This design comes from an exercise in tuning for small area on the open sky130 flow, not from production work. RTL that was checked went through simulation tests only; none was proved equivalent to the original. Some runs may be left out. An edit can pass the tests and still lose a function that they never use. Only the layout flow was run in runs 2 to 5; the RTL was not checked for function there.

==> flow/design.v <==
`timescale 1ns / 1ps
module img_proc_top(
    input           i_clk,
    input           someport, 
    input           i_data_valid,
    input [11:0]    pixel_in,
    output          o_data_valid,
    output [17:0]   o_waddr,
    output [11:0]   o_data,
    input [2:0]     filter_sel
);
    wire rst   = someport;
    wire mode2 = (filter_sel == 3'd2);
    wire mode3 = (filter_sel == 3'd3);
    wire [3:0] r_in = pixel_in[11:8];
    wire [3:0] g_in = pixel_in[7:4];
    wire [3:0] b_in = pixel_in[3:0];
    wire [14:0] weighted_sum = (613 * r_in) + (1202 * g_in) + (233 * b_in);
    wire [3:0] gray = weighted_sum[14:11];
    wire [11:0] pix_st = {mode3 ? gray : r_in, g_in, b_in};
    reg [4:0] wcol;      
    reg [2:0] wq;        
    reg [1:0] nrows;     
    reg [5:0] ph;        
    reg [9:0] ctr;       
    wire row_done = i_data_valid && (wcol == 5'd31);
    wire trigger  = row_done && (nrows == 2'd2);
    wire pop      = (ph >= 6'd2) && (ph <= 6'd33);   
    wire outv     = (ph >= 6'd5);                     
    always @(posedge i_clk) begin
        if (rst) begin
            wcol  <= 5'd0;
            wq    <= 3'b001;
            nrows <= 2'd0;
            ph    <= 6'd0;
        end else begin
            if (i_data_valid) wcol <= wcol + 5'd1;
            if (row_done) begin
                wq <= {wq[1:0], wq[2]};
                if (nrows != 2'd2) nrows <= nrows + 2'd1;
            end
            if (trigger) ph <= 6'd1;
            else if (ph == 6'd36) ph <= 6'd0;
            else if (ph != 6'd0) ph <= ph + 6'd1;
        end
    end
    always @(posedge i_clk) begin
        if (rst || ctr == 10'd767) ctr <= 10'd0;
        else if (outv) ctr <= ctr + 10'd1;
    end
    wire [31:0] low;
    genvar k, i;
    generate
        for (i = 0; i < 32; i = i + 1) begin : g_low
            assign low[i] = pop && (ph <= 6'd33 - i);
        end
    endgenerate
    wire [35:0] tap [0:2];
    generate
        for (k = 0; k < 3; k = k + 1) begin : g_q
            reg [383:0] d;
            wire is_w = wq[k];
            wire arr  = is_w && i_data_valid;
            wire [31:0] en = {32{arr}} | (is_w ? low : {32{pop}});
            wire [11:0] in31 = is_w ? pix_st : d[11:0];
            for (i = 0; i < 31; i = i + 1) begin : g_s
                always @(posedge i_clk)
                    if (en[i]) d[i*12 +: 12] <= d[(i+1)*12 +: 12];
            end
            always @(posedge i_clk)
                if (en[31]) d[383:372] <= in31;
            assign tap[k] = d[35:0];
        end
    endgenerate
    wire [35:0] Ot = ({36{wq[0]}} & tap[0]) | ({36{wq[1]}} & tap[1]) | ({36{wq[2]}} & tap[2]);
    wire [35:0] M  = ({36{wq[2]}} & tap[0]) | ({36{wq[0]}} & tap[1]) | ({36{wq[1]}} & tap[2]);
    wire [35:0] N  = ({36{wq[1]}} & tap[0]) | ({36{wq[2]}} & tap[1]) | ({36{wq[0]}} & tap[2]);
    reg [23:0] wrap;
    always @(posedge i_clk)
        if (ph == 6'd2) wrap <= Ot[23:0];
    wire last1 = (ph == 6'd32);
    wire last2 = (ph == 6'd33);
    wire [35:0] O = {last2 ? wrap[23:12] : (last1 ? wrap[11:0] : Ot[35:24]),
                     last2 ? wrap[11:0] : Ot[23:12],
                     Ot[11:0]};
    function [3:0] px(input [35:0] row, input integer j, input integer s);
        px = row[j*12 + (2-s)*4 +: 4];
    endfunction
    wire [3:0] gs [0:2];
    genvar s;
    generate
        for (s = 0; s < 3; s = s + 1) begin : g_gauss
            wire [5:0] hn = px(N,0,s) + 2*px(N,1,s) + px(N,2,s);
            wire [5:0] hm = px(M,0,s) + 2*px(M,1,s) + px(M,2,s);
            wire [5:0] ho = px(O,0,s) + 2*px(O,1,s) + px(O,2,s);
            wire [7:0] sum = hn + 2*hm + ho;
            assign gs[s] = sum[7:4];
        end
    endgenerate
    wire [3:0] p0 = px(N,0,0), p1 = px(N,1,0), p2 = px(N,2,0);
    wire [3:0] p3 = px(M,0,0),                 p5 = px(M,2,0);
    wire [3:0] p6 = px(O,0,0), p7 = px(O,1,0), p8 = px(O,2,0);
    wire [6:0] X  = p0 + p8 + p3 + p7 + 2*p6;
    wire [5:0] A  = p1 + p2 + p5;
    wire [5:0] B  = p3 + p6 + p7;
    wire edge_px = (X >= 7'd40) || ((X == 7'd39) && ({1'b0, A} >= {1'b0, B} + 7'd9));
    wire [11:0] res = mode3 ? {12{edge_px}} : {gs[0], gs[1], gs[2]};
    reg [11:0] r1, r2, r3;
    always @(posedge i_clk) begin
        r1 <= res;
        r2 <= r1;
        r3 <= r2;
    end
    assign o_data       = r3;
    assign o_data_valid = (mode2 || mode3) && outv;
    assign o_waddr      = {9'd0, ctr[9:1]};
endmodule
==> flow/run.sh <==
#!/bin/bash
# synth_recipe.tcl (not shown) runs the flow's synth.tcl, then flattens the netlist and writes it again
# the make line also repeats each setting of config.mk as NAME=value (left out here)
make -C /OpenROAD-flow-scripts/flow DESIGN_CONFIG=/design/flow/config.mk WORK_HOME=/design/flow/orfs CLKGATE_MAP_FILE= SYNTH_SCRIPT=/design/flow/synth_recipe.tcl finish
==> flow/config.mk <==
export PLATFORM = sky130hd
export DESIGN_NAME = img_proc_top
export DESIGN_NICKNAME = img_proc_top
export VERILOG_FILES = /design/flow/design.v
export SDC_FILE = /design/flow/constraint.sdc
export NUM_CORES = 4
export LEC_CHECK = 0
export CAP_MARGIN = 20
export CORE_MARGIN = 2
export CORE_UTILIZATION = 40
export SLEW_MARGIN = 20
==> flow/constraint.sdc <==
create_clock -name core_clock -period 10.0 [get_ports {i_clk}]
set_input_delay 2.0000 -clock core_clock [delete_from_list [all_inputs] [get_ports {i_clk}]]
set_output_delay 2.0000 -clock core_clock [all_outputs]
set_load 0.01 [all_outputs]
### Worst path highlighted, run 1

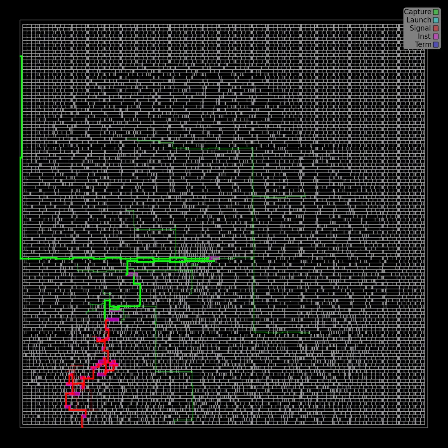
final setup TNS: 0 ns
fin crit period: 7.264 ns
non-filler cells, final: 4166

### Track usage over the die, run 1

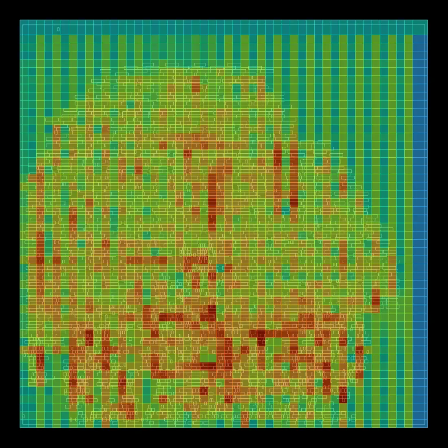
DR WL/cell: 20.79 microns
met3 usage: 0.04321

### Sizing map, run 1

Bar = 100 microns.
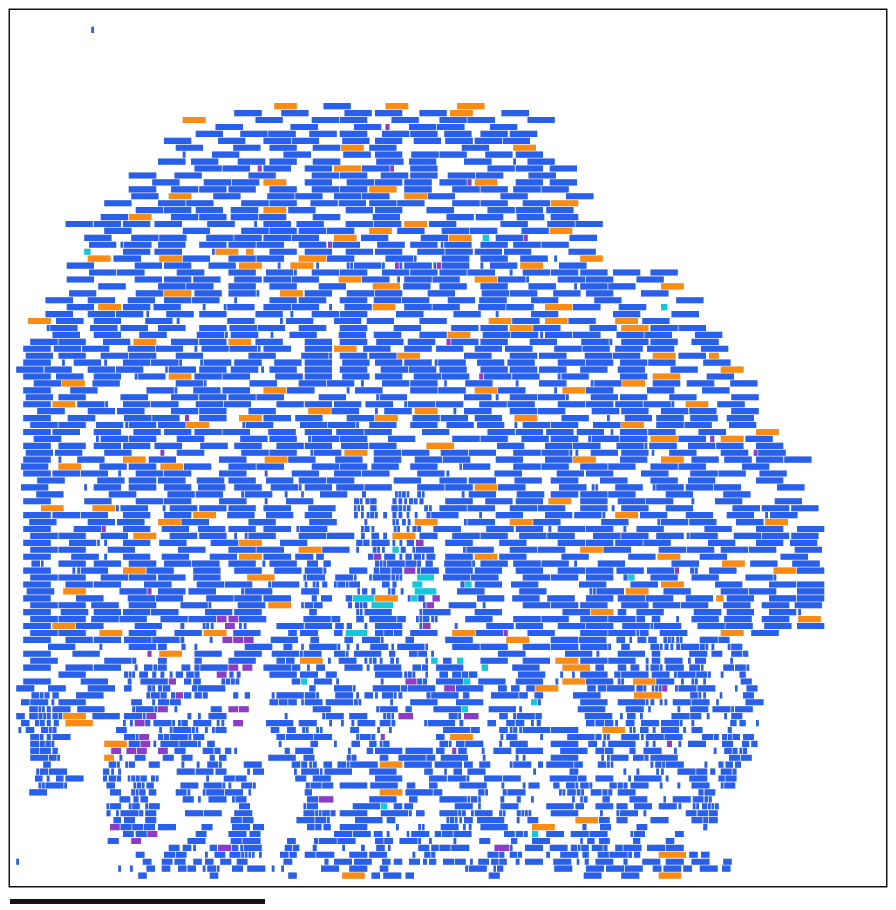
Blue stands for drive 1 or less, cells 2431, share 92%, most used edfxtp_1. Orange stands for drive 6 and up, cells 137, share 5.2%, most used clkbuf_16. Cyan stands for drive 3 to 4, cells 22, share 0.83%. Purple stands for drive 2, cells 62, share 2.3%, most used mux2_2.

==> results.yml, run 1 <==
synth:
  synth_compound_area_frac: 0.04794
  netlist_instances: 2476
  synth_edf_count: 1176
  synth_area_leaders: "edfxtp_1 76%, fa_1 4.9%, ha_1 3.6%"
  avgSynthCellArea_sq_um: 18.65
  ys_seq_area_frac: 0.7918
  synth_area_sq_um: 46170
  ys_seq_elements: 1238
  synth_top_family_by_area: "adder cells"
  yosysTopAreaCellShare: 0.7649
layout:
  fin_nets: 2817
  final_area_sq_um: 51890
  synthToLayoutAreaGrowth_pct: 12.40
  fillers: 9572
sta:
  maxSlewHeadroom: 0.2618
  fmax_mhz: 137.7
  final.period_utilization: 0.7264
  drv_slew: 0
  skew_ns: 0.07397
  final.setup.worst_slack_ns: 2.736
  hold_viol: 0
clock_tree:
  hold_buffers: 0
  root_buffer: "clkbuf_16"
  cts.path.max_buffers: 3
  htree_num_levels: 3
  cts_sinks: 1238
  cts_buffers: 116
job:
  drv_cap: 0
worst_setup_path:
  arrival_ns: 7.72
  start_kind: "primary input"
  worstPathMaxFanout: 9
  critical_path_required_ns: 10.45
hold_path:
  hp-class: "flop to flop"
floorplan:
  die_area_sq_um: 118200
  pin_count: 49
route:
  drt_iter0_markers: 2928
  first_pass_iters: 15
  wl_microns: 86620
  vias_per_cell: 5.066
global_route:
  grt_overflow: 0
  grt_pass1_wl_microns: 129700
status:
  status: "timing/DRC/antenna clean"
## run 1: flip-flops by register name, indices dropped and copies added, names as in the netlist
name	flops
r1	12
wrap	24
ctr	10
g_q.d	1152
ph	6
r2	12
r3	12
nrows	2
wq	3
wcol	5
## run 1: final timing paths
path	startpoint	end	cells past startpoint
setup / recovery	pixel_in[6]	g_q[0].d[381]	22
hold / removal	r1[5]	r2[5]	0
setup reg to reg	wq[0]	r1[7]	21
hold reg to reg	r1[5]	r2[5]	0
## run 1: placed cells by master (no fill, tap or decap), types with 24 or more instances in the layout
master           netlist  routed
a21oi_1               50      50
clkbuf_16              0     116
edfxtp_1            1176    1176
nand2_1              151     151
fa_1                 112     112
o21ai_0               43      42
dfxtp_1               62      59
inv_1                226     226
a222oi_1             105     105
clkdlybuf4s50_1        0      39
mux2_2                24      24
ha_1                 133     133
clkinv_1               0      29
nor2_1                71      71
## run 1: metrics by stage
stage | utilization | hold WS [ns] | cells
2_1_floorplan | - | 0.3096 | 2484
3_3_place_gp | 0.4205 | 0.3097 | 3948
3_5_place_dp | 0.4205 | 0.3121 | 3948
4_1_cts | 0.4538 | 0.3237 | 4164
5_1_grt | 0.4538 | 0.3290 | 4164
6_report | 0.4538 | 0.3223 | 4166
## run 1: critical path, delay by kind of cell
| family | cells | cell delay (ns) |
|---|---|---|
| compound gates | 5 | 1.17 |
| fa+ha+maj | 8 | 2.88 |
| buf+inv | 5 | 0.82 |
| simple gates | 4 | 0.82 |
## run 1: area by class of cell
cell class / instances / area share
antenna: 2 / 0.00009644
clock buffer: 137 / 0.05746
clock inverter: 79 / 0.01589
inverter: 226 / 0.01635
multi-input combinational: 925 / 0.1604
sequential: 1238 / 0.7046
tap: 1512 / 0.03646
timing repair buffer: 47 / 0.008680
## run 1: routing by layer
layer | vias up | GRT usage | routed length (microns)
li1 | 9519 | - | -
met1 | 10700 | 0.1878 | 34250
met2 | 768 | 0.2443 | 42410
met3 | 117 | 0.04321 | 8212
met4 | 0 | 0.04067 | 1747
met5 | - | 0 | 0
--- run 2 (diff from run 1) ---
--- a/flow/design.v
+++ b/flow/design.v
@@ -16,6 +16,6 @@
     wire [3:0] g_in = pixel_in[7:4];
     wire [3:0] b_in = pixel_in[3:0];
-    wire [14:0] weighted_sum = (613 * r_in) + (1202 * g_in) + (233 * b_in);
-    wire [3:0] gray = weighted_sum[14:11];
+    wire [13:0] weighted_sum = (299 * r_in) + (587 * g_in) + (114 * b_in);
+    wire [3:0] gray = weighted_sum / 1000;
     wire [11:0] pix_st = {mode3 ? gray : r_in, g_in, b_in};
     reg [4:0] wcol;      
@@ -49,25 +49,26 @@
         else if (outv) ctr <= ctr + 10'd1;
     end
-    wire [31:0] low;
+    wire [35:0] tap [0:2];
     genvar k, i;
-    generate
-        for (i = 0; i < 32; i = i + 1) begin : g_low
-            assign low[i] = pop && (ph <= 6'd33 - i);
-        end
-    endgenerate
-    wire [35:0] tap [0:2];
     generate
         for (k = 0; k < 3; k = k + 1) begin : g_q
             reg [383:0] d;
+            reg [31:0]  v;
             wire is_w = wq[k];
             wire arr  = is_w && i_data_valid;
-            wire [31:0] en = {32{arr}} | (is_w ? low : {32{pop}});
-            wire [11:0] in31 = is_w ? pix_st : d[11:0];
+            wire [11:0] in31  = is_w ? pix_st : d[11:0];
+            wire        vin31 = is_w ? i_data_valid : 1'b1;
+            wire [30:0] mv = v[31:1] & ~v[30:0];    
             for (i = 0; i < 31; i = i + 1) begin : g_s
                 always @(posedge i_clk)
-                    if (en[i]) d[i*12 +: 12] <= d[(i+1)*12 +: 12];
+                    if (pop || mv[i]) d[i*12 +: 12] <= d[(i+1)*12 +: 12];
             end
             always @(posedge i_clk)
-                if (en[31]) d[383:372] <= in31;
+                if (pop || arr) d[383:372] <= in31;
+            always @(posedge i_clk) begin
+                if (rst) v <= 32'd0;
+                else if (pop) v <= {vin31, v[31:1]};
+                else v <= (v & ~{mv, 1'b0}) | {arr, mv};
+            end
             assign tap[k] = d[35:0];
         end
--- a/flow/config.mk
+++ b/flow/config.mk
@@ -8,4 +8,4 @@
 export CAP_MARGIN = 20
 export CORE_MARGIN = 2
-export CORE_UTILIZATION = 40
+export CORE_UTILIZATION = 80
 export SLEW_MARGIN = 20
==> results.yml, run 2 <==
floorplan:
  pin_count: 49
  initial_utilization: 0.8090
  die_h_microns: 256.6
  die_x_microns: 256.6
  row_count: 92
synth:
  ys_seq_area_frac: 0.7539
  synth_flop_cell: "edfxtp_1"
  yosysWarnings: 1
  avgSynthCellArea_sq_um: 16.31
  synth_area_sq_um: 51030
  synth_top_area_cell: "edfxtp_1"
  ys_async_sr_fraction: 0
  synth_cell_types: 94
  netlist_instances: 3129
  synth_edf_count: 1176
  synth_most_common_cell: "edfxtp_1"
  synth_common_cells: "1176 x edfxtp_1, 309 x inv_1, 254 x nand2_1"
  ys_seq_elements: 1334
  yosysTopAreaCellShare: 0.6920
  synth_area_leaders: "edfxtp_1 69%, dfxtp_1 6.2%, fa_1 4.4%"
place:
  place_hpwl_microns: 72940
  globalplace.congestion: 0.8921
  io_buffers: 39
clock_tree:
  cts_setup_buffers: 0
  cts.path.max_buffers: 3
  root_buffer: "clkbuf_16"
  cts_sinks: 1334
  cts_buffers: 118
  cts.repair.resized: 0
  htree_num_levels: 3
  hold_buffers: 0
status:
  lastStage: "global routing (5_1_grt)"
  firstError: "[ERROR GRT-0232] Routing congestion too high. Check the congestion heatmap in the GUI."
  status: "did not finish"
global_route:
  grt_overflow: 3
  antenna_found_initial: 36
  grtUsageTotal: 0.6603
  grt_max_degree: 111
sta:
  grt_repair_worst_endpoint: "g_q[2].d[380]$_DFFE_PP_/D"
  worst-ep-kind: "register data pin"
run 2: cells by family after synthesis:
kind of cell    Yosys count  share of synthesized area
buf+inv                 433                    0.03530
mux                      56                    0.01238
compound gates          491                    0.06598
other cells               1                 0.00007348
simple gates            519                    0.04661
fa+ha+maj               246                    0.07693
flops                  1334                     0.7539
xor+xnor                 49                   0.008777
run 2: through the flow:
stage          setup WS, ns  instance area [sq um]  std cells  setup TNS, ns
2_1_floorplan        0.5245                  51060       3137              0
3_5_place_dp        -0.1520                  52860       4025        -0.7642
4_1_cts              0.4076                  56670       4250              0
3_3_place_gp     -0.0005977                  52860       4025     -0.0005977
run 2: worst min-delay path by stage:
stage	slack [ns]	to	start	cells after the start
2_1_floorplan	0.31	r2[0]	r1[0]	0
3_3_place_gp	0.31	r3[5]	r2[5]	0
3_5_place_dp	0.31	r3[6]	r2[6]	0
4_1_cts	0.33	r2[11]	r1[11]	0
run 2: per-layer routing:
metal / track usage / GRT overflow
met3: 0.4952 / 1
met5: 0.3370 / 0
met1: 0.6611 / 0
met2: 0.8594 / 1
met4: 0.5717 / 1
--- run 3 (diff from run 2) ---
--- a/flow/config.mk
+++ b/flow/config.mk
@@ -8,4 +8,4 @@
 export CAP_MARGIN = 20
 export CORE_MARGIN = 2
-export CORE_UTILIZATION = 80
+export CORE_UTILIZATION = 60
 export SLEW_MARGIN = 20
### The metal 4 layer, run 3

Bar = 100 microns.
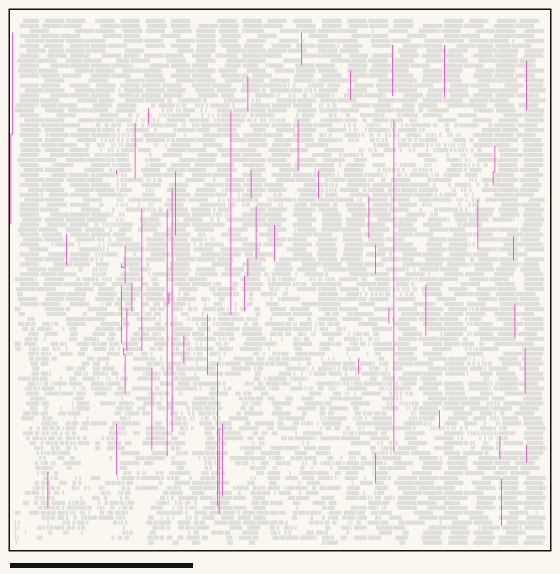
27 nets have wire on it. The wires run mostly vertical.

==> results.yml, run 3 <==
status:
  status: "timing/DRC/antenna clean"
sta:
  final.setup.worst_slack_ns: 0.5826
  fmax_mhz: 106.2
  maxSlewHeadroom: 0.2622
layout:
  diodes: 0
  final_cell_mix: "1176 x edfxtp_1, 309 x inv_1, 254 x nand2_1"
  layout_commonest_cell: "edfxtp_1"
global_route:
  grt_pass1_wl_microns: 141800
  use_met1: 0.2976
  grt_max_degree: 96
  grt_overflow: 0
  grtUsageMet3: 0.04070
  met2_usage: 0.3499
synth:
  synth_most_common_cell: "edfxtp_1"
  synth_cell_types: 94
  synth_edf_count: 1176
  synth_top_area_cell: "edfxtp_1"
  ys_seq_elements: 1334
  ys_async_sr_fraction: 0
  synth_xor_area_frac: 0.008777
  yosysWarnings: 1
  synthSimpleGateAreaFrac: 0.04661
clock_tree:
  cts_buffers: 132
  cts.path.max_buffers: 3
  root_buffer: "clkbuf_16"
floorplan:
  die_h_microns: 295.6
  die_x_microns: 295.6
hold_path:
  hp-class: "flop to flop"
  whs_path_depth: 0
worst_setup_path:
  reg2reg_depth: 23
  cp_top_family: "adder cells"
  path_buf_inv: 6
  start_kind: "primary input"
  reg2reg_from: "wq[0]"
place:
  globalplace.congestion: 0.8564
  place_hpwl_microns: 61010
  io_buffers: 39
### Sizing map, run 3

Bar = 100 microns.
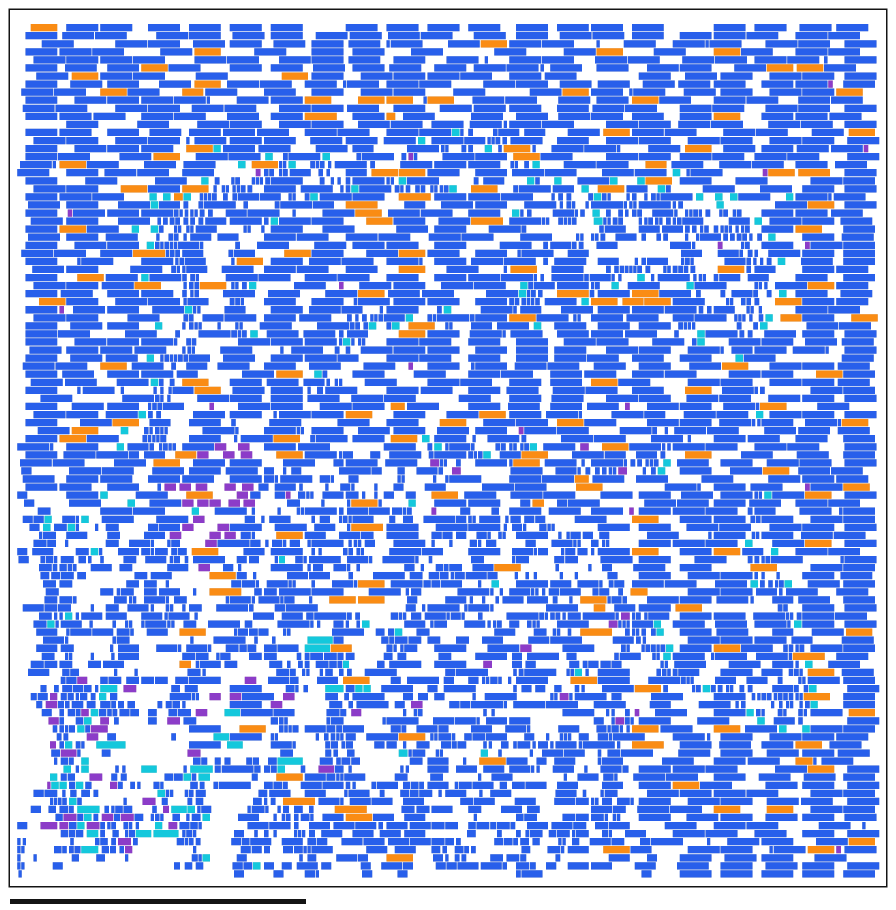
Orange stands for drive 6 and up, cells 162, share 4.7%, most used clkbuf_16. Blue stands for drive 1 or less, cells 3016, share 88%, most used edfxtp_1. Purple stands for drive 2, cells 90, share 2.6%, most used mux2_2. Cyan stands for drive 3 to 4, cells 157, share 4.6%, most used buf_4.

-- run 3: cell counts after synthesis --
No cell type changed its count.
-- run 3: worst max-delay path by stage --
stage | cells past startpoint | to | slack (ns) | from
2_1_floorplan | 32 | g_q[1].d[380] | 0.52 | pixel_in[1]
3_3_place_gp | 32 | g_q[0].d[380] | -0.003 | pixel_in[1]
3_5_place_dp | 32 | g_q[0].d[380] | -0.20 | pixel_in[1]
4_1_cts | 32 | g_q[2].d[380] | 0.56 | pixel_in[1]
5_1_grt | 32 | g_q[2].d[380] | 0.09 | pixel_in[1]
6_report | 31 | g_q[2].d[380] | 0.58 | pixel_in[1]
-- run 3: metrics by stage --
stage               cell area (sq um)  setup TNS, ns    util
CTS                             57570              0  0.6857
floorplan                       51060              0       -
global placement                53240      -0.002521  0.6342
detailed placement              53240         -1.062  0.6342
finish                          57600              0  0.6861
global route                    57600              0  0.6861
-- run 3: per-layer routing --
metal	routed length, microns	up-vias
met1	39200	12600
li1	-	11950
met5	0	-
met2	44650	782
met3	5919	129
met4	1794	0
-- run 3: worst register-to-register path: stages (launching register included) --
cell      delay, ns
dfxtp_4        0.95
buf_4          0.64
a222oi_1       0.18
inv_1          0.14
fa_1           0.43
ha_1           0.26
fa_1           0.50
inv_1          0.05
fa_1           0.46
fa_1           0.50
inv_1          0.06
fa_1           0.50
fa_1           0.50
ha_1           0.31
nand2_1        0.07
nor2_1         0.04
a21oi_1        0.28
nor2b_1        0.10
o21a_1         0.19
nor2_1         0.16
nor2b_1        0.07
nor2_1         0.12
xor2_1         0.19
o21ai_0        0.09
-- run 3: layout make-up --
| type | count | share of cell area |
|---|---|---|
| Clock inverter | 77 | 0.01492 |
| Sequential cell | 1334 | 0.6682 |
| Inverter | 310 | 0.02020 |
| Multi-Input combinational cell | 1370 | 0.1881 |
| Clock buffer | 165 | 0.06021 |
| Tap cell | 1134 | 0.02463 |
| Timing Repair Buffer | 169 | 0.02381 |
-- run 3: what timing repair did --
item / 4_1_cts / 5_1_grt
gates resized for setup: 0 / 1
endpoints found under the setup margin: 0 / 6
hold buffers: 0 / 0
buffers inserted: 0 / 0
### Port wiring, run 3

Bar = 100 microns.
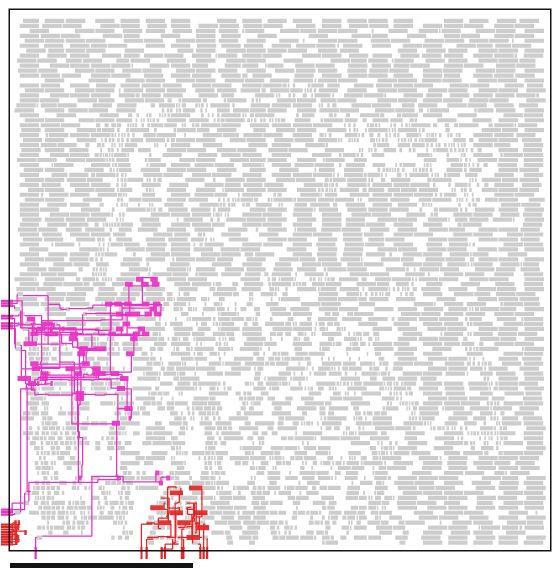

--- run 4 (diff from run 3) ---
==> flow/design.v (replaced) <==
`timescale 1ns / 1ps
module img_proc_top(
    input           i_clk,
    input           someport, 
    input           i_data_valid,
    input [11:0]    pixel_in,
    output          o_data_valid,
    output [17:0]   o_waddr,
    output [11:0]   o_data,
    input [2:0]     filter_sel
);
    wire rst   = someport;
    wire mode2 = (filter_sel == 3'd2);
    wire mode3 = (filter_sel == 3'd3);
    wire [3:0] r_in = pixel_in[11:8];
    wire [3:0] g_in = pixel_in[7:4];
    wire [3:0] b_in = pixel_in[3:0];
    wire [13:0] weighted_sum = (299 * r_in) + (587 * g_in) + (114 * b_in);
    wire [3:0] gray = weighted_sum / 1000;
    wire [11:0] pix_st = {mode3 ? gray : r_in, g_in, b_in};
    reg [4:0] wcol;      
    reg [1:0] wring;     
    reg [1:0] nrows;     
    reg [5:0] ph;        
    reg [9:0] ctr;       
    wire row_done = i_data_valid && (wcol == 5'd31);
    wire trigger  = row_done && (nrows == 2'd2);
    wire burst    = (ph >= 6'd5);
    always @(posedge i_clk) begin
        if (rst) begin
            wcol  <= 5'd0;
            wring <= 2'd0;
            nrows <= 2'd0;
            ph    <= 6'd0;
        end else begin
            if (i_data_valid) wcol <= wcol + 5'd1;
            if (row_done) begin
                wring <= wring + 2'd1;
                if (nrows != 2'd2) nrows <= nrows + 2'd1;
            end
            if (trigger) ph <= 6'd1;
            else if (ph == 6'd36) ph <= 6'd0;
            else if (ph != 6'd0) ph <= ph + 6'd1;
        end
    end
    always @(posedge i_clk) begin
        if (rst || ctr == 10'd767) ctr <= 10'd0;
        else if (burst) ctr <= ctr + 10'd1;
    end
    reg [383:0] ring [0:3];
    genvar k;
    generate
        for (k = 0; k < 4; k = k + 1) begin : g_ring
            wire wr  = (wring == k);
            wire en  = wr ? i_data_valid : burst;
            wire [11:0] tail_in = wr ? pix_st : ring[k][11:0];
            always @(posedge i_clk)
                if (en) ring[k] <= {tail_in, ring[k][383:12]};
        end
    endgenerate
    wire [1:0] ro = wring + 2'd1;
    wire [1:0] rm = wring + 2'd2;
    wire [1:0] rn = wring + 2'd3;
    wire [35:0] O = ring[ro][35:0];
    wire [35:0] M = ring[rm][35:0];
    wire [35:0] N = ring[rn][35:0];
    function [3:0] px(input [35:0] row, input integer j, input integer s);
        px = row[j*12 + (2-s)*4 +: 4];
    endfunction
    wire [3:0] gs [0:2];
    genvar s;
    generate
        for (s = 0; s < 3; s = s + 1) begin : g_gauss
            wire [5:0] hn = px(N,0,s) + 2*px(N,1,s) + px(N,2,s);
            wire [5:0] hm = px(M,0,s) + 2*px(M,1,s) + px(M,2,s);
            wire [5:0] ho = px(O,0,s) + 2*px(O,1,s) + px(O,2,s);
            wire [7:0] sum = hn + 2*hm + ho;
            assign gs[s] = sum[7:4];
        end
    endgenerate
    wire [3:0] p0 = px(N,0,0), p1 = px(N,1,0), p2 = px(N,2,0);
    wire [3:0] p3 = px(M,0,0),                 p5 = px(M,2,0);
    wire [3:0] p6 = px(O,0,0), p7 = px(O,1,0), p8 = px(O,2,0);
    wire [6:0] X  = p0 + p8 + p3 + p7 + 2*p6;
    wire [5:0] A  = p1 + p2 + p5;
    wire [5:0] B  = p3 + p6 + p7;
    wire edge_px = (X >= 7'd40) || ((X == 7'd39) && ({1'b0, A} >= {1'b0, B} + 7'd9));
    assign o_data       = mode3 ? {12{edge_px}} : {gs[0], gs[1], gs[2]};
    assign o_data_valid = (mode2 || mode3) && burst;
    assign o_waddr      = {9'd0, ctr[9:1]};
endmodule
--- a/flow/config.mk
+++ b/flow/config.mk
@@ -8,4 +8,4 @@
 export CAP_MARGIN = 20
 export CORE_MARGIN = 2
-export CORE_UTILIZATION = 60
+export CORE_UTILIZATION = 40
 export SLEW_MARGIN = 20
### Port wiring, run 4

Bar = 100 microns.
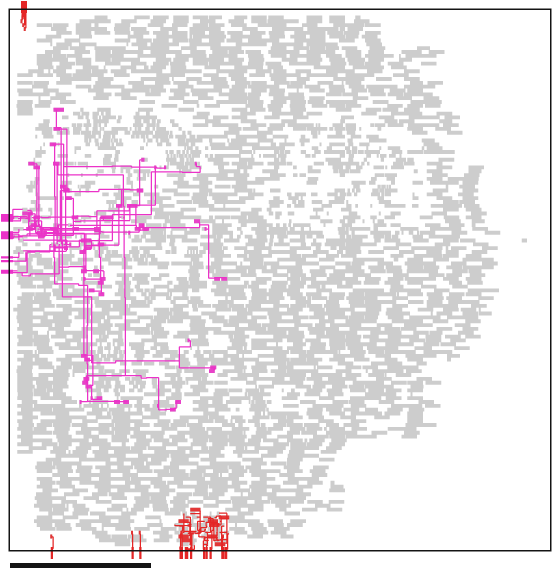
Red stands for o_waddr, direction output, end cells 18, buffers 9, wire 525 microns. Magenta stands for pixel_in, direction input, end cells 70, buffers 22, wire 3000 microns.

### Close-up of the layout, run 4

Bar = 5 microns. Region (85, 276) to (105, 296) microns. Cells in gray, sequential cells in the stronger gray; small squares are vias.
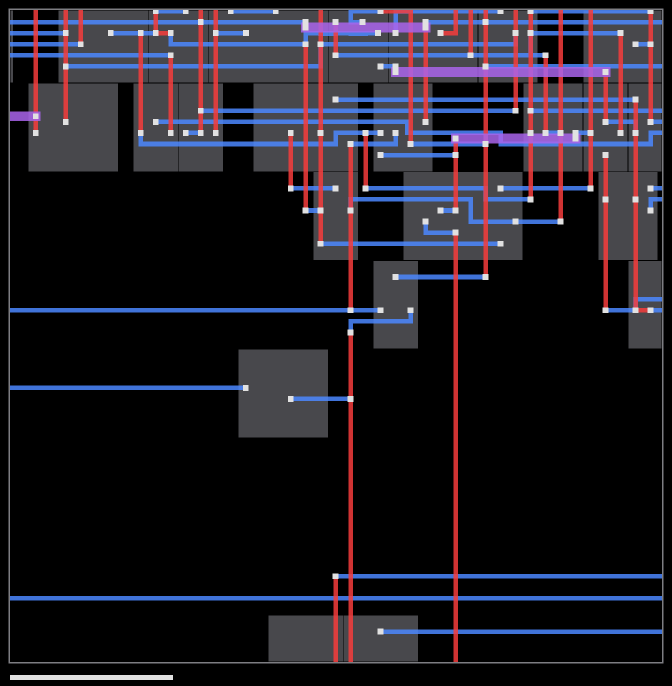
Blue stands for met1. Purple stands for met3. Red stands for met2.
22 logic cells have their middle in the window. Sequential cells in the window: 0. Most frequent: nand2_1 (5), buf_4 (4), nand3_1 (3).

==> results.yml, run 4 <==
sta:
  fin_tns_setup_ns: 0
  maxSlewHeadroom: 0.3144
  drv_slew: 0
  skew_ns: 0.04900
  final.period_utilization: 0.9562
  fmax_mhz: 104.6
  finalCriticalPeriod_ns: 9.562
worst_setup_path:
  path_buf_inv: 3
  worstPathMaxFanout: 25
  arrival_ns: 7.56
  critical_path_required_ns: 8.00
  start_kind: "flop"
synth:
  synth_cell_types: 91
  synth_most_common_cell: "edfxtp_1"
  synth_top_area_cell: "edfxtp_1"
  ys_seq_elements: 1561
  synth_common_cells: "1536 x edfxtp_1, 155 x inv_1, 140 x ha_1"
  netlist_instances: 2745
  synth_edf_count: 1536
  synth_area_leaders: "edfxtp_1 81%, fa_1 4.0%, ha_1 3.1%"
  synth_flop_cell: "edfxtp_1"
floorplan:
  die_h_microns: 382.0
  initial_utilization: 0.4031
  row_count: 138
status:
  status: "timing/DRC/antenna clean"
global_route:
  grt_pass1_wl_microns: 150500
  antenna_found_initial: 3
  grt_max_degree: 185
  grtUsageTotal: 0.1321
layout:
  fin_nets: 3182
  largest_reg_flops: 1536
  top_register: "ring"
  final_cell_mix: "1536 x edfxtp_1, 155 x inv_1, 153 x clkbuf_16"
clock_tree:
  hold_buffers: 0
  cts.path.max_buffers: 3
  cts_buffers: 152
  cts_sinks: 1561
place:
  globalplace.congestion: 0.8196
route:
  wl_microns: 96420
  drt-wirelength-per-cell_microns: 19.59
  first_pass_iters: 12
  vias_per_cell: 5.018
  drt_iter0_markers: 2974
hold_path:
  hp-class: "flop to flop"
job:
  drv_cap: 0
run 4: cell type report:
type / count / area, sq um
Multi-Input combinational cell: 943 / 9622
Timing Repair Buffer: 98 / 953.4
Clock buffer: 184 / 3995
Inverter: 155 / 581.8
Fill cell: 11630 / 76630
Sequential cell: 1561 / 46630
Tap cell: 1890 / 2365
Clock inverter: 91 / 983.4
run 4: logic make-up after synthesis:
family                   Yosys count  share of synthesized area
AND/OR/NAND/NOR                  190                    0.01784
flip-flops                      1561                     0.8159
AO/OA/AOI/OAI                    301                    0.04421
multiplexers                     137                    0.02496
buffers and inverters            249                    0.01837
other                              1                 0.00006562
adder cells (fa/ha/maj)          253                    0.07024
XOR/XNOR                          53                   0.008451
run 4: worst paths after layout:
kind | from | cells past startpoint | slack (ns) | endpoint
setup / recovery | wring[0] | 19 | 0.44 | o_data[10]
setup reg to reg | wring[1] | 6 | 6.34 | ring[1][102]
hold / removal | ring[2][315] | 0 | 0.39 | ring[2][303]
hold reg to reg | ring[2][315] | 0 | 0.39 | ring[2][303]
run 4: routing by layer:
| metal | track usage | vias up | part of all wire |
|---|---|---|---|
| li1 | - | 11080 | - |
| met1 | 0.1952 | 12710 | 0.47 |
| met2 | 0.1946 | 719 | 0.45 |
| met3 | 0.02750 | 185 | 0.057 |
| met4 | 0.04615 | 2 | 0.024 |
| met5 | 0 | - | 0.000083 |
run 4: what timing repair did:
action	4_1_cts	5_1_grt
gates resized for setup	0	6
endpoints found under the setup margin	2	4
cloned	0	0
setup buffers	1	1
run 4: per-stage QoR:
| stage | instances | setup WS (ns) | hold slack (ns) | instance area, sq um |
|---|---|---|---|---|
| 6_report | 4922 | 0.4382 | 0.3902 | 65130 |
| 5_1_grt | 4922 | 0.06665 | 0.3927 | 65130 |
| 4_1_cts | 4921 | 0.02031 | 0.3903 | 65070 |
| 3_5_place_dp | 4645 | -0.1132 | 0.4045 | 60080 |
| 3_3_place_gp | 4645 | -0.05257 | 0.4002 | 60080 |
| 2_1_floorplan | 2753 | 0.8524 | 0.4003 | 57180 |
### Sizing map, run 4

Bar = 100 microns.
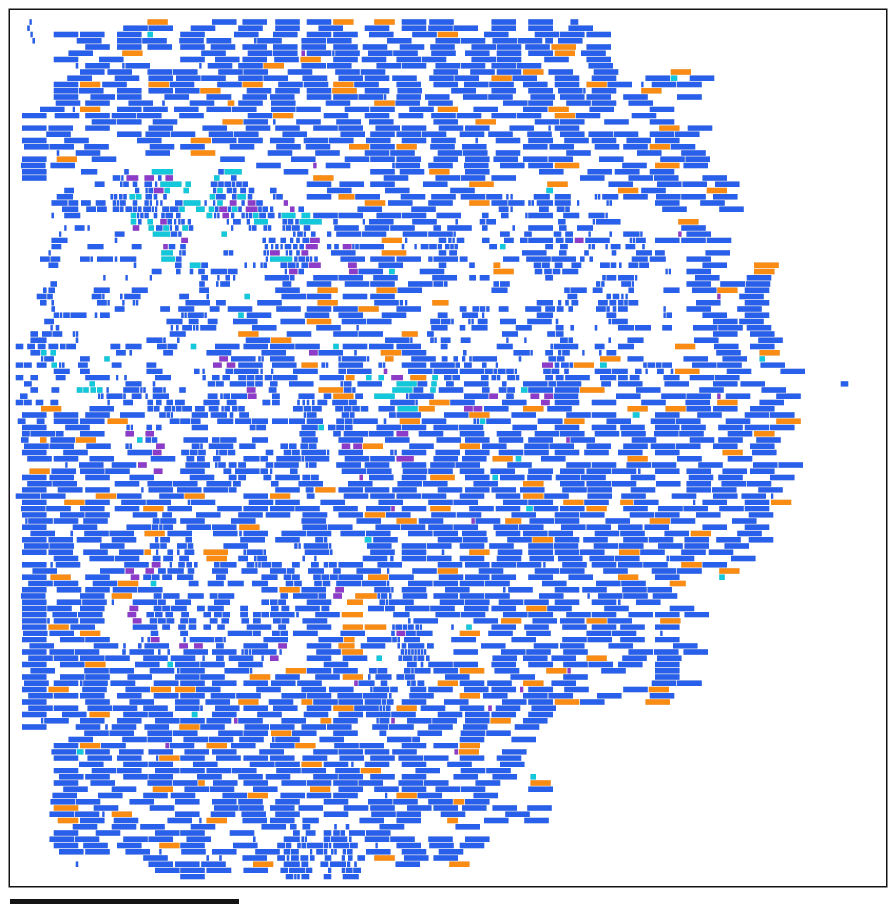

--- run 5 (changed files replaced; the others as in run 4) ---
==> flow/design.v <==
`timescale 1ns / 1ps
module lineBuffer #(
    parameter W = 640
) (
    input  wire         i_clk,
    input  wire         i_rst,
    input  wire [15:0]  i_data,          
    input  wire         i_data_valid,
    output wire [47:0]  o_data,          
    input  wire         i_rd_data
);
    reg [15:0] buffer [W-1:0];
    reg [9:0] write_ptr;  
    reg [9:0] read_ptr;
    always @(posedge i_clk) begin
        if (i_data_valid) begin
            buffer[write_ptr] <= i_data;
        end
    end
    always @(posedge i_clk) begin
        if (i_rst) begin
            read_ptr <= 10'd0;
        end 
        else if (i_rd_data) begin
            read_ptr <= (read_ptr == W - 1) ? 10'd0 : read_ptr + 10'd1;
        end
    end
    always @(posedge i_clk) begin
        if (i_rst) begin
            write_ptr <= 10'd0;
        end 
        else if (i_data_valid) begin
            write_ptr <= (write_ptr == W - 1) ? 10'd0 : write_ptr + 10'd1;
        end
    end
    wire [9:0] rd_ptr1 = (read_ptr >= W - 1) ? read_ptr + 1 - W : read_ptr + 1;
    wire [9:0] rd_ptr2 = (read_ptr >= W - 2) ? read_ptr + 2 - W : read_ptr + 2;
    assign o_data = {buffer[read_ptr], 
                     buffer[rd_ptr1], 
                     buffer[rd_ptr2]};
endmodule
`timescale 1ns / 1ps
module control #(
    parameter W = 640
) (
    input  wire         i_clk,
    input  wire         i_rst,
    input  wire [15:0]  i_pixel,
    input  wire         i_pixel_valid,
    output reg  [143:0] o_pixel,
    output wire         o_pixel_valid
);
    reg [9:0]   pix_write_cnt;     
    reg [9:0]   pix_read_cnt;      
    reg [1:0]   curr_w_buff;       
    reg [1:0]   curr_r_buff;      
    reg         rd_line_buff_en;   
    reg [3:0]   buff_data_valid;  
    reg [3:0]   buff_rd_en;        
    reg [11:0]  total_pix_cnt;    
    localparam IDLE      = 1'b0,
               RD_BUFFER = 1'b1;
    reg rd_state;                  
    assign o_pixel_valid = rd_line_buff_en;
    always @(posedge i_clk) begin
        if (i_rst) begin
            total_pix_cnt <= 12'd0;
        end
        else begin
            if (i_pixel_valid && !rd_line_buff_en) begin
                total_pix_cnt <= total_pix_cnt + 12'd1;
            end
            else if (!i_pixel_valid && rd_line_buff_en) begin
                total_pix_cnt <= total_pix_cnt - 12'd1;
            end
        end
    end
    always @(posedge i_clk) begin
        if (i_rst) begin
            pix_write_cnt <= 10'd0;
        end
        else begin
            if (i_pixel_valid && (pix_write_cnt != W - 1)) begin
                pix_write_cnt <= pix_write_cnt + 10'd1;
            end
            else if (i_pixel_valid && (pix_write_cnt == W - 1)) begin
                pix_write_cnt <= 10'd0;
            end
        end
    end
    always @(posedge i_clk) begin
        if (i_rst) begin
            curr_w_buff <= 2'd0;
        end
        else begin
            if ((pix_write_cnt == W - 1) && i_pixel_valid) begin
                curr_w_buff <= curr_w_buff + 2'd1;
            end
        end
    end
    always @(*) begin
        buff_data_valid = 4'b0000;
        buff_data_valid[curr_w_buff] = i_pixel_valid;
    end
    always @(posedge i_clk) begin
        if (i_rst) begin
            pix_read_cnt <= 10'd0;
        end
        else begin
            if (rd_line_buff_en && (pix_read_cnt != W - 1)) begin
                pix_read_cnt <= pix_read_cnt + 10'd1;
            end
            else if (rd_line_buff_en && (pix_read_cnt == W - 1)) begin
                pix_read_cnt <= 10'd0;
            end
        end
    end
    always @(posedge i_clk) begin
        if (i_rst) begin
            curr_r_buff <= 2'd0;
        end
        else begin
            if ((pix_read_cnt == W - 1) && rd_line_buff_en) begin
                curr_r_buff <= curr_r_buff + 2'd1;
            end
        end
    end
    wire [47:0] buf0_data;
    wire [47:0] buf1_data;
    wire [47:0] buf2_data;
    wire [47:0] buf3_data;
    always @(*) begin
        case (curr_r_buff)
            2'd0: o_pixel = {buf2_data, buf1_data, buf0_data};
            2'd1: o_pixel = {buf3_data, buf2_data, buf1_data};
            2'd2: o_pixel = {buf0_data, buf3_data, buf2_data};
            2'd3: o_pixel = {buf1_data, buf0_data, buf3_data};
        endcase
    end
    always @(posedge i_clk) begin
        if (i_rst) begin
            rd_state       <= IDLE;
            rd_line_buff_en <= 1'b0;
        end
        else begin
            case (rd_state)
                IDLE: begin
                    if (total_pix_cnt >= 3 * W) begin
                        rd_line_buff_en <= 1'b1;
                        rd_state        <= RD_BUFFER;
                    end
                end
                RD_BUFFER: begin
                    if (pix_read_cnt == W - 1) begin
                        rd_state       <= IDLE;
                        rd_line_buff_en <= 1'b0;
                    end
                end
            endcase
        end
    end
    always @(*) begin
        case (curr_r_buff)
            2'd0: begin
                buff_rd_en[0] = rd_line_buff_en;
                buff_rd_en[1] = rd_line_buff_en;
                buff_rd_en[2] = rd_line_buff_en;
                buff_rd_en[3] = 1'b0;
            end
            2'd1: begin
                buff_rd_en[0] = 1'b0;
                buff_rd_en[1] = rd_line_buff_en;
                buff_rd_en[2] = rd_line_buff_en;
                buff_rd_en[3] = rd_line_buff_en;
            end
            2'd2: begin
                buff_rd_en[0] = rd_line_buff_en;
                buff_rd_en[1] = 1'b0;
                buff_rd_en[2] = rd_line_buff_en;
                buff_rd_en[3] = rd_line_buff_en;
            end
            2'd3: begin
                buff_rd_en[0] = rd_line_buff_en;
                buff_rd_en[1] = rd_line_buff_en;
                buff_rd_en[2] = 1'b0;
                buff_rd_en[3] = rd_line_buff_en;
            end
        endcase
    end
    lineBuffer #(.W(W)) buf0 (
        .i_clk       (i_clk),
        .i_rst       (i_rst),
        .i_data      (i_pixel),
        .i_data_valid(buff_data_valid[0]),
        .o_data      (buf0_data),
        .i_rd_data   (buff_rd_en[0])
    );
    lineBuffer #(.W(W)) buf1 (
        .i_clk       (i_clk),
        .i_rst       (i_rst),
        .i_data      (i_pixel),
        .i_data_valid(buff_data_valid[1]),
        .o_data      (buf1_data),
        .i_rd_data   (buff_rd_en[1])
    );
    lineBuffer #(.W(W)) buf2 (
        .i_clk       (i_clk),
        .i_rst       (i_rst),
        .i_data      (i_pixel),
        .i_data_valid(buff_data_valid[2]),
        .o_data      (buf2_data),
        .i_rd_data   (buff_rd_en[2])
    );
    lineBuffer #(.W(W)) buf3 (
        .i_clk       (i_clk),
        .i_rst       (i_rst),
        .i_data      (i_pixel),
        .i_data_valid(buff_data_valid[3]),
        .o_data      (buf3_data),
        .i_rd_data   (buff_rd_en[3])
    );
endmodule
`timescale 1ns / 1ps
module gaussian #
(
    parameter SUM_ALL_KERNAL = 16,
    parameter IMG_W = 640,
    parameter IMG_H = 480
) (
    input               d_clk,
    input               rst,
    input               valid_in,   
    input [143:0]       RGB_data,
    output [17:0]       bram_addr,
    output reg          valid_out,      
    output reg [15:0]   convolved_rgb   
);
    integer i, out_c, in_c;
    reg multValid, sumValid;
    reg [7:0] base_kernel [8:0];
    wire [7:0] kernel [2:0][8:0];
    reg [15:0] mult [2:0][8:0];
    reg [19:0] sum_out [2:0];
    reg [19:0] r_out;
    reg [19:0] g_out;
    reg [19:0] b_out;
    generate
        genvar k, g;
        for (k = 0; k < 3; k = k + 1) begin : init_kernel
            for (g = 0; g < 9; g = g + 1) begin : init_elements
                assign kernel[k][g] = (g == 4) ? 8'd4 :
                                      (g == 1 || g == 3 || g == 5 || g == 7) ? 8'd2 : 8'd1;
            end
        end
    endgenerate
    always @(posedge d_clk) begin : extract_rgb
        for (in_c = 0; in_c < 3; in_c = in_c + 1) begin
            for (i = 0; i < 9; i = i + 1) begin
                case (in_c)
                    0: mult[in_c][i] <= kernel[in_c][i] * RGB_data[143 - (i*16) -:5];  
                    1: mult[in_c][i] <= kernel[in_c][i] * RGB_data[138 - (i*16) -:6];  
                    2: mult[in_c][i] <= kernel[in_c][i] * RGB_data[132 - (i*16) -:5];  
                endcase
            end
        end
        multValid <= rst ? 1'b0 : valid_in;
    end
    always @(*) begin
        for (out_c = 0; out_c < 3; out_c = out_c + 1) begin
            sum_out[out_c] = 0;
            for (i = 0; i < 9; i = i + 1) begin
                sum_out[out_c] = sum_out[out_c] + mult[out_c][i];
            end
        end
    end
    always @(posedge d_clk) begin
            r_out <= sum_out[0];
            g_out <= sum_out[1];
            b_out <= sum_out[2];
            sumValid <= rst ? 1'b0 : multValid;
    end
    wire [4:0] r_norm = (r_out / SUM_ALL_KERNAL) > 31 ? 8'd31 : (r_out / SUM_ALL_KERNAL);
    wire [5:0] g_norm = (g_out / SUM_ALL_KERNAL) > 63 ? 8'd63 : (g_out / SUM_ALL_KERNAL);
    wire [4:0] b_norm = (b_out / SUM_ALL_KERNAL) > 31 ? 8'd31 : (b_out / SUM_ALL_KERNAL);
    always @(posedge d_clk) begin
        convolved_rgb <= {r_norm, g_norm, b_norm};
        valid_out <= rst ? 1'b0 : sumValid;
    end
    reg [18:0] filter_addr_ctr;
    assign bram_addr = filter_addr_ctr[18:1];
    always @(posedge d_clk) begin
        if (rst || filter_addr_ctr == IMG_W * IMG_H - 1) begin
            filter_addr_ctr <= 19'd0;
        end
        else if (valid_out == 1) begin
            filter_addr_ctr <= filter_addr_ctr + 19'd1;
        end
    end
endmodule
`timescale 1ns / 1ps
module sobel #
(
    parameter SUM_ALL_KERNAL = 0,
    parameter IMG_W = 640,
    parameter IMG_H = 480
) (
    input               d_clk,
    input               rst,
    input               valid_in,   
    input [143:0]       RGB_data,
    output [17:0]       bram_addr,
    output reg          valid_out,      
    output reg [15:0]   convolved_rgb   
);
    integer i, out_c, in_c;
    reg multValid, sumValid;
    reg [7:0] base_kernel [8:0];
    wire signed [7:0] kernel [2:0][8:0];
    wire signed [7:0] kernel1 [2:0][8:0];
    reg signed [15:0] mult [2:0][8:0];
    reg signed [15:0] mult1 [2:0][8:0];
    reg signed [19:0] sum_out [2:0];
    reg signed [19:0] sum_out1 [2:0];
    reg signed [19:0] r_out;
    reg signed [19:0] g_out;
    reg signed [19:0] b_out;
    generate
        genvar k, g;
        for (k = 0; k < 3; k = k + 1) begin : init_kernel
            for (g = 0; g < 9; g = g + 1) begin : init_elements
                assign kernel[k][g]  = (g == 0 || g == 6) ? -8'sd1 : (g == 3) ? -8'sd2 :
                                       (g == 2 || g == 8) ? 8'sd1 : (g == 5) ? 8'sd2 : 8'sd0;
                assign kernel1[k][g] = (g == 0 || g == 2) ? 8'sd1 : (g == 1) ? 8'sd2 :
                                       (g == 6 || g == 8) ? -8'sd1 : (g == 7) ? -8'sd2 : 8'sd0;
            end
        end
    endgenerate
    always @(posedge d_clk) begin : extract_rgb
        for (in_c = 0; in_c < 3; in_c = in_c + 1) begin
            for (i = 0; i < 9; i = i + 1) begin
                case (in_c)
                    0: begin mult[in_c][i] <= kernel[in_c][i] * RGB_data[143 - (i*16) -:5];  
                    mult1[in_c][i] <= kernel1[in_c][i] * RGB_data[143 - (i*16) -:5];
                    end
                    1: begin mult[in_c][i] <= kernel[in_c][i] * RGB_data[138 - (i*16) -:6];  
                    mult1[in_c][i] <= kernel1[in_c][i] * RGB_data[138 - (i*16) -:6];
                    end
                    2: begin mult[in_c][i] <= kernel[in_c][i] * RGB_data[132 - (i*16) -:5];  
                    mult1[in_c][i] <= kernel1[in_c][i] * RGB_data[132 - (i*16) -:5];
                    end
                endcase
            end
        end
        multValid <= rst ? 1'b0 : valid_in;
    end
    always @(*) begin
        for (out_c = 0; out_c < 3; out_c = out_c + 1) begin
            sum_out[out_c] = 0;
            sum_out1[out_c] = 0;
            for (i = 0; i < 9; i = i + 1) begin
                sum_out[out_c] = sum_out[out_c] + mult[out_c][i];
                sum_out1[out_c] = sum_out1[out_c] + mult1[out_c][i];
            end
        end
    end
    always @(posedge d_clk) begin
            r_out <= sum_out[0] + sum_out1[0];
            g_out <= sum_out[1] + sum_out1[1];
            b_out <= sum_out[2] + sum_out1[2];
            sumValid <= rst ? 1'b0 : multValid;
    end
    wire [4:0] r_norm = (r_out) > 10000 ? 8'd31 : 8'd0;
    wire [5:0] g_norm = (g_out) > 10000 ? 8'd63 : 8'd0;
    wire [4:0] b_norm = (b_out) > 10000 ? 8'd31 : 8'd0;
    always @(posedge d_clk) begin
        convolved_rgb <= {r_norm, g_norm, b_norm};
        valid_out <= rst ? 1'b0 : sumValid;
    end
    reg [18:0] filter_addr_ctr;
    assign bram_addr = filter_addr_ctr[18:1];
    always @(posedge d_clk) begin
        if (rst || filter_addr_ctr == IMG_W * IMG_H - 1) begin
            filter_addr_ctr <= 19'd0;
        end
        else if (valid_out == 1) begin
            filter_addr_ctr <= filter_addr_ctr + 19'd1;
        end
    end
endmodule
`timescale 1ns / 1ps
module img_proc_top(
    input           i_clk,
    input           someport, 
    input           i_data_valid,
    input [11:0]    pixel_in,
    output          o_data_valid,
    output [17:0]   o_waddr,
    output [11:0]   o_data,
    input [2:0]     filter_sel
);
    localparam IMG_W = 32;
    localparam IMG_H = 24;
    wire [143:0] pixel_data;
    wire pixel_data_valid;
    wire [15:0] data_out;
    wire [15:0] gaussian_out;
    wire [15:0] sobel_out;
    wire [17:0] gaussian_addr;
    wire [17:0] sobel_addr;
    wire gaussian_we;
    wire sobel_we;   
    wire [3:0]  r_out = data_out[14:11];
    wire [3:0]  g_out = data_out[8:5];
    wire [3:0]  b_out = data_out[3:0];
    assign o_data  = {r_out, g_out, b_out};
    wire [3:0] r_in = pixel_in[11:8];
    wire [3:0] g_in = pixel_in[7:4];
    wire [3:0] b_in = pixel_in[3:0];
    wire [15:0] data_in;
    wire [11:0] pixel_out;
    wire [13:0] weighted_sum;   
    assign weighted_sum = (299 * r_in) + (587 * g_in) + (114 * b_in);
    wire [7:0] gray_8bit = weighted_sum / 1000;
    wire [3:0] gray_4bit;
    assign gray_4bit = (gray_8bit > 8'd15) ? 4'd15 : gray_8bit[3:0];
    assign data_in = (filter_sel == 3'd2) ? {1'b0, r_in, 2'b0,g_in, 1'b0, b_in} :
                      (filter_sel == 3'd3) ? {1'b0, gray_4bit, 2'b0, gray_4bit, 1'b0, gray_4bit} :
                                 15'b0;
    control #(
        .W(IMG_W)
    ) u_control(
        .i_clk(i_clk),
        .i_rst(someport),
        .i_pixel(data_in),
        .i_pixel_valid(i_data_valid),
        .o_pixel(pixel_data),
        .o_pixel_valid(pixel_data_valid)
    );
    gaussian #(
        .SUM_ALL_KERNAL(16),
        .IMG_W(IMG_W),
        .IMG_H(IMG_H)
    ) u_gaussian(
        .d_clk(i_clk),
        .rst(someport),
        .valid_in(pixel_data_valid),
        .RGB_data(pixel_data),
        .bram_addr(gaussian_addr),
        .valid_out(gaussian_we),
        .convolved_rgb(gaussian_out)
    );
    sobel #(
        .SUM_ALL_KERNAL(0),
        .IMG_W(IMG_W),
        .IMG_H(IMG_H)
    ) u_sobel(
        .d_clk(i_clk),
        .rst(someport),
        .valid_in(pixel_data_valid),
        .RGB_data(pixel_data),
        .bram_addr(sobel_addr),
        .valid_out(sobel_we),
        .convolved_rgb(sobel_out)
    );
    assign data_out = (filter_sel == 3'd2) ? gaussian_out :
                      (filter_sel == 3'd3) ? sobel_out :
                                 16'b0;
    assign o_waddr = (filter_sel == 3'd2) ? gaussian_addr :
                     (filter_sel == 3'd3) ? sobel_addr :
                                18'b0; 
    assign o_data_valid = (filter_sel == 3'd2) ? gaussian_we :
                          (filter_sel == 3'd3) ? sobel_we :
                                     1'b0; 
endmodule
### Sizing map, run 5

Bar = 200 microns.
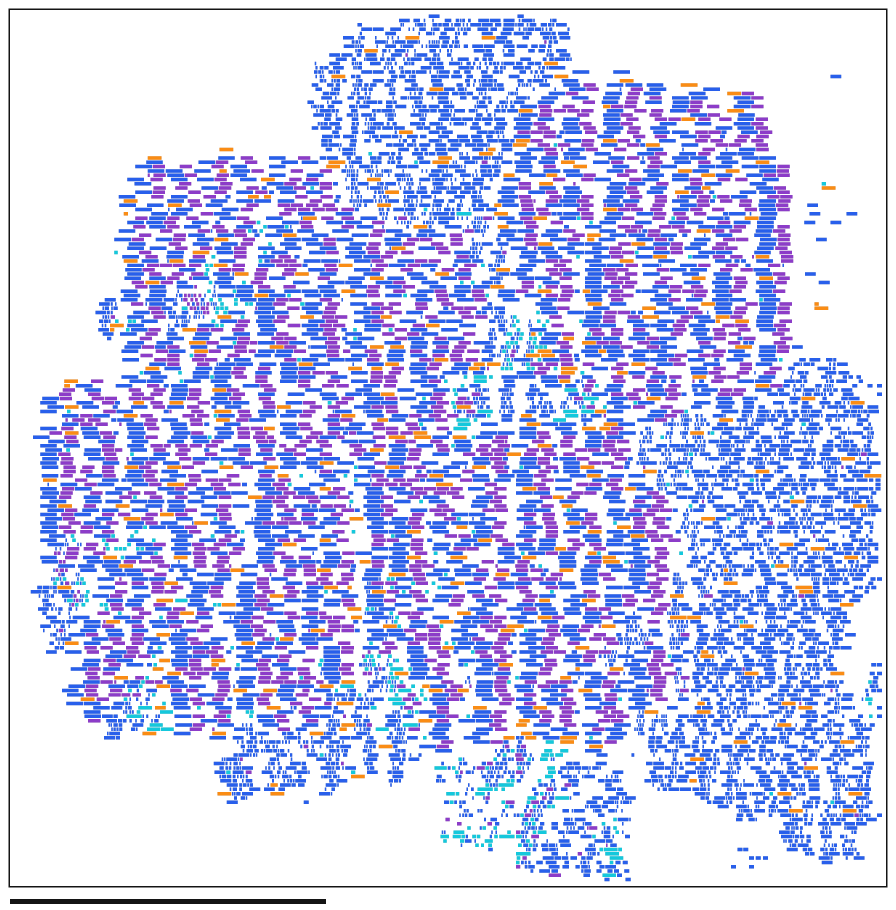
Purple stands for drive 2, cells 1611, share 20%, most used mux4_2. Cyan stands for drive 3 to 4, cells 412, share 5.0%, most used buf_4. Blue stands for drive 1 or less, cells 5860, share 71%, most used edfxtp_1. Orange stands for drive 6 and up, cells 329, share 4.0%, most used clkbuf_16.

### Worst path highlighted, run 5

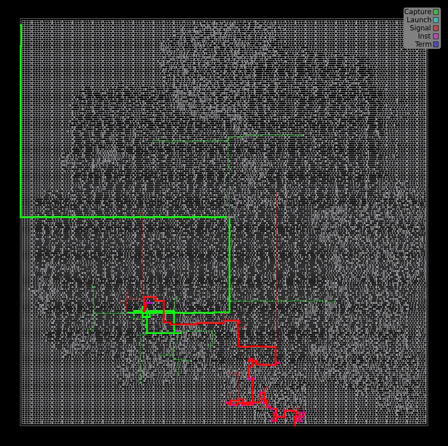
non-filler cells, final: 12200
Finished Core Util: 0.4527

==> results.yml, run 5 <==
route:
  wl_microns: 366100
  first_pass_iters: 7
  vias_per_cell: 6.200
  drt_iter0_markers: 9369
synth:
  ys_seq_elements: 2075
  synth_edf_count: 1536
  synth_top_family_by_area: "multiplexers"
  synthSimpleGateAreaFrac: 0.04413
  synth_xor_area_frac: 0.02294
  synth-adder-area-share: 0.1107
  synth_flop_cell: "edfxtp_1"
  synth_top_area_cell: "edfxtp_1"
  synth_common_cells: "1536 x edfxtp_1, 1440 x mux4_2, 608 x inv_1"
  synth_area_sq_um: 121300
  synth_cell_types: 94
  yosysWarnings: 10
  synth_most_common_cell: "edfxtp_1"
  netlist_instances: 7811
global_route:
  grt_pass1_wl_microns: 529400
  grt_max_degree: 147
  grt_overflow: 0
sta:
  final.period_utilization: 0.9338
  fmax_mhz: 107.1
  final.setup.worst_slack_ns: 0.6619
  finalCriticalPeriod_ns: 9.338
  hold_viol: 0
clock_tree:
  hold_buffers: 0
  cts_setup_buffers: 0
  root_buffer: "clkbuf_16"
  cts_sinks: 2075
  cts.path.max_buffers: 4
  cts_buffers: 231
  cts.repair.resized: 0
status:
  status: "timing/DRC/antenna clean"
floorplan:
  initial_utilization: 0.4014
  die_x_microns: 554.8
  pin_count: 49
worst_setup_path:
  worstPathMaxFanout: 16
  start_kind: "primary input"
  arrival_ns: 10.07
layout:
  layout_commonest_cell: "edfxtp_1"
  final_area_sq_um: 136800
  final_cell_mix: "1536 x edfxtp_1, 1440 x mux4_2, 606 x inv_1"
  synthToLayoutAreaGrowth_pct: 12.77
place:
  globalplace.congestion: 0.8487
  io_buffers: 48
  place_hpwl_microns: 244900
hold_path:
  hp-class: "flop to flop"
-- run 5: cell count changes after synthesis, sizes merged, moves of 94 or more --
| cell | before | now |
|---|---|---|
| a21oi | 57 | 250 |
| a222oi | 108 | 1 |
| buf | 37 | 178 |
| clkbuf | 57 | 264 |
| dfxtp | 25 | 539 |
| fa | 113 | 348 |
| ha | 140 | 517 |
| inv | 155 | 610 |
| mux4 | 0 | 1440 |
| nand2 | 47 | 190 |
| nor2 | 45 | 588 |
| nor3 | 6 | 100 |
| xnor2 | 30 | 172 |
| xor2 | 23 | 145 |
-- run 5: metal layers --
metal	global-route usage	wire length, microns	up-vias
li1	-	-	31000
met1	0.3106	138100	39370
met2	0.3734	170700	4508
met3	0.06635	42090	749
met4	0.08582	15180	0
met5	0	0	-
-- run 5: critical path: cells and delay by family --
| kind | cells | cell delay [ns] |
|---|---|---|
| muxes | 1 | 0.35 |
| and+or+nand+nor | 4 | 0.63 |
| adders and majority gates | 9 | 3.11 |
| xor gates and xnor gates | 1 | 0.14 |
| buffers and inverters | 3 | 0.98 |
| AOI/OAI and AO/OA | 12 | 2.81 |
-- run 5: per-stage QoR --
stage / std cells / hold slack (ns) / TNS (ns)
detailed placement: 11760 / 0.3143 / -64.59
global placement: 11750 / 0.3121 / -34.32
CTS: 12190 / 0.3275 / 0
finish: 12200 / 0.3247 / 0
floorplan: 7811 / 0.3096 / -1008.46
global route: 12190 / 0.3295 / 0
-- run 5: area by class of cell --
| cell class | count | area [sq um] |
|---|---|---|
| antenna | 7 | 17.52 |
| clock buffer | 306 | 6386 |
| clock inverter | 128 | 1378 |
| fill | 25970 | 165400 |
| inverter | 613 | 2310 |
| multi-input combinational | 4681 | 61130 |
| sequential | 2075 | 56980 |
| tap | 3978 | 4977 |
| timing repair buffer | 409 | 3664 |
-- run 5: final timing paths --
| path | start | endpoint | slack, ns | depth (start not counted) |
|---|---|---|---|---|
| worst max-delay path | pixel_in[1] | u_control.buf0.buffer[3][12] | 0.66 | 30 |
| worst min-delay path | u_gaussian.b_out[7] | u_gaussian.convolved_rgb[3] | 0.32 | 0 |
| worst max register to register | u_control.buf2.read_ptr[1] | u_sobel.mult1[19][12] | 2.21 | 21 |
| worst min register to register | u_gaussian.b_out[7] | u_gaussian.convolved_rgb[3] | 0.32 | 0 |
### Port wiring, run 5

Bar = 200 microns.
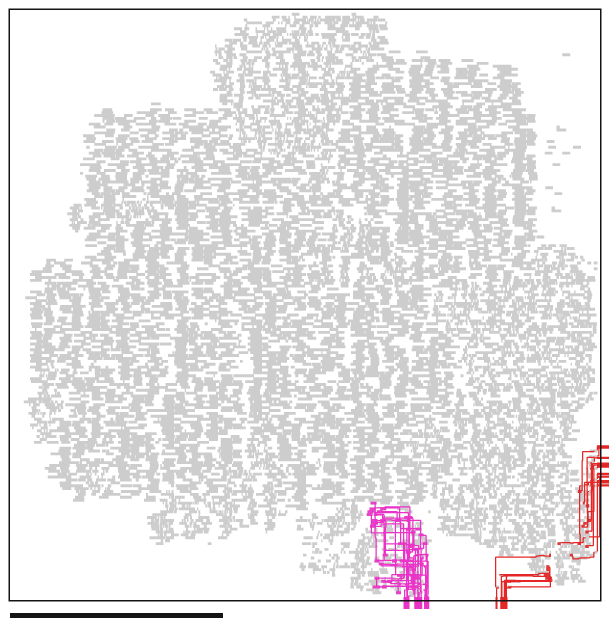

--- run 6 (changed files replaced; the others as in run 5) ---
==> flow/design.v <==
`timescale 1ns / 1ps
module img_proc_top(
    input           i_clk,
    input           someport, 
    input           i_data_valid,
    input [11:0]    pixel_in,
    output          o_data_valid,
    output [17:0]   o_waddr,
    output [11:0]   o_data,
    input [2:0]     filter_sel
);
    wire rst   = someport;
    wire mode2 = (filter_sel == 3'd2);
    wire mode3 = (filter_sel == 3'd3);
    wire [3:0] r_in = pixel_in[11:8];
    wire [3:0] g_in = pixel_in[7:4];
    wire [3:0] b_in = pixel_in[3:0];
    wire gy_0 = r_in[1] ^ r_in[0] ^ g_in[2];
    wire gy_1 = (r_in[1] & r_in[0]) | (r_in[1] & g_in[2]) | (r_in[0] & g_in[2]);
    wire gy_2 = r_in[2] ^ r_in[1] ^ g_in[3];
    wire gy_3 = (r_in[2] & r_in[1]) | (r_in[2] & g_in[3]) | (r_in[1] & g_in[3]);
    wire gy_4 = g_in[2] ^ g_in[0] ^ b_in[2];
    wire gy_5 = (g_in[2] & g_in[0]) | (g_in[2] & b_in[2]) | (g_in[0] & b_in[2]);
    wire gy_6 = r_in[3] ^ r_in[2] ^ g_in[3];
    wire gy_7 = (r_in[3] & r_in[2]) | (r_in[3] & g_in[3]) | (r_in[2] & g_in[3]);
    wire gy_8 = g_in[1] ^ b_in[3] ^ b_in[2];
    wire gy_9 = (g_in[1] & b_in[3]) | (g_in[1] & b_in[2]) | (b_in[3] & b_in[2]);
    wire gy_10 = r_in[3] ^ r_in[0] ^ g_in[2];
    wire gy_11 = (r_in[3] & r_in[0]) | (r_in[3] & g_in[2]) | (r_in[0] & g_in[2]);
    wire gy_12 = r_in[3] ^ r_in[1] ^ g_in[2];
    wire gy_13 = (r_in[3] & r_in[1]) | (r_in[3] & g_in[2]) | (r_in[1] & g_in[2]);
    wire gy_14 = r_in[2] ^ g_in[3] ^ g_in[0];
    wire gy_15 = (r_in[2] & g_in[3]) | (r_in[2] & g_in[0]) | (g_in[3] & g_in[0]);
    wire gy_16 = r_in[3] ^ r_in[0] ^ g_in[1];
    wire gy_17 = (r_in[3] & r_in[0]) | (r_in[3] & g_in[1]) | (r_in[0] & g_in[1]);
    wire gy_18 = g_in[0] ^ b_in[2] ^ b_in[0];
    wire gy_19 = (g_in[0] & b_in[2]) | (g_in[0] & b_in[0]) | (b_in[2] & b_in[0]);
    wire gy_20 = gy_0 ^ g_in[1] ^ b_in[3];
    wire gy_21 = (gy_0 & g_in[1]) | (gy_0 & b_in[3]) | (g_in[1] & b_in[3]);
    wire gy_22 = b_in[1] ^ b_in[0];
    wire gy_23 = b_in[1] & b_in[0];
    wire gy_24 = gy_1 ^ gy_2 ^ gy_4;
    wire gy_25 = (gy_1 & gy_2) | (gy_1 & gy_4) | (gy_2 & gy_4);
    wire gy_26 = b_in[1] ^ b_in[0];
    wire gy_27 = b_in[1] & b_in[0];
    wire gy_28 = gy_3 ^ gy_5 ^ gy_6;
    wire gy_29 = (gy_3 & gy_5) | (gy_3 & gy_6) | (gy_5 & gy_6);
    wire gy_30 = gy_8 ^ b_in[1];
    wire gy_31 = gy_8 & b_in[1];
    wire gy_32 = gy_7 ^ gy_9 ^ gy_10;
    wire gy_33 = (gy_7 & gy_9) | (gy_7 & gy_10) | (gy_9 & gy_10);
    wire gy_34 = b_in[3] ^ b_in[2];
    wire gy_35 = b_in[3] & b_in[2];
    wire gy_36 = gy_11 ^ r_in[1] ^ g_in[3];
    wire gy_37 = (gy_11 & r_in[1]) | (gy_11 & g_in[3]) | (r_in[1] & g_in[3]);
    wire gy_38 = g_in[0] ^ b_in[3];
    wire gy_39 = g_in[0] & b_in[3];
    wire gy_40 = r_in[2] ^ r_in[0] ^ g_in[1];
    wire gy_41 = (r_in[2] & r_in[0]) | (r_in[2] & g_in[1]) | (r_in[0] & g_in[1]);
    wire gy_42 = gy_12 ^ b_in[3] ^ b_in[0];
    wire gy_43 = (gy_12 & b_in[3]) | (gy_12 & b_in[0]) | (b_in[3] & b_in[0]);
    wire gy_44 = gy_13 ^ gy_14 ^ b_in[1];
    wire gy_45 = (gy_13 & gy_14) | (gy_13 & b_in[1]) | (gy_14 & b_in[1]);
    wire gy_46 = gy_15 ^ gy_16 ^ gy_18;
    wire gy_47 = (gy_15 & gy_16) | (gy_15 & gy_18) | (gy_16 & gy_18);
    wire gy_48 = gy_17 ^ gy_19 ^ gy_20;
    wire gy_49 = (gy_17 & gy_19) | (gy_17 & gy_20) | (gy_19 & gy_20);
    wire gy_50 = gy_21 ^ gy_23 ^ gy_24;
    wire gy_51 = (gy_21 & gy_23) | (gy_21 & gy_24) | (gy_23 & gy_24);
    wire gy_52 = gy_25 ^ gy_27 ^ gy_28;
    wire gy_53 = (gy_25 & gy_27) | (gy_25 & gy_28) | (gy_27 & gy_28);
    wire gy_54 = gy_29 ^ gy_31 ^ gy_32;
    wire gy_55 = (gy_29 & gy_31) | (gy_29 & gy_32) | (gy_31 & gy_32);
    wire gy_56 = gy_33 ^ gy_35 ^ gy_36;
    wire gy_57 = (gy_33 & gy_35) | (gy_33 & gy_36) | (gy_35 & gy_36);
    wire gy_58 = gy_37 ^ gy_39 ^ r_in[2];
    wire gy_59 = (gy_37 & gy_39) | (gy_37 & r_in[2]) | (gy_39 & r_in[2]);
    wire gy_60 = r_in[1] ^ g_in[0] ^ b_in[1];
    wire gy_61 = (r_in[1] & g_in[0]) | (r_in[1] & b_in[1]) | (g_in[0] & b_in[1]);
    wire gy_62 = gy_40 ^ b_in[2];
    wire gy_63 = gy_40 & b_in[2];
    wire gy_64 = gy_41 ^ gy_42;
    wire gy_65 = gy_41 & gy_42;
    wire gy_66 = gy_43 ^ gy_44;
    wire gy_67 = gy_43 & gy_44;
    wire gy_68 = gy_45 ^ gy_46;
    wire gy_69 = gy_45 & gy_46;
    wire gy_70 = gy_47 ^ gy_48 ^ gy_22;
    wire gy_71 = (gy_47 & gy_48) | (gy_47 & gy_22) | (gy_48 & gy_22);
    wire gy_72 = gy_49 ^ gy_50 ^ gy_26;
    wire gy_73 = (gy_49 & gy_50) | (gy_49 & gy_26) | (gy_50 & gy_26);
    wire gy_74 = gy_51 ^ gy_52 ^ gy_30;
    wire gy_75 = (gy_51 & gy_52) | (gy_51 & gy_30) | (gy_52 & gy_30);
    wire gy_76 = gy_53 ^ gy_54 ^ gy_34;
    wire gy_77 = (gy_53 & gy_54) | (gy_53 & gy_34) | (gy_54 & gy_34);
    wire gy_78 = gy_55 ^ gy_56 ^ gy_38;
    wire gy_79 = (gy_55 & gy_56) | (gy_55 & gy_38) | (gy_56 & gy_38);
    wire gy_80 = gy_57 ^ gy_58 ^ g_in[1];
    wire gy_81 = (gy_57 & gy_58) | (gy_57 & g_in[1]) | (gy_58 & g_in[1]);
    wire gy_82 = gy_59 ^ r_in[3] ^ g_in[2];
    wire gy_83 = (gy_59 & r_in[3]) | (gy_59 & g_in[2]) | (r_in[3] & g_in[2]);
    wire [14:0] gy_a = {1'b0, gy_83, gy_81, gy_79, gy_77, gy_75, gy_73, gy_71, gy_69, gy_67, gy_65, gy_63, gy_61, gy_60, r_in[0]};
    wire [14:0] gy_b = {1'b0, g_in[3], gy_82, gy_80, gy_78, gy_76, gy_74, gy_72, gy_70, gy_68, gy_66, gy_64, gy_62, 1'b0, b_in[0]};
    wire [14:0] gy_sum = gy_a + gy_b;
    wire [3:0] gray = gy_sum[14:11];
    wire [11:0] pix_st = {mode3 ? gray : r_in, g_in, b_in};
    reg [4:0] wcol;      
    reg [2:0] wq;        
    reg [1:0] nrows;     
    reg [5:0] ph;        
    reg [9:0] ctr;       
    wire row_done = i_data_valid && (wcol == 5'd31);
    wire trigger  = row_done && (nrows == 2'd2);
    wire pop      = (ph >= 6'd2) && (ph <= 6'd33);   
    wire outv     = (ph >= 6'd5);                     
    always @(posedge i_clk) begin
        if (rst) begin
            wcol  <= 5'd0;
            wq    <= 3'b001;
            nrows <= 2'd0;
            ph    <= 6'd0;
        end else begin
            if (i_data_valid) wcol <= wcol + 5'd1;
            if (row_done) begin
                wq <= {wq[1:0], wq[2]};
                if (nrows != 2'd2) nrows <= nrows + 2'd1;
            end
            if (trigger) ph <= 6'd1;
            else if (ph == 6'd36) ph <= 6'd0;
            else if (ph != 6'd0) ph <= ph + 6'd1;
        end
    end
    always @(posedge i_clk) begin
        if (rst || ctr == 10'd767) ctr <= 10'd0;
        else if (outv) ctr <= ctr + 10'd1;
    end
    wire [31:0] low;
    genvar k, i;
    generate
        for (i = 0; i < 32; i = i + 1) begin : g_low
            assign low[i] = pop && (ph <= 6'd33 - i);
        end
    endgenerate
    wire [35:0] tap [0:2];
    generate
        for (k = 0; k < 3; k = k + 1) begin : g_q
            reg [383:0] d;
            wire is_w = wq[k];
            wire arr  = is_w && i_data_valid;
            wire [31:0] en = {32{arr}} | (is_w ? low : {32{pop}});
            wire [11:0] in31 = is_w ? pix_st : d[11:0];
            for (i = 0; i < 31; i = i + 1) begin : g_s
                always @(posedge i_clk)
                    if (en[i]) d[i*12 +: 12] <= d[(i+1)*12 +: 12];
            end
            always @(posedge i_clk)
                if (en[31]) d[383:372] <= in31;
            assign tap[k] = d[35:0];
        end
    endgenerate
    wire [35:0] Ot = ({36{wq[0]}} & tap[0]) | ({36{wq[1]}} & tap[1]) | ({36{wq[2]}} & tap[2]);
    wire [35:0] M  = ({36{wq[2]}} & tap[0]) | ({36{wq[0]}} & tap[1]) | ({36{wq[1]}} & tap[2]);
    wire [35:0] N  = ({36{wq[1]}} & tap[0]) | ({36{wq[2]}} & tap[1]) | ({36{wq[0]}} & tap[2]);
    reg [23:0] wrap;
    always @(posedge i_clk)
        if (ph == 6'd2) wrap <= Ot[23:0];
    wire last1 = (ph == 6'd32);
    wire last2 = (ph == 6'd33);
    wire [35:0] O = {last2 ? wrap[23:12] : (last1 ? wrap[11:0] : Ot[35:24]),
                     last2 ? wrap[11:0] : Ot[23:12],
                     Ot[11:0]};
    wire ga0_0 = N[9] ^ N[20] ^ N[33];
    wire ga0_1 = (N[9] & N[20]) | (N[9] & N[33]) | (N[20] & N[33]);
    wire ga0_2 = N[10] ^ N[21] ^ N[34];
    wire ga0_3 = (N[10] & N[21]) | (N[10] & N[34]) | (N[21] & N[34]);
    wire ga0_4 = M[9] ^ M[20] ^ M[33];
    wire ga0_5 = (M[9] & M[20]) | (M[9] & M[33]) | (M[20] & M[33]);
    wire ga0_6 = N[11] ^ N[22] ^ N[35];
    wire ga0_7 = (N[11] & N[22]) | (N[11] & N[35]) | (N[22] & N[35]);
    wire ga0_8 = M[10] ^ M[21] ^ M[34];
    wire ga0_9 = (M[10] & M[21]) | (M[10] & M[34]) | (M[21] & M[34]);
    wire ga0_10 = O[11] ^ O[22] ^ O[35];
    wire ga0_11 = (O[11] & O[22]) | (O[11] & O[35]) | (O[22] & O[35]);
    wire ga0_12 = N[23] ^ M[11] ^ M[22];
    wire ga0_13 = (N[23] & M[11]) | (N[23] & M[22]) | (M[11] & M[22]);
    wire ga0_14 = ga0_0 ^ M[8] ^ M[32];
    wire ga0_15 = (ga0_0 & M[8]) | (ga0_0 & M[32]) | (M[8] & M[32]);
    wire ga0_16 = ga0_1 ^ ga0_2 ^ ga0_4;
    wire ga0_17 = (ga0_1 & ga0_2) | (ga0_1 & ga0_4) | (ga0_2 & ga0_4);
    wire ga0_18 = O[10] ^ O[21] ^ O[34];
    wire ga0_19 = (O[10] & O[21]) | (O[10] & O[34]) | (O[21] & O[34]);
    wire ga0_20 = ga0_3 ^ ga0_5 ^ ga0_6;
    wire ga0_21 = (ga0_3 & ga0_5) | (ga0_3 & ga0_6) | (ga0_5 & ga0_6);
    wire ga0_22 = ga0_8 ^ ga0_10;
    wire ga0_23 = ga0_8 & ga0_10;
    wire ga0_24 = ga0_7 ^ ga0_9 ^ ga0_11;
    wire ga0_25 = (ga0_7 & ga0_9) | (ga0_7 & ga0_11) | (ga0_9 & ga0_11);
    wire ga0_26 = ga0_12 ^ M[35] ^ O[23];
    wire ga0_27 = (ga0_12 & M[35]) | (ga0_12 & O[23]) | (M[35] & O[23]);
    wire ga0_28 = N[8] ^ N[32] ^ O[8];
    wire ga0_29 = (N[8] & N[32]) | (N[8] & O[8]) | (N[32] & O[8]);
    wire ga0_30 = ga0_14 ^ O[9] ^ O[20];
    wire ga0_31 = (ga0_14 & O[9]) | (ga0_14 & O[20]) | (O[9] & O[20]);
    wire ga0_32 = ga0_15 ^ ga0_16 ^ ga0_18;
    wire ga0_33 = (ga0_15 & ga0_16) | (ga0_15 & ga0_18) | (ga0_16 & ga0_18);
    wire ga0_34 = ga0_17 ^ ga0_19 ^ ga0_20;
    wire ga0_35 = (ga0_17 & ga0_19) | (ga0_17 & ga0_20) | (ga0_19 & ga0_20);
    wire ga0_36 = ga0_21 ^ ga0_23 ^ ga0_24;
    wire ga0_37 = (ga0_21 & ga0_23) | (ga0_21 & ga0_24) | (ga0_23 & ga0_24);
    wire ga0_38 = ga0_25 ^ ga0_27 ^ ga0_13;
    wire ga0_39 = (ga0_25 & ga0_27) | (ga0_25 & ga0_13) | (ga0_27 & ga0_13);
    wire ga0_40 = ga0_29 ^ ga0_30 ^ O[33];
    wire ga0_41 = (ga0_29 & ga0_30) | (ga0_29 & O[33]) | (ga0_30 & O[33]);
    wire ga0_42 = ga0_31 ^ ga0_32;
    wire ga0_43 = ga0_31 & ga0_32;
    wire ga0_44 = ga0_33 ^ ga0_34 ^ ga0_22;
    wire ga0_45 = (ga0_33 & ga0_34) | (ga0_33 & ga0_22) | (ga0_34 & ga0_22);
    wire ga0_46 = ga0_35 ^ ga0_36 ^ ga0_26;
    wire ga0_47 = (ga0_35 & ga0_36) | (ga0_35 & ga0_26) | (ga0_36 & ga0_26);
    wire ga0_48 = ga0_37 ^ ga0_38 ^ M[23];
    wire ga0_49 = (ga0_37 & ga0_38) | (ga0_37 & M[23]) | (ga0_38 & M[23]);
    wire [7:0] ga0_a = {1'b0, ga0_49, ga0_47, ga0_45, ga0_43, ga0_41, ga0_40, ga0_28};
    wire [7:0] ga0_b = {1'b0, ga0_39, ga0_48, ga0_46, ga0_44, ga0_42, 1'b0, O[32]};
    wire [7:0] ga0_sum = ga0_a + ga0_b;
    wire [3:0] gs0 = ga0_sum[7:4];
    wire ga1_0 = N[5] ^ N[16] ^ N[29];
    wire ga1_1 = (N[5] & N[16]) | (N[5] & N[29]) | (N[16] & N[29]);
    wire ga1_2 = N[6] ^ N[17] ^ N[30];
    wire ga1_3 = (N[6] & N[17]) | (N[6] & N[30]) | (N[17] & N[30]);
    wire ga1_4 = M[5] ^ M[16] ^ M[29];
    wire ga1_5 = (M[5] & M[16]) | (M[5] & M[29]) | (M[16] & M[29]);
    wire ga1_6 = N[7] ^ N[18] ^ N[31];
    wire ga1_7 = (N[7] & N[18]) | (N[7] & N[31]) | (N[18] & N[31]);
    wire ga1_8 = M[6] ^ M[17] ^ M[30];
    wire ga1_9 = (M[6] & M[17]) | (M[6] & M[30]) | (M[17] & M[30]);
    wire ga1_10 = O[7] ^ O[18] ^ O[31];
    wire ga1_11 = (O[7] & O[18]) | (O[7] & O[31]) | (O[18] & O[31]);
    wire ga1_12 = N[19] ^ M[7] ^ M[18];
    wire ga1_13 = (N[19] & M[7]) | (N[19] & M[18]) | (M[7] & M[18]);
    wire ga1_14 = ga1_0 ^ M[4] ^ M[28];
    wire ga1_15 = (ga1_0 & M[4]) | (ga1_0 & M[28]) | (M[4] & M[28]);
    wire ga1_16 = ga1_1 ^ ga1_2 ^ ga1_4;
    wire ga1_17 = (ga1_1 & ga1_2) | (ga1_1 & ga1_4) | (ga1_2 & ga1_4);
    wire ga1_18 = O[6] ^ O[17] ^ O[30];
    wire ga1_19 = (O[6] & O[17]) | (O[6] & O[30]) | (O[17] & O[30]);
    wire ga1_20 = ga1_3 ^ ga1_5 ^ ga1_6;
    wire ga1_21 = (ga1_3 & ga1_5) | (ga1_3 & ga1_6) | (ga1_5 & ga1_6);
    wire ga1_22 = ga1_8 ^ ga1_10;
    wire ga1_23 = ga1_8 & ga1_10;
    wire ga1_24 = ga1_7 ^ ga1_9 ^ ga1_11;
    wire ga1_25 = (ga1_7 & ga1_9) | (ga1_7 & ga1_11) | (ga1_9 & ga1_11);
    wire ga1_26 = ga1_12 ^ M[31] ^ O[19];
    wire ga1_27 = (ga1_12 & M[31]) | (ga1_12 & O[19]) | (M[31] & O[19]);
    wire ga1_28 = N[4] ^ N[28] ^ O[4];
    wire ga1_29 = (N[4] & N[28]) | (N[4] & O[4]) | (N[28] & O[4]);
    wire ga1_30 = ga1_14 ^ O[5] ^ O[16];
    wire ga1_31 = (ga1_14 & O[5]) | (ga1_14 & O[16]) | (O[5] & O[16]);
    wire ga1_32 = ga1_15 ^ ga1_16 ^ ga1_18;
    wire ga1_33 = (ga1_15 & ga1_16) | (ga1_15 & ga1_18) | (ga1_16 & ga1_18);
    wire ga1_34 = ga1_17 ^ ga1_19 ^ ga1_20;
    wire ga1_35 = (ga1_17 & ga1_19) | (ga1_17 & ga1_20) | (ga1_19 & ga1_20);
    wire ga1_36 = ga1_21 ^ ga1_23 ^ ga1_24;
    wire ga1_37 = (ga1_21 & ga1_23) | (ga1_21 & ga1_24) | (ga1_23 & ga1_24);
    wire ga1_38 = ga1_25 ^ ga1_27 ^ ga1_13;
    wire ga1_39 = (ga1_25 & ga1_27) | (ga1_25 & ga1_13) | (ga1_27 & ga1_13);
    wire ga1_40 = ga1_29 ^ ga1_30 ^ O[29];
    wire ga1_41 = (ga1_29 & ga1_30) | (ga1_29 & O[29]) | (ga1_30 & O[29]);
    wire ga1_42 = ga1_31 ^ ga1_32;
    wire ga1_43 = ga1_31 & ga1_32;
    wire ga1_44 = ga1_33 ^ ga1_34 ^ ga1_22;
    wire ga1_45 = (ga1_33 & ga1_34) | (ga1_33 & ga1_22) | (ga1_34 & ga1_22);
    wire ga1_46 = ga1_35 ^ ga1_36 ^ ga1_26;
    wire ga1_47 = (ga1_35 & ga1_36) | (ga1_35 & ga1_26) | (ga1_36 & ga1_26);
    wire ga1_48 = ga1_37 ^ ga1_38 ^ M[19];
    wire ga1_49 = (ga1_37 & ga1_38) | (ga1_37 & M[19]) | (ga1_38 & M[19]);
    wire [7:0] ga1_a = {1'b0, ga1_49, ga1_47, ga1_45, ga1_43, ga1_41, ga1_40, ga1_28};
    wire [7:0] ga1_b = {1'b0, ga1_39, ga1_48, ga1_46, ga1_44, ga1_42, 1'b0, O[28]};
    wire [7:0] ga1_sum = ga1_a + ga1_b;
    wire [3:0] gs1 = ga1_sum[7:4];
    wire ga2_0 = N[1] ^ N[12] ^ N[25];
    wire ga2_1 = (N[1] & N[12]) | (N[1] & N[25]) | (N[12] & N[25]);
    wire ga2_2 = N[2] ^ N[13] ^ N[26];
    wire ga2_3 = (N[2] & N[13]) | (N[2] & N[26]) | (N[13] & N[26]);
    wire ga2_4 = M[1] ^ M[12] ^ M[25];
    wire ga2_5 = (M[1] & M[12]) | (M[1] & M[25]) | (M[12] & M[25]);
    wire ga2_6 = N[3] ^ N[14] ^ N[27];
    wire ga2_7 = (N[3] & N[14]) | (N[3] & N[27]) | (N[14] & N[27]);
    wire ga2_8 = M[2] ^ M[13] ^ M[26];
    wire ga2_9 = (M[2] & M[13]) | (M[2] & M[26]) | (M[13] & M[26]);
    wire ga2_10 = O[3] ^ O[14] ^ O[27];
    wire ga2_11 = (O[3] & O[14]) | (O[3] & O[27]) | (O[14] & O[27]);
    wire ga2_12 = N[15] ^ M[3] ^ M[14];
    wire ga2_13 = (N[15] & M[3]) | (N[15] & M[14]) | (M[3] & M[14]);
    wire ga2_14 = ga2_0 ^ M[0] ^ M[24];
    wire ga2_15 = (ga2_0 & M[0]) | (ga2_0 & M[24]) | (M[0] & M[24]);
    wire ga2_16 = ga2_1 ^ ga2_2 ^ ga2_4;
    wire ga2_17 = (ga2_1 & ga2_2) | (ga2_1 & ga2_4) | (ga2_2 & ga2_4);
    wire ga2_18 = O[2] ^ O[13] ^ O[26];
    wire ga2_19 = (O[2] & O[13]) | (O[2] & O[26]) | (O[13] & O[26]);
    wire ga2_20 = ga2_3 ^ ga2_5 ^ ga2_6;
    wire ga2_21 = (ga2_3 & ga2_5) | (ga2_3 & ga2_6) | (ga2_5 & ga2_6);
    wire ga2_22 = ga2_8 ^ ga2_10;
    wire ga2_23 = ga2_8 & ga2_10;
    wire ga2_24 = ga2_7 ^ ga2_9 ^ ga2_11;
    wire ga2_25 = (ga2_7 & ga2_9) | (ga2_7 & ga2_11) | (ga2_9 & ga2_11);
    wire ga2_26 = ga2_12 ^ M[27] ^ O[15];
    wire ga2_27 = (ga2_12 & M[27]) | (ga2_12 & O[15]) | (M[27] & O[15]);
    wire ga2_28 = N[0] ^ N[24] ^ O[0];
    wire ga2_29 = (N[0] & N[24]) | (N[0] & O[0]) | (N[24] & O[0]);
    wire ga2_30 = ga2_14 ^ O[1] ^ O[12];
    wire ga2_31 = (ga2_14 & O[1]) | (ga2_14 & O[12]) | (O[1] & O[12]);
    wire ga2_32 = ga2_15 ^ ga2_16 ^ ga2_18;
    wire ga2_33 = (ga2_15 & ga2_16) | (ga2_15 & ga2_18) | (ga2_16 & ga2_18);
    wire ga2_34 = ga2_17 ^ ga2_19 ^ ga2_20;
    wire ga2_35 = (ga2_17 & ga2_19) | (ga2_17 & ga2_20) | (ga2_19 & ga2_20);
    wire ga2_36 = ga2_21 ^ ga2_23 ^ ga2_24;
    wire ga2_37 = (ga2_21 & ga2_23) | (ga2_21 & ga2_24) | (ga2_23 & ga2_24);
    wire ga2_38 = ga2_25 ^ ga2_27 ^ ga2_13;
    wire ga2_39 = (ga2_25 & ga2_27) | (ga2_25 & ga2_13) | (ga2_27 & ga2_13);
    wire ga2_40 = ga2_29 ^ ga2_30 ^ O[25];
    wire ga2_41 = (ga2_29 & ga2_30) | (ga2_29 & O[25]) | (ga2_30 & O[25]);
    wire ga2_42 = ga2_31 ^ ga2_32;
    wire ga2_43 = ga2_31 & ga2_32;
    wire ga2_44 = ga2_33 ^ ga2_34 ^ ga2_22;
    wire ga2_45 = (ga2_33 & ga2_34) | (ga2_33 & ga2_22) | (ga2_34 & ga2_22);
    wire ga2_46 = ga2_35 ^ ga2_36 ^ ga2_26;
    wire ga2_47 = (ga2_35 & ga2_36) | (ga2_35 & ga2_26) | (ga2_36 & ga2_26);
    wire ga2_48 = ga2_37 ^ ga2_38 ^ M[15];
    wire ga2_49 = (ga2_37 & ga2_38) | (ga2_37 & M[15]) | (ga2_38 & M[15]);
    wire [7:0] ga2_a = {1'b0, ga2_49, ga2_47, ga2_45, ga2_43, ga2_41, ga2_40, ga2_28};
    wire [7:0] ga2_b = {1'b0, ga2_39, ga2_48, ga2_46, ga2_44, ga2_42, 1'b0, O[24]};
    wire [7:0] ga2_sum = ga2_a + ga2_b;
    wire [3:0] gs2 = ga2_sum[7:4];
    wire sb_0 = N[21] ^ N[33] ^ M[33];
    wire sb_1 = (N[21] & N[33]) | (N[21] & M[33]) | (N[33] & M[33]);
    wire sb_2 = N[22] ^ N[34] ^ M[34];
    wire sb_3 = (N[22] & N[34]) | (N[22] & M[34]) | (N[34] & M[34]);
    wire sb_4 = N[23] ^ N[35] ^ M[35];
    wire sb_5 = (N[23] & N[35]) | (N[23] & M[35]) | (N[35] & M[35]);
    wire sb_6 = N[20] ^ N[32] ^ M[32];
    wire sb_7 = (N[20] & N[32]) | (N[20] & M[32]) | (N[32] & M[32]);
    wire sb_8 = sb_0 ^ ~M[9] ^ ~O[9];
    wire sb_9 = (sb_0 & ~M[9]) | (sb_0 & ~O[9]) | (~M[9] & ~O[9]);
    wire sb_10 = sb_1 ^ sb_2 ^ ~M[10];
    wire sb_11 = (sb_1 & sb_2) | (sb_1 & ~M[10]) | (sb_2 & ~M[10]);
    wire sb_12 = sb_3 ^ sb_4 ^ ~M[11];
    wire sb_13 = (sb_3 & sb_4) | (sb_3 & ~M[11]) | (sb_4 & ~M[11]);
    wire sb_14 = ~O[11] ^ ~O[23] ^ 1'b1;
    wire sb_15 = (~O[11] & ~O[23]) | (~O[11] & 1'b1) | (~O[23] & 1'b1);
    wire sb_16 = N[9] ^ O[33] ^ M[9];
    wire sb_17 = (N[9] & O[33]) | (N[9] & M[9]) | (O[33] & M[9]);
    wire sb_18 = N[10] ^ O[34] ^ M[10];
    wire sb_19 = (N[10] & O[34]) | (N[10] & M[10]) | (O[34] & M[10]);
    wire sb_20 = N[11] ^ O[35] ^ M[11];
    wire sb_21 = (N[11] & O[35]) | (N[11] & M[11]) | (O[35] & M[11]);
    wire sb_22 = O[23] ^ O[10] ^ 1'b1;
    wire sb_23 = (O[23] & O[10]) | (O[23] & 1'b1) | (O[10] & 1'b1);
    wire sb_24 = sb_6 ^ ~M[8] ^ ~O[8];
    wire sb_25 = (sb_6 & ~M[8]) | (sb_6 & ~O[8]) | (~M[8] & ~O[8]);
    wire sb_26 = sb_7 ^ sb_8 ^ ~O[21];
    wire sb_27 = (sb_7 & sb_8) | (sb_7 & ~O[21]) | (sb_8 & ~O[21]);
    wire sb_28 = sb_9 ^ sb_10 ^ ~O[10];
    wire sb_29 = (sb_9 & sb_10) | (sb_9 & ~O[10]) | (sb_10 & ~O[10]);
    wire sb_30 = sb_11 ^ sb_12 ^ sb_14;
    wire sb_31 = (sb_11 & sb_12) | (sb_11 & sb_14) | (sb_12 & sb_14);
    wire sb_32 = sb_13 ^ sb_15 ^ sb_5;
    wire sb_33 = (sb_13 & sb_15) | (sb_13 & sb_5) | (sb_15 & sb_5);
    wire sb_34 = N[8] ^ O[32] ^ M[8];
    wire sb_35 = (N[8] & O[32]) | (N[8] & M[8]) | (O[32] & M[8]);
    wire sb_36 = sb_16 ^ O[21] ^ O[8];
    wire sb_37 = (sb_16 & O[21]) | (sb_16 & O[8]) | (O[21] & O[8]);
    wire sb_38 = sb_17 ^ sb_18 ^ O[22];
    wire sb_39 = (sb_17 & sb_18) | (sb_17 & O[22]) | (sb_18 & O[22]);
    wire sb_40 = sb_19 ^ sb_20 ^ sb_22;
    wire sb_41 = (sb_19 & sb_20) | (sb_19 & sb_22) | (sb_20 & sb_22);
    wire sb_42 = sb_21 ^ sb_23 ^ O[11];
    wire sb_43 = (sb_21 & sb_23) | (sb_21 & O[11]) | (sb_23 & O[11]);
    wire sb_44 = sb_25 ^ sb_26 ^ 1'b1;
    wire sb_45 = (sb_25 & sb_26) | (sb_25 & 1'b1) | (sb_26 & 1'b1);
    wire sb_46 = sb_27 ^ sb_28 ^ ~O[22];
    wire sb_47 = (sb_27 & sb_28) | (sb_27 & ~O[22]) | (sb_28 & ~O[22]);
    wire sb_48 = sb_29 ^ sb_30;
    wire sb_49 = sb_29 & sb_30;
    wire sb_50 = sb_31 ^ sb_32;
    wire sb_51 = sb_31 & sb_32;
    wire sb_52 = sb_37 ^ sb_38 ^ O[9];
    wire sb_53 = (sb_37 & sb_38) | (sb_37 & O[9]) | (sb_38 & O[9]);
    wire sb_54 = sb_39 ^ sb_40;
    wire sb_55 = sb_39 & sb_40;
    wire sb_56 = sb_41 ^ sb_42 ^ 1'b1;
    wire sb_57 = (sb_41 & sb_42) | (sb_41 & 1'b1) | (sb_42 & 1'b1);
    wire [14:0] sb_a = {1'b0, 1'b1, sb_57, sb_55, sb_53, sb_52, sb_35, sb_34, 1'b1, sb_51, sb_49, sb_47, sb_45, sb_44, sb_24};
    wire [14:0] sb_b = {1'b0, 1'b0, sb_43, sb_56, sb_54, 1'b0, sb_36, O[20], 1'b0, sb_33, sb_50, sb_48, sb_46, 1'b0, ~O[20]};
    wire [14:0] sb_sum = sb_a + sb_b;
    wire edge_px = sb_sum[14];
    wire [11:0] res = mode3 ? {12{edge_px}} : {gs0, gs1, gs2};
    reg [11:0] r1, r2, r3;
    always @(posedge i_clk) begin
        r1 <= res;
        r2 <= r1;
        r3 <= r2;
    end
    assign o_data       = r3;
    assign o_data_valid = (mode2 || mode3) && outv;
    assign o_waddr      = {9'd0, ctr[9:1]};
endmodule
==> flow/config.mk <==
export PLATFORM = sky130hd
export DESIGN_NAME = img_proc_top
export DESIGN_NICKNAME = img_proc_top
export VERILOG_FILES = /design/flow/design.v
export SDC_FILE = /design/flow/constraint.sdc
export NUM_CORES = 4
export LEC_CHECK = 0
export CAP_MARGIN = 20
export CORE_MARGIN = 2
export CORE_UTILIZATION = 45
export CTS_BUF_LIST = sky130_fd_sc_hd__clkbuf_16
export CTS_CLUSTER_DIAMETER = 60
export CTS_CLUSTER_SIZE = 30
export GPL_TIMING_DRIVEN = 0
export SLEW_MARGIN = 20
### Port wiring, run 6

Bar = 100 microns.
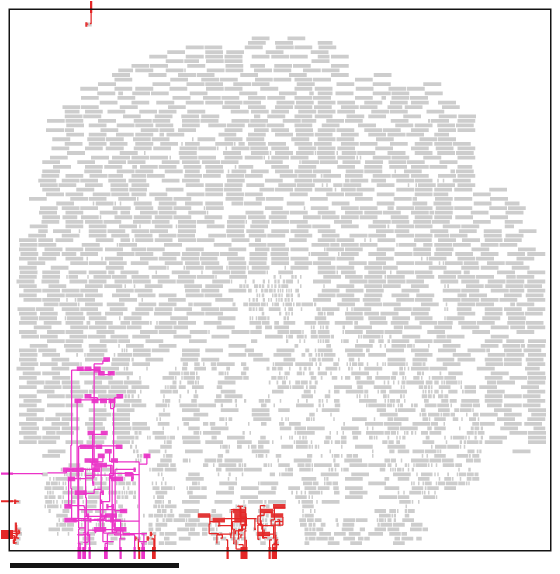
Red stands for o_waddr, direction output, end cells 18, buffers 27, wire 497 microns. Magenta stands for pixel_in, direction input, end cells 52, buffers 12, wire 1330 microns.

### Track usage over the die, run 6

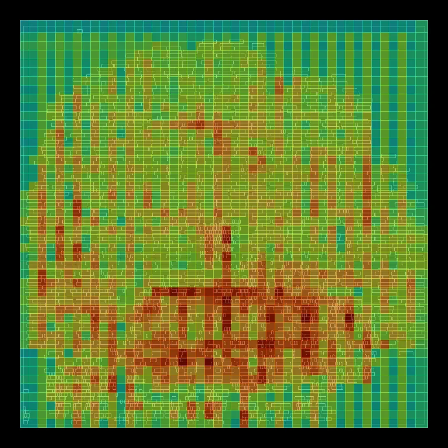
Global Route met2 Usage: 0.2812
met1 Usage GRT: 0.2412
DR WL/cell: 23.61 microns
GRT Max-Usage Layer: met2

==> results.yml, run 6 <==
status:
  status: "timing/DRC/antenna clean"
clock_tree:
  hold_buffers: 0
  cts_buffers: 79
  cts.path.max_buffers: 3
hold_path:
  hp-class: "flop to flop"
  hold_end: "r3[5]"
global_route:
  grtUsageTotal: 0.1775
  grt_overflow: 0
  grt_pass1_wl_microns: 131600
worst_setup_path:
  reg2reg_depth: 18
  arrival_ns: 7.90
  worstPathMaxFanout: 10
  reg2reg_from: "wq[0]"
place:
  globalplace.congestion: 0.9088
  place_hpwl_microns: 65150
layout:
  final_area_sq_um: 49980
synth:
  netlist_instances: 2353
  synth_most_common_cell: "edfxtp_1"
  ys_seq_area_frac: 0.8133
route:
  wl_microns: 90690
  vias_per_cell: 5.310
floorplan:
  die_area_sq_um: 102400
  pin_count: 49
sta:
  finalCriticalPeriod_ns: 7.390
==> run 6: changes by cell type after synthesis, sizes merged, moves of 142 or more <==
cell    delta
ha       -450
mux4    -1440
clkbuf   -212
a21oi    -210
mux2i    -145
fa       -229
dfxtp    -477
edfxtp   -360
buf      -142
inv      -382
nor2     -532
xnor2    -153
==> run 6: routing by layer <==
metal | share of wire | track usage | up-vias | wire (microns)
met2 | 0.47 | 0.2812 | 757 | 42500
met3 | 0.11 | 0.05294 | 127 | 9906
met4 | 0.021 | 0.04549 | 2 | 1892
met1 | 0.40 | 0.2412 | 10400 | 36360
li1 | - | - | 9112 | -
met5 | 0.00026 | 0.001891 | - | 24
==> run 6: worst max path at each step <==
stage	from	endpoint	depth (start not counted)
floorplan	pixel_in[7]	g_q[2].d[383]	15
global placement	wq[0]	r1[10]	18
detailed placement	pixel_in[7]	g_q[1].d[381]	16
CTS	wq[0]	r1[8]	18
global route	wq[0]	r1[8]	18
finish	wq[0]	r1[8]	18
==> run 6: per-stage QoR <==
stage | utilization | std cells
final | 0.5064 | 3841
after global routing | 0.5063 | 3839
after CTS | 0.5062 | 3837
after detailed placement | 0.4764 | 3690
after global placement | 0.4759 | 3687
after floorplan | - | 2361
==> run 6: cell type report <==
type                    count  area, sq um  area share
flip-flops and latches   1238        36560      0.7313
inverters                 228        855.8     0.01712
clock buffers              79         1977     0.03955
repair buffers             44        447.9    0.008961
diodes                      2        5.005   0.0001001
plain buffers              88        407.9    0.008160
well taps                1287         1610     0.03222
multi-input cells         807         7166      0.1434
clock inverters            68        959.7     0.01920
==> run 6: cell families (layout without fill, tap and decap cells) <==
kind of cell	count (synthesis)	count (layout)	synth area share
flops	1238	1238	0.8133
buf+inv	316	507	0.02812
simple gates	281	281	0.02745
compound gates	261	261	0.04398
fa+ha+maj	188	188	0.07210
mux	37	37	0.008936
xor+xnor	31	31	0.006041
other cells	1	11	0.00008343
### Close-up of the layout, run 6

Bar = 5 microns. Region (70, 230) to (90, 250) microns. Cells in gray, sequential cells in the stronger gray; small squares are vias.
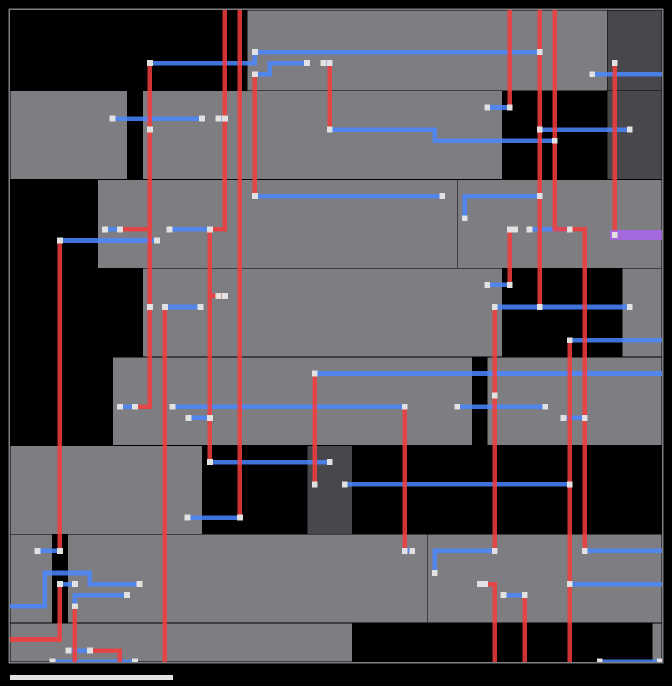

--- run 7 (diff from run 6) ---
--- a/flow/config.mk
+++ b/flow/config.mk
@@ -9,7 +9,5 @@
 export CORE_MARGIN = 2
 export CORE_UTILIZATION = 45
-export CTS_BUF_LIST = sky130_fd_sc_hd__clkbuf_16
-export CTS_CLUSTER_DIAMETER = 60
-export CTS_CLUSTER_SIZE = 30
+export CTS_BUF_LIST = sky130_fd_sc_hd__clkbuf_8
 export GPL_TIMING_DRIVEN = 0
 export SLEW_MARGIN = 20
### Close-up of the layout, run 7

Bar = 5 microns. Region (70, 230) to (90, 250) microns. Cells in gray, sequential cells in the stronger gray; small squares are vias.
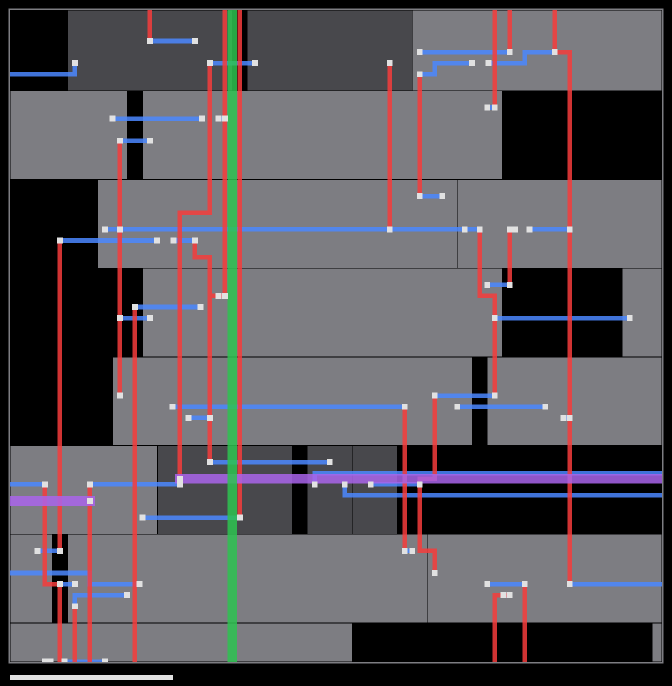
Green stands for met4. Blue stands for met1. Purple stands for met3. Red stands for met2.
13 logic cells have their middle in the window. Most frequent: edfxtp_1 (8), clkbuf_8 (2). Netlist names of flops here include g_q.d (8). Sequential cells in the window: 8.

==> results.yml, run 7 <==
status:
  status: "timing/DRC/antenna clean"
global_route:
  grt_overflow: 0
  grtUsageTotal: 0.1834
  use_met1: 0.2392
  grt_max_degree: 17
sta:
  timing.hold.ws_ns: 0.3191
  final.setup.worst_slack_ns: 2.495
  skew_ns: 0.06808
  maxSlewHeadroom: 0.2414
layout:
  final_area_sq_um: 50580
  final_cell_mix: "1176 x edfxtp_1, 289 x inv_1, 198 x clkbuf_8"
  top_register: "g_q.d"
  layout_commonest_cell: "edfxtp_1"
  reg_top3: "g_q.d (1152), wrap (24)"
synth:
  avgSynthCellArea_sq_um: 19.10
  yosysWarnings: 1
  synth_edf_count: 1176
  ys_async_sr_fraction: 0
  synth_top_area_cell: "edfxtp_1"
job:
  drv_cap: 0
place:
  globalplace.congestion: 0.9088
  place_area_sq_um: 47030
route:
  drt-wirelength-per-cell_microns: 23.15
  wl_microns: 93310
worst_setup_path:
  start_kind: "flop"
  r2r_slack_ns: 2.49
  critical_path_required_ns: 10.67
clock_tree:
  hold_buffers: 0
  cts_sinks: 1238
floorplan:
  die_x_microns: 320.0
  die_area_sq_um: 102400
### The metal 4 layer, run 7

Bar = 100 microns.
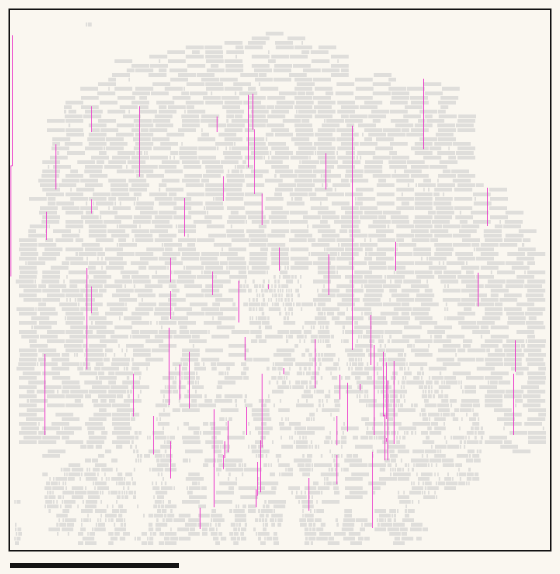
The layer holds 2.0% of the routed length. The layer carries 1820 microns of wire. The wires run mostly vertical.

run 7: changes by cell type in the layout (fill, tap and decap cells not counted), moves of 2 or more:
cell / before / now
inv_1: 233 / 289
clkinv_8: 18 / 4
inv_6: 11 / 1
clkbuf_16: 79 / 0
clkinv_2: 2 / 19
inv_8: 6 / 2
clkbuf_8: 0 / 198
clkinv_4: 4 / 1
clkinv_1: 2 / 36
inv_12: 7 / 3
clkinv_16: 2 / 0
bufinv_16: 5 / 3
run 7: area by class of cell:
type	instances	area (sq um)
Tap cell	1287	1610
Antenna cell	3	7.507
Sequential cell	1238	36560
Buffer	88	407.9
Timing Repair Buffer	44	447.9
Clock inverter	137	804.5
Fill cell	7909	48130
Multi-Input combinational cell	807	7166
Clock buffer	198	2725
Inverter	228	855.8
run 7: logic make-up after synthesis:
kind of cell | after synthesis | synth area share
xor+xnor | 31 | 0.006041
fa+ha+maj | 188 | 0.07210
flops | 1238 | 0.8133
buf+inv | 316 | 0.02812
simple gates | 281 | 0.02745
mux | 37 | 0.008936
compound gates | 261 | 0.04398
other cells | 1 | 0.00008343
run 7: stage by stage:
step                utilization  cells
CTS                      0.5122   4025
finish                   0.5124   4030
global placement         0.4759   3687
floorplan                     -   2361
global route             0.5124   4029
detailed placement       0.4764   3690
run 7: routing by layer:
layer | wire length, microns | vias to the layer above
li1 | - | 9368
met1 | 37770 | 10870
met2 | 43910 | 935
met3 | 9815 | 157
met4 | 1821 | 0
met5 | 0 | -
run 7: worst max-delay path: stages (launching register included):
cell and delay, ns:
dfxtp_1 0.39, buf_1 0.46, clkbuf_1 0.49, clkbuf_1 0.78, clkbuf_1 0.73, a222oi_1 0.38, fa_1 0.63, inv_1 0.06
fa_1 0.51, fa_1 0.44, ha_1 0.30, ha_1 0.32, a21oi_1 0.13, o21ai_0 0.10, a21oi_1 0.15, nor2b_1 0.07
o21ai_0 0.62, clkbuf_1 0.55, o21ai_0 0.20
run 7: path summary, 6_finish.rpt:
| kind | startpoint | to | cells after the start |
|---|---|---|---|
| worst max register to register | wq[0] | r1[8] | 18 |
| worst min register to register | r2[5] | r3[5] | 0 |
| worst max-delay path | wq[0] | r1[8] | 18 |
| worst min-delay path | r2[5] | r3[5] | 0 |
### Worst path highlighted, run 7

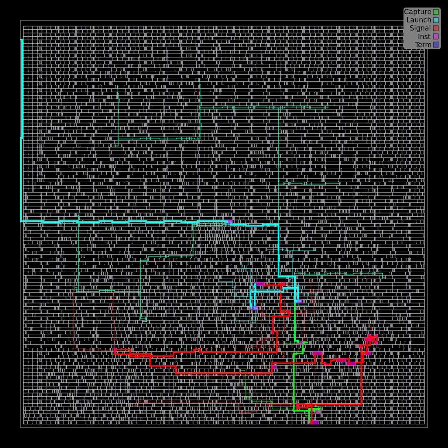

--- run 8 (diff from run 7) ---
--- a/flow/config.mk
+++ b/flow/config.mk
@@ -10,4 +10,6 @@
 export CORE_UTILIZATION = 45
 export CTS_BUF_LIST = sky130_fd_sc_hd__clkbuf_8
+export CTS_CLUSTER_DIAMETER = 40
+export CTS_CLUSTER_SIZE = 20
 export GPL_TIMING_DRIVEN = 0
 export SLEW_MARGIN = 20
### Worst path highlighted, run 8

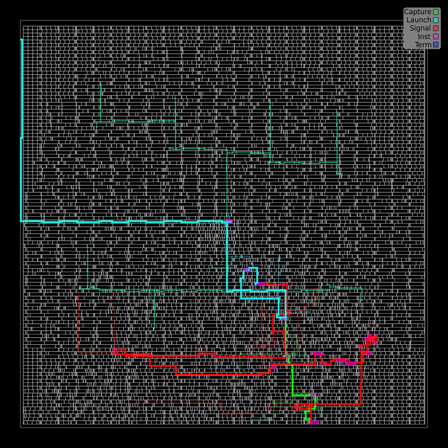
Finished Core Util: 0.5078
fin crit period: 7.389 ns

==> results.yml, run 8 <==
worst_setup_path:
  crit_chain: "buf_1, clkbuf_1, clkbuf_1, clkbuf_1, a222oi_1, fa_1, inv_1, fa_1, fa_1, ha_1, ha_1, a21oi_1, o21ai_0, a21oi_1, nor2b_1, o21ai_0, clkbuf_1, o21ai_0"
  worstPathMaxFanout: 10
  max_stage_delay_ns: 0.76
  critPathSlowestCell: "clkbuf_1"
  cpMostUsedCell: "clkbuf_1"
  start_kind: "flop"
clock_tree:
  root_buffer: "clkbuf_8"
  cts_buffers: 136
  cts.repair.resized: 0
  cts.path.max_buffers: 3
  hold_buffers: 0
  cts_sinks: 1238
  cts_setup_buffers: 0
layout:
  seqCellArea_sq_um: 36560
  top_register: "g_q.d"
  reg_top3: "g_q.d (1152), wrap (24)"
  multi_input_area_sq_um: 7166
  layout_commonest_cell: "edfxtp_1"
  fillers: 7925
  fin_nets: 2747
route:
  vias_per_cell: 5.314
  wl_microns: 92510
  first_pass_iters: 8
  drt_iter0_markers: 2977
place:
  place_hpwl_microns: 65150
  io_buffers: 39
synth:
  synth_area_leaders: "edfxtp_1 79%, fa_1 5.3%, dfxtp_1 2.8%"
  synth_most_common_cell: "edfxtp_1"
  ys_seq_elements: 1238
  ys_seq_area_frac: 0.8133
  synth_cell_types: 59
  netlist_instances: 2353
  yosysWarnings: 1
  synth_top_area_cell: "edfxtp_1"
  synth_flop_cell: "edfxtp_1"
  avgSynthCellArea_sq_um: 19.10
  yosysTopAreaCellShare: 0.7857
  ys_async_sr_fraction: 0
floorplan:
  row_count: 115
  die_x_microns: 320.0
  die_h_microns: 320.0
hold_path:
  hp-class: "flop to flop"
global_route:
  antenna_found_initial: 2
  grt_overflow: 0
  grtUsageTotal: 0.1822
  grt_pass1_wl_microns: 134600
sta:
  fmax_mhz: 135.3
  fin_tns_setup_ns: 0
  hold_viol: 0
  timing.hold.ws_ns: 0.3174
job:
  drv_cap: 0
status:
  status: "timing/DRC/antenna clean"
### Track usage over the die, run 8

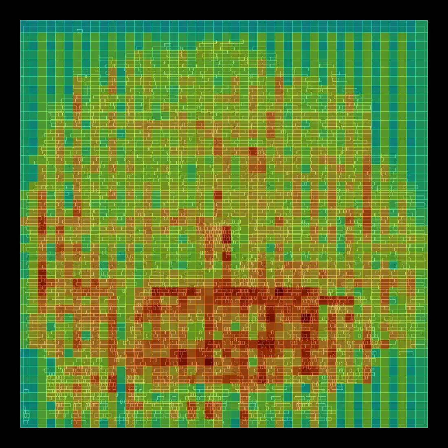
DR WL/cell: 23.46 microns
met3 usage: 0.06028

==> run 8: cell counts after synthesis <==
Identical to the previous run, type by type.
==> run 8: stage by stage <==
stage | cells | setup slack [ns] | area (sq um)
after floorplan | 2361 | 4.215 | 44980
after global placement | 3687 | 2.868 | 46980
after detailed placement | 3690 | 2.793 | 47030
after CTS | 3940 | 2.835 | 50110
after global routing | 3943 | 2.464 | 50130
final | 3943 | 2.611 | 50130
==> run 8: worst paths after layout <==
check | start | to | slack (ns) | cells after the start
max | wq[0] | r1[8] | 2.61 | 18
max reg2reg | wq[0] | r1[8] | 2.61 | 18
min | r2[5] | r3[5] | 0.32 | 0
min reg2reg | r2[5] | r3[5] | 0.32 | 0
==> run 8: worst max-delay path, delay by kind of cell, from the launching register on <==
family	cells	cell delay [ns]
AOI/OAI and AO/OA	6	1.61
adders and majority gates	5	2.20
buffers and inverters	6	2.96
DFF	1	0.38
and+or+nand+nor	1	0.07
==> run 8: layout make-up <==
cell class | instances | area share
antenna | 1 | 0.00004992
buffer | 88 | 0.008137
clock buffer | 138 | 0.03789
clock inverter | 112 | 0.02361
inverter | 228 | 0.01707
multi-input combinational | 807 | 0.1429
sequential | 1238 | 0.7292
tap | 1287 | 0.03212
timing repair buffer | 44 | 0.008936
==> run 8: cells by family after synthesis <==
kind of cell    Yosys count  share of synthesized area
flops                  1238                     0.8133
buf+inv                 316                    0.02812
simple gates            281                    0.02745
compound gates          261                    0.04398
fa+ha+maj               188                    0.07210
mux                      37                   0.008936
xor+xnor                 31                   0.006041
other cells               1                 0.00008343
==> run 8: metal layers <==
| metal | up-vias | global-route usage | routed length, microns | share of wire |
|---|---|---|---|---|
| met2 | 890 | 0.2879 | 43630 | 0.47 |
| met1 | 10650 | 0.2420 | 36900 | 0.40 |
| met5 | - | 0 | 0 | 0 |
| met3 | 166 | 0.06028 | 10130 | 0.11 |
| li1 | 9250 | - | - | - |
| met4 | 0 | 0.05206 | 1841 | 0.020 |
### Sizing map, run 8

Bar = 100 microns.
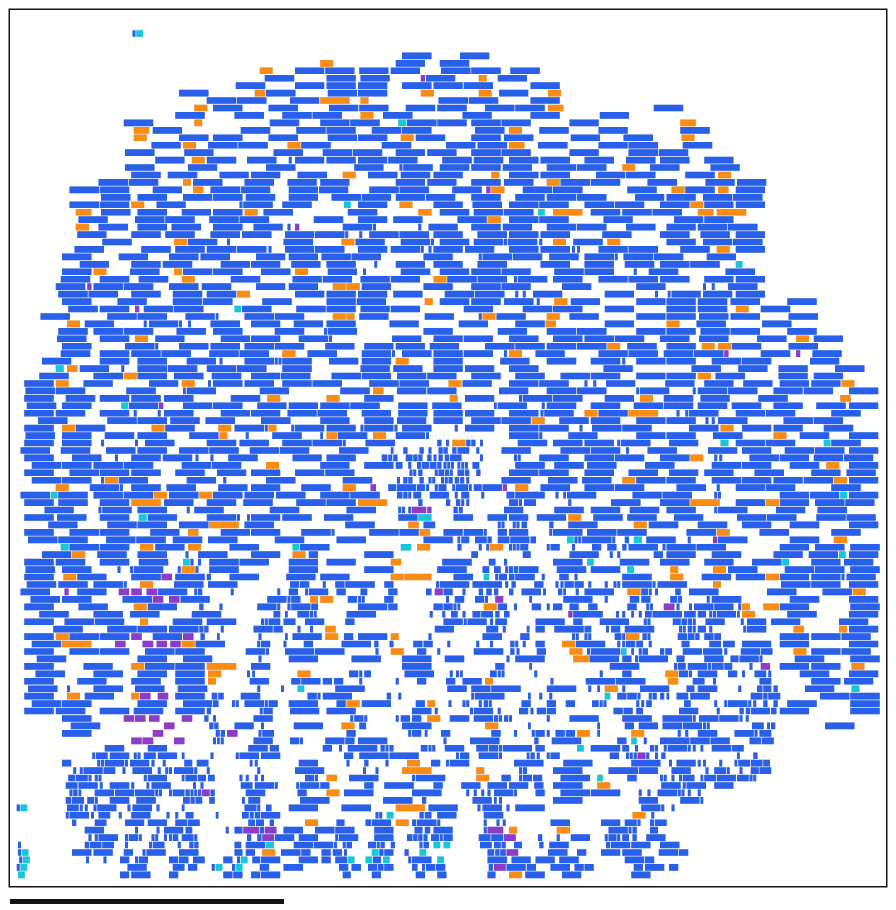

--- run 9 (diff from run 8) ---
--- a/flow/config.mk
+++ b/flow/config.mk
@@ -8,8 +8,8 @@
 export CAP_MARGIN = 20
 export CORE_MARGIN = 2
-export CORE_UTILIZATION = 45
+export CORE_UTILIZATION = 55
 export CTS_BUF_LIST = sky130_fd_sc_hd__clkbuf_8
 export CTS_CLUSTER_DIAMETER = 40
-export CTS_CLUSTER_SIZE = 20
+export CTS_CLUSTER_SIZE = 18
 export GPL_TIMING_DRIVEN = 0
 export SLEW_MARGIN = 20
### Sizing map, run 9

Bar = 100 microns.
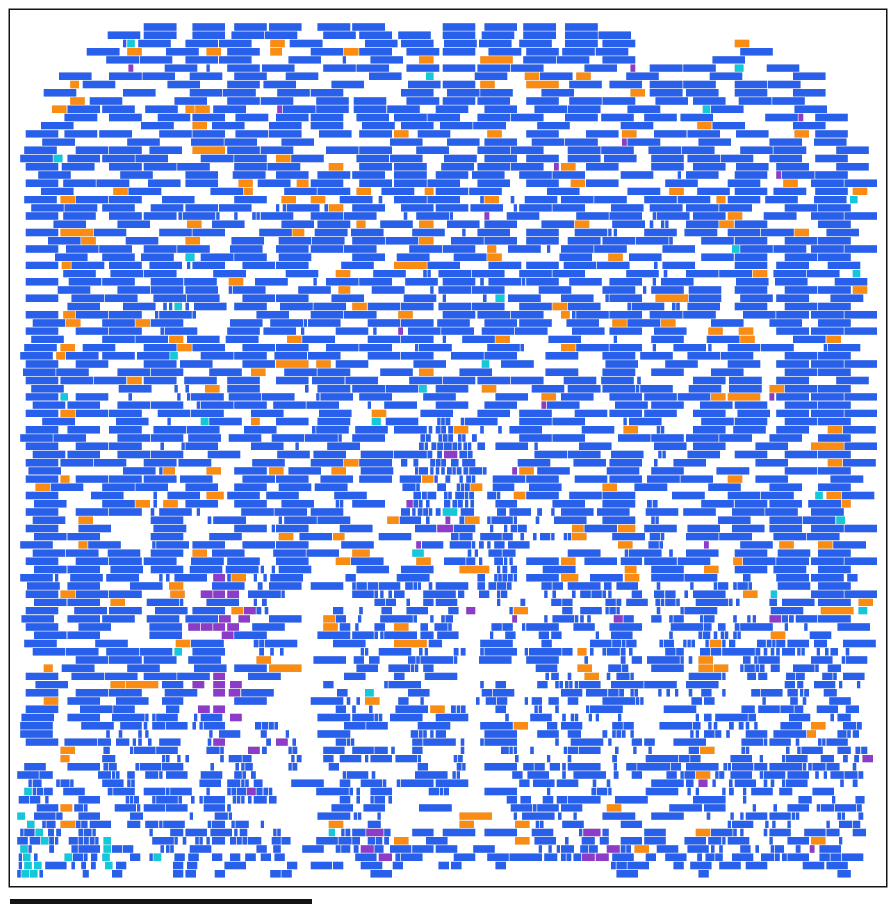
Cyan stands for drive 3 to 4, cells 43, share 1.6%, most used buf_4. Blue stands for drive 1 or less, cells 2355, share 89%, most used edfxtp_1. Orange stands for drive 6 and up, cells 197, share 7.4%, most used clkbuf_8. Purple stands for drive 2, cells 57, share 2.1%, most used mux2_2.

### The metal 4 layer, run 9

Bar = 100 microns.
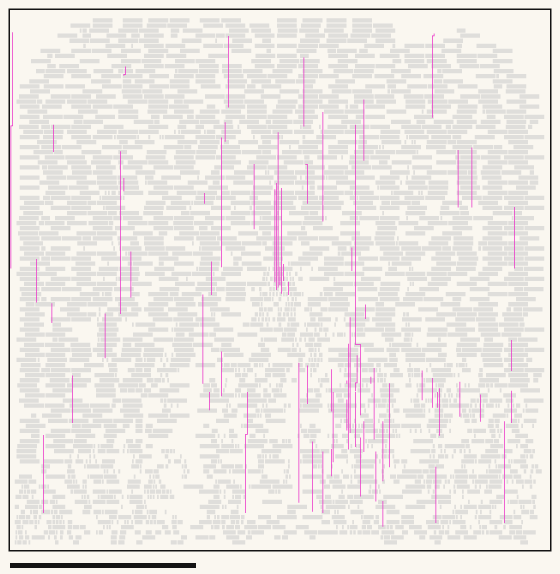
The longest straight run is 118 microns. The layer holds 2.5% of the routed length. 45 nets have wire on it. The wires run mostly vertical. The layer carries 2300 microns of wire.

==> results.yml, run 9 <==
status:
  status: "timing/DRC/antenna clean"
layout:
  largest_reg_flops: 1152
  top_register: "g_q.d"
route:
  drt_iter0_markers: 2851
  wl_microns: 91830
  first_pass_iters: 12
  drt-wirelength-per-cell_microns: 24.73
clock_tree:
  cts.path.max_buffers: 3
  cts_setup_buffers: 0
  cts_buffers: 135
  htree_num_levels: 4
synth:
  synth_flop_cell: "edfxtp_1"
  synth_top_area_cell: "edfxtp_1"
  netlist_instances: 2353
  ys_seq_elements: 1238
  synth_edf_count: 1176
  yosysTopAreaCellShare: 0.7857
  avgSynthCellArea_sq_um: 19.10
  ys_async_sr_fraction: 0
global_route:
  antenna_found_initial: 3
  grt_max_degree: 19
  grtUsageTotal: 0.2202
  grt_overflow: 0
floorplan:
  die_h_microns: 289.9
  initial_utilization: 0.5571
  row_count: 104
worst_setup_path:
  reg2reg_from: "wq[0]"
  r2r_slack_ns: 2.78
  critPathSlowestCell: "clkbuf_1"
  critical_path_required_ns: 10.60
sta:
  fmax_mhz: 138.5
  hold_viol: 0
  maxSlewHeadroom: 0.2270
  drv_slew: 0
  final.period_utilization: 0.7219
  skew_ns: 0.03397
hold_path:
  hp-class: "flop to flop"
job:
  drv_cap: 0
place:
  globalplace.congestion: 0.9276
-- run 9: cell counts after synthesis --
Identical to the previous run, type by type.
-- run 9: logic make-up (layout without fill, tap and decap cells) --
family / count (synthesis) / count (layout) / share of synthesized area
fa+ha+maj: 188 / 188 / 0.07210
compound gates: 261 / 261 / 0.04398
other cells: 1 / 10 / 0.00008343
mux: 37 / 37 / 0.008936
flops: 1238 / 1238 / 0.8133
simple gates: 281 / 281 / 0.02745
buf+inv: 316 / 607 / 0.02812
xor+xnor: 31 / 31 / 0.006041
-- run 9: worst max-delay path, delay by kind of cell (launching register included) --
family / cells / cell delay (ns)
AOI/OAI and AO/OA: 6 / 1.50
and+or+nand+nor: 1 / 0.06
buffers and inverters: 6 / 2.91
DFF: 1 / 0.41
adders and majority gates: 5 / 2.14
-- run 9: per-stage QoR --
step                        util  worst slack [ns]  area (sq um)  hold WS, ns
final                     0.6178             2.781         49850       0.3219
after floorplan                -             4.215         44980       0.3096
after CTS                 0.6178             2.870         49840       0.3174
after detailed placement  0.5795             2.865         46750       0.3121
after global routing      0.6178             2.406         49850       0.3247
after global placement    0.5788             2.927         46690       0.3095
-- run 9: area by class of cell --
class / count / area share
antenna: 1 / 0.00005020
timing repair buffer: 42 / 0.008760
clock buffer: 142 / 0.03921
sequential: 1238 / 0.7334
buffer: 88 / 0.008183
clock inverter: 107 / 0.02279
inverter: 228 / 0.01717
tap: 1060 / 0.02661
multi-input combinational: 807 / 0.1439
-- run 9: worst min path at each step --
stage | end | slack, ns | start | cells past startpoint
CTS | r3[1] | 0.32 | r2[1] | 0
detailed placement | r2[4] | 0.31 | r1[4] | 0
global placement | r3[8] | 0.31 | r2[8] | 0
finish | r3[1] | 0.32 | r2[1] | 0
floorplan | r2[0] | 0.31 | r1[0] | 0
global route | r3[1] | 0.32 | r2[1] | 0
-- run 9: metal layers --
metal | track usage | share of wire
met1 | 0.3026 | 0.41
met2 | 0.3404 | 0.47
met3 | 0.06457 | 0.094
met4 | 0.07736 | 0.025
met5 | 0 | 0

==> screenshots <==
Worst path highlighted.
image #1
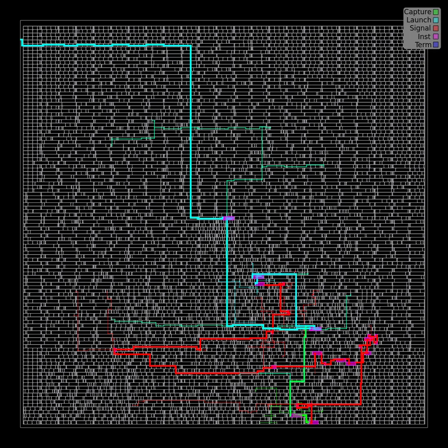
image #2
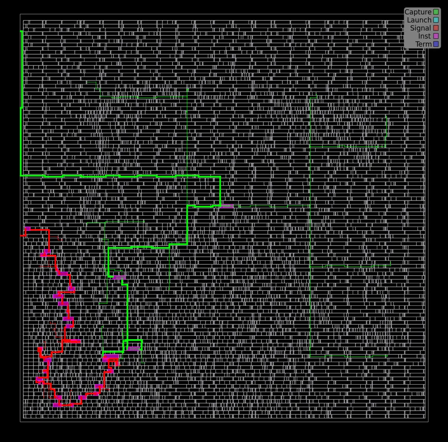
For run 3, see image #2.
For run 6, see image #1.
Of these, most cells: image #2
Of these, highest utilization: image #2


==> layout pictures side by side <==
Track usage over the die.
panel A
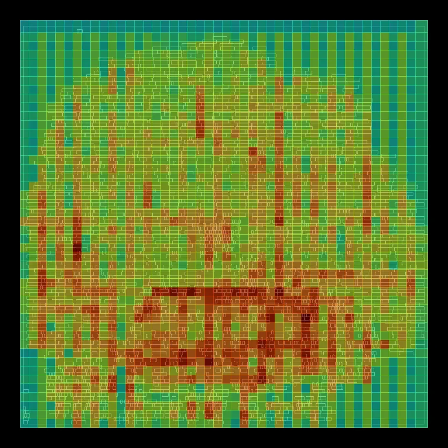
panel B
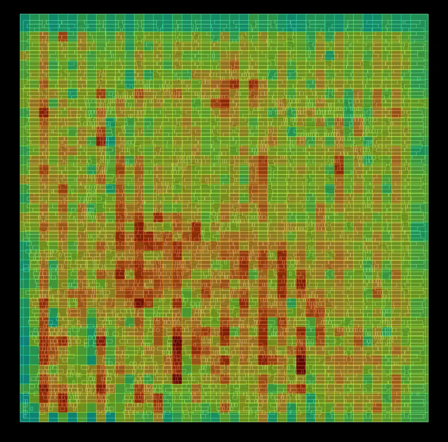
panel C
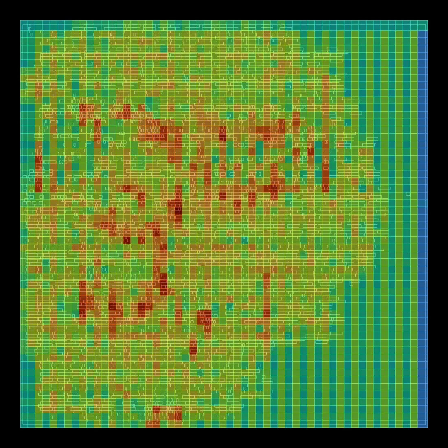
panel D
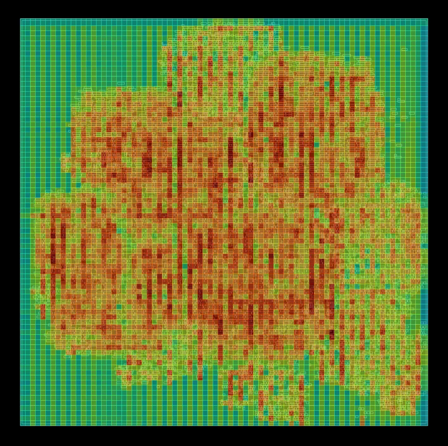
Run 3 is panel B.
Run 5 is panel D.
Run 4 is panel C.
Run 7 is panel A.

==> separate check: timing with driven ports <==
The flow's constraints put no driver on any port. The routed layouts listed below were extracted and timed again, unchanged, in two steps.
Step 1 sets driving cells, clkbuf_16 on the clock port and buf_2 on the other inputs (assumed; they add their load-dependent delay and slew).
Step 2 also shifts input and output timing later by t, the mid clock arrival at the registers, as if the neighbouring blocks saw the same clock.
Slacks: ideal / step 1 / step 2; pairs: ideal / step 1.
run | t (ns) | slack for setup (ns) | worst setup path after step 2 | worst register clock-pin slew, ns | worst slew at a driven data input, ns
run 1 | 0.738 | 2.736 / 2.775 / 2.037 | input to register | 0.07 / 0.07 | 0.15
run 3 | 0.776 | 0.583 / 0.619 / -0.157 | input to register | 0.06 / 0.06 | 0.07
run 4 | 0.832 | 0.438 / 0.369 / -0.152 | input to register | 0.07 / 0.07 | 0.06
run 5 | 0.992 | 0.662 / 0.733 / -0.259 | input to register | 0.07 / 0.07 | 0.05
run 6 | 0.718 | 2.610 / 2.610 / 2.610 | register to register | 0.10 / 0.10 | 0.10
run 7 | 0.912 | 2.495 / 2.495 / 2.495 | register to register | 0.07 / 0.07 | 0.10
run 8 | 0.863 | 2.611 / 2.611 / 2.611 | register to register | 0.11 / 0.11 | 0.09
run 9 | 0.831 | 2.781 / 2.781 / 2.781 | register to register | 0.10 / 0.10 | 0.03
With both steps, setup timing fails in run 3, run 4 and run 5, where it was met with ideal ports. The setup slack of run 5, which loses most, moves by +0.071 ns with the drivers and by -0.921 ns with both steps.
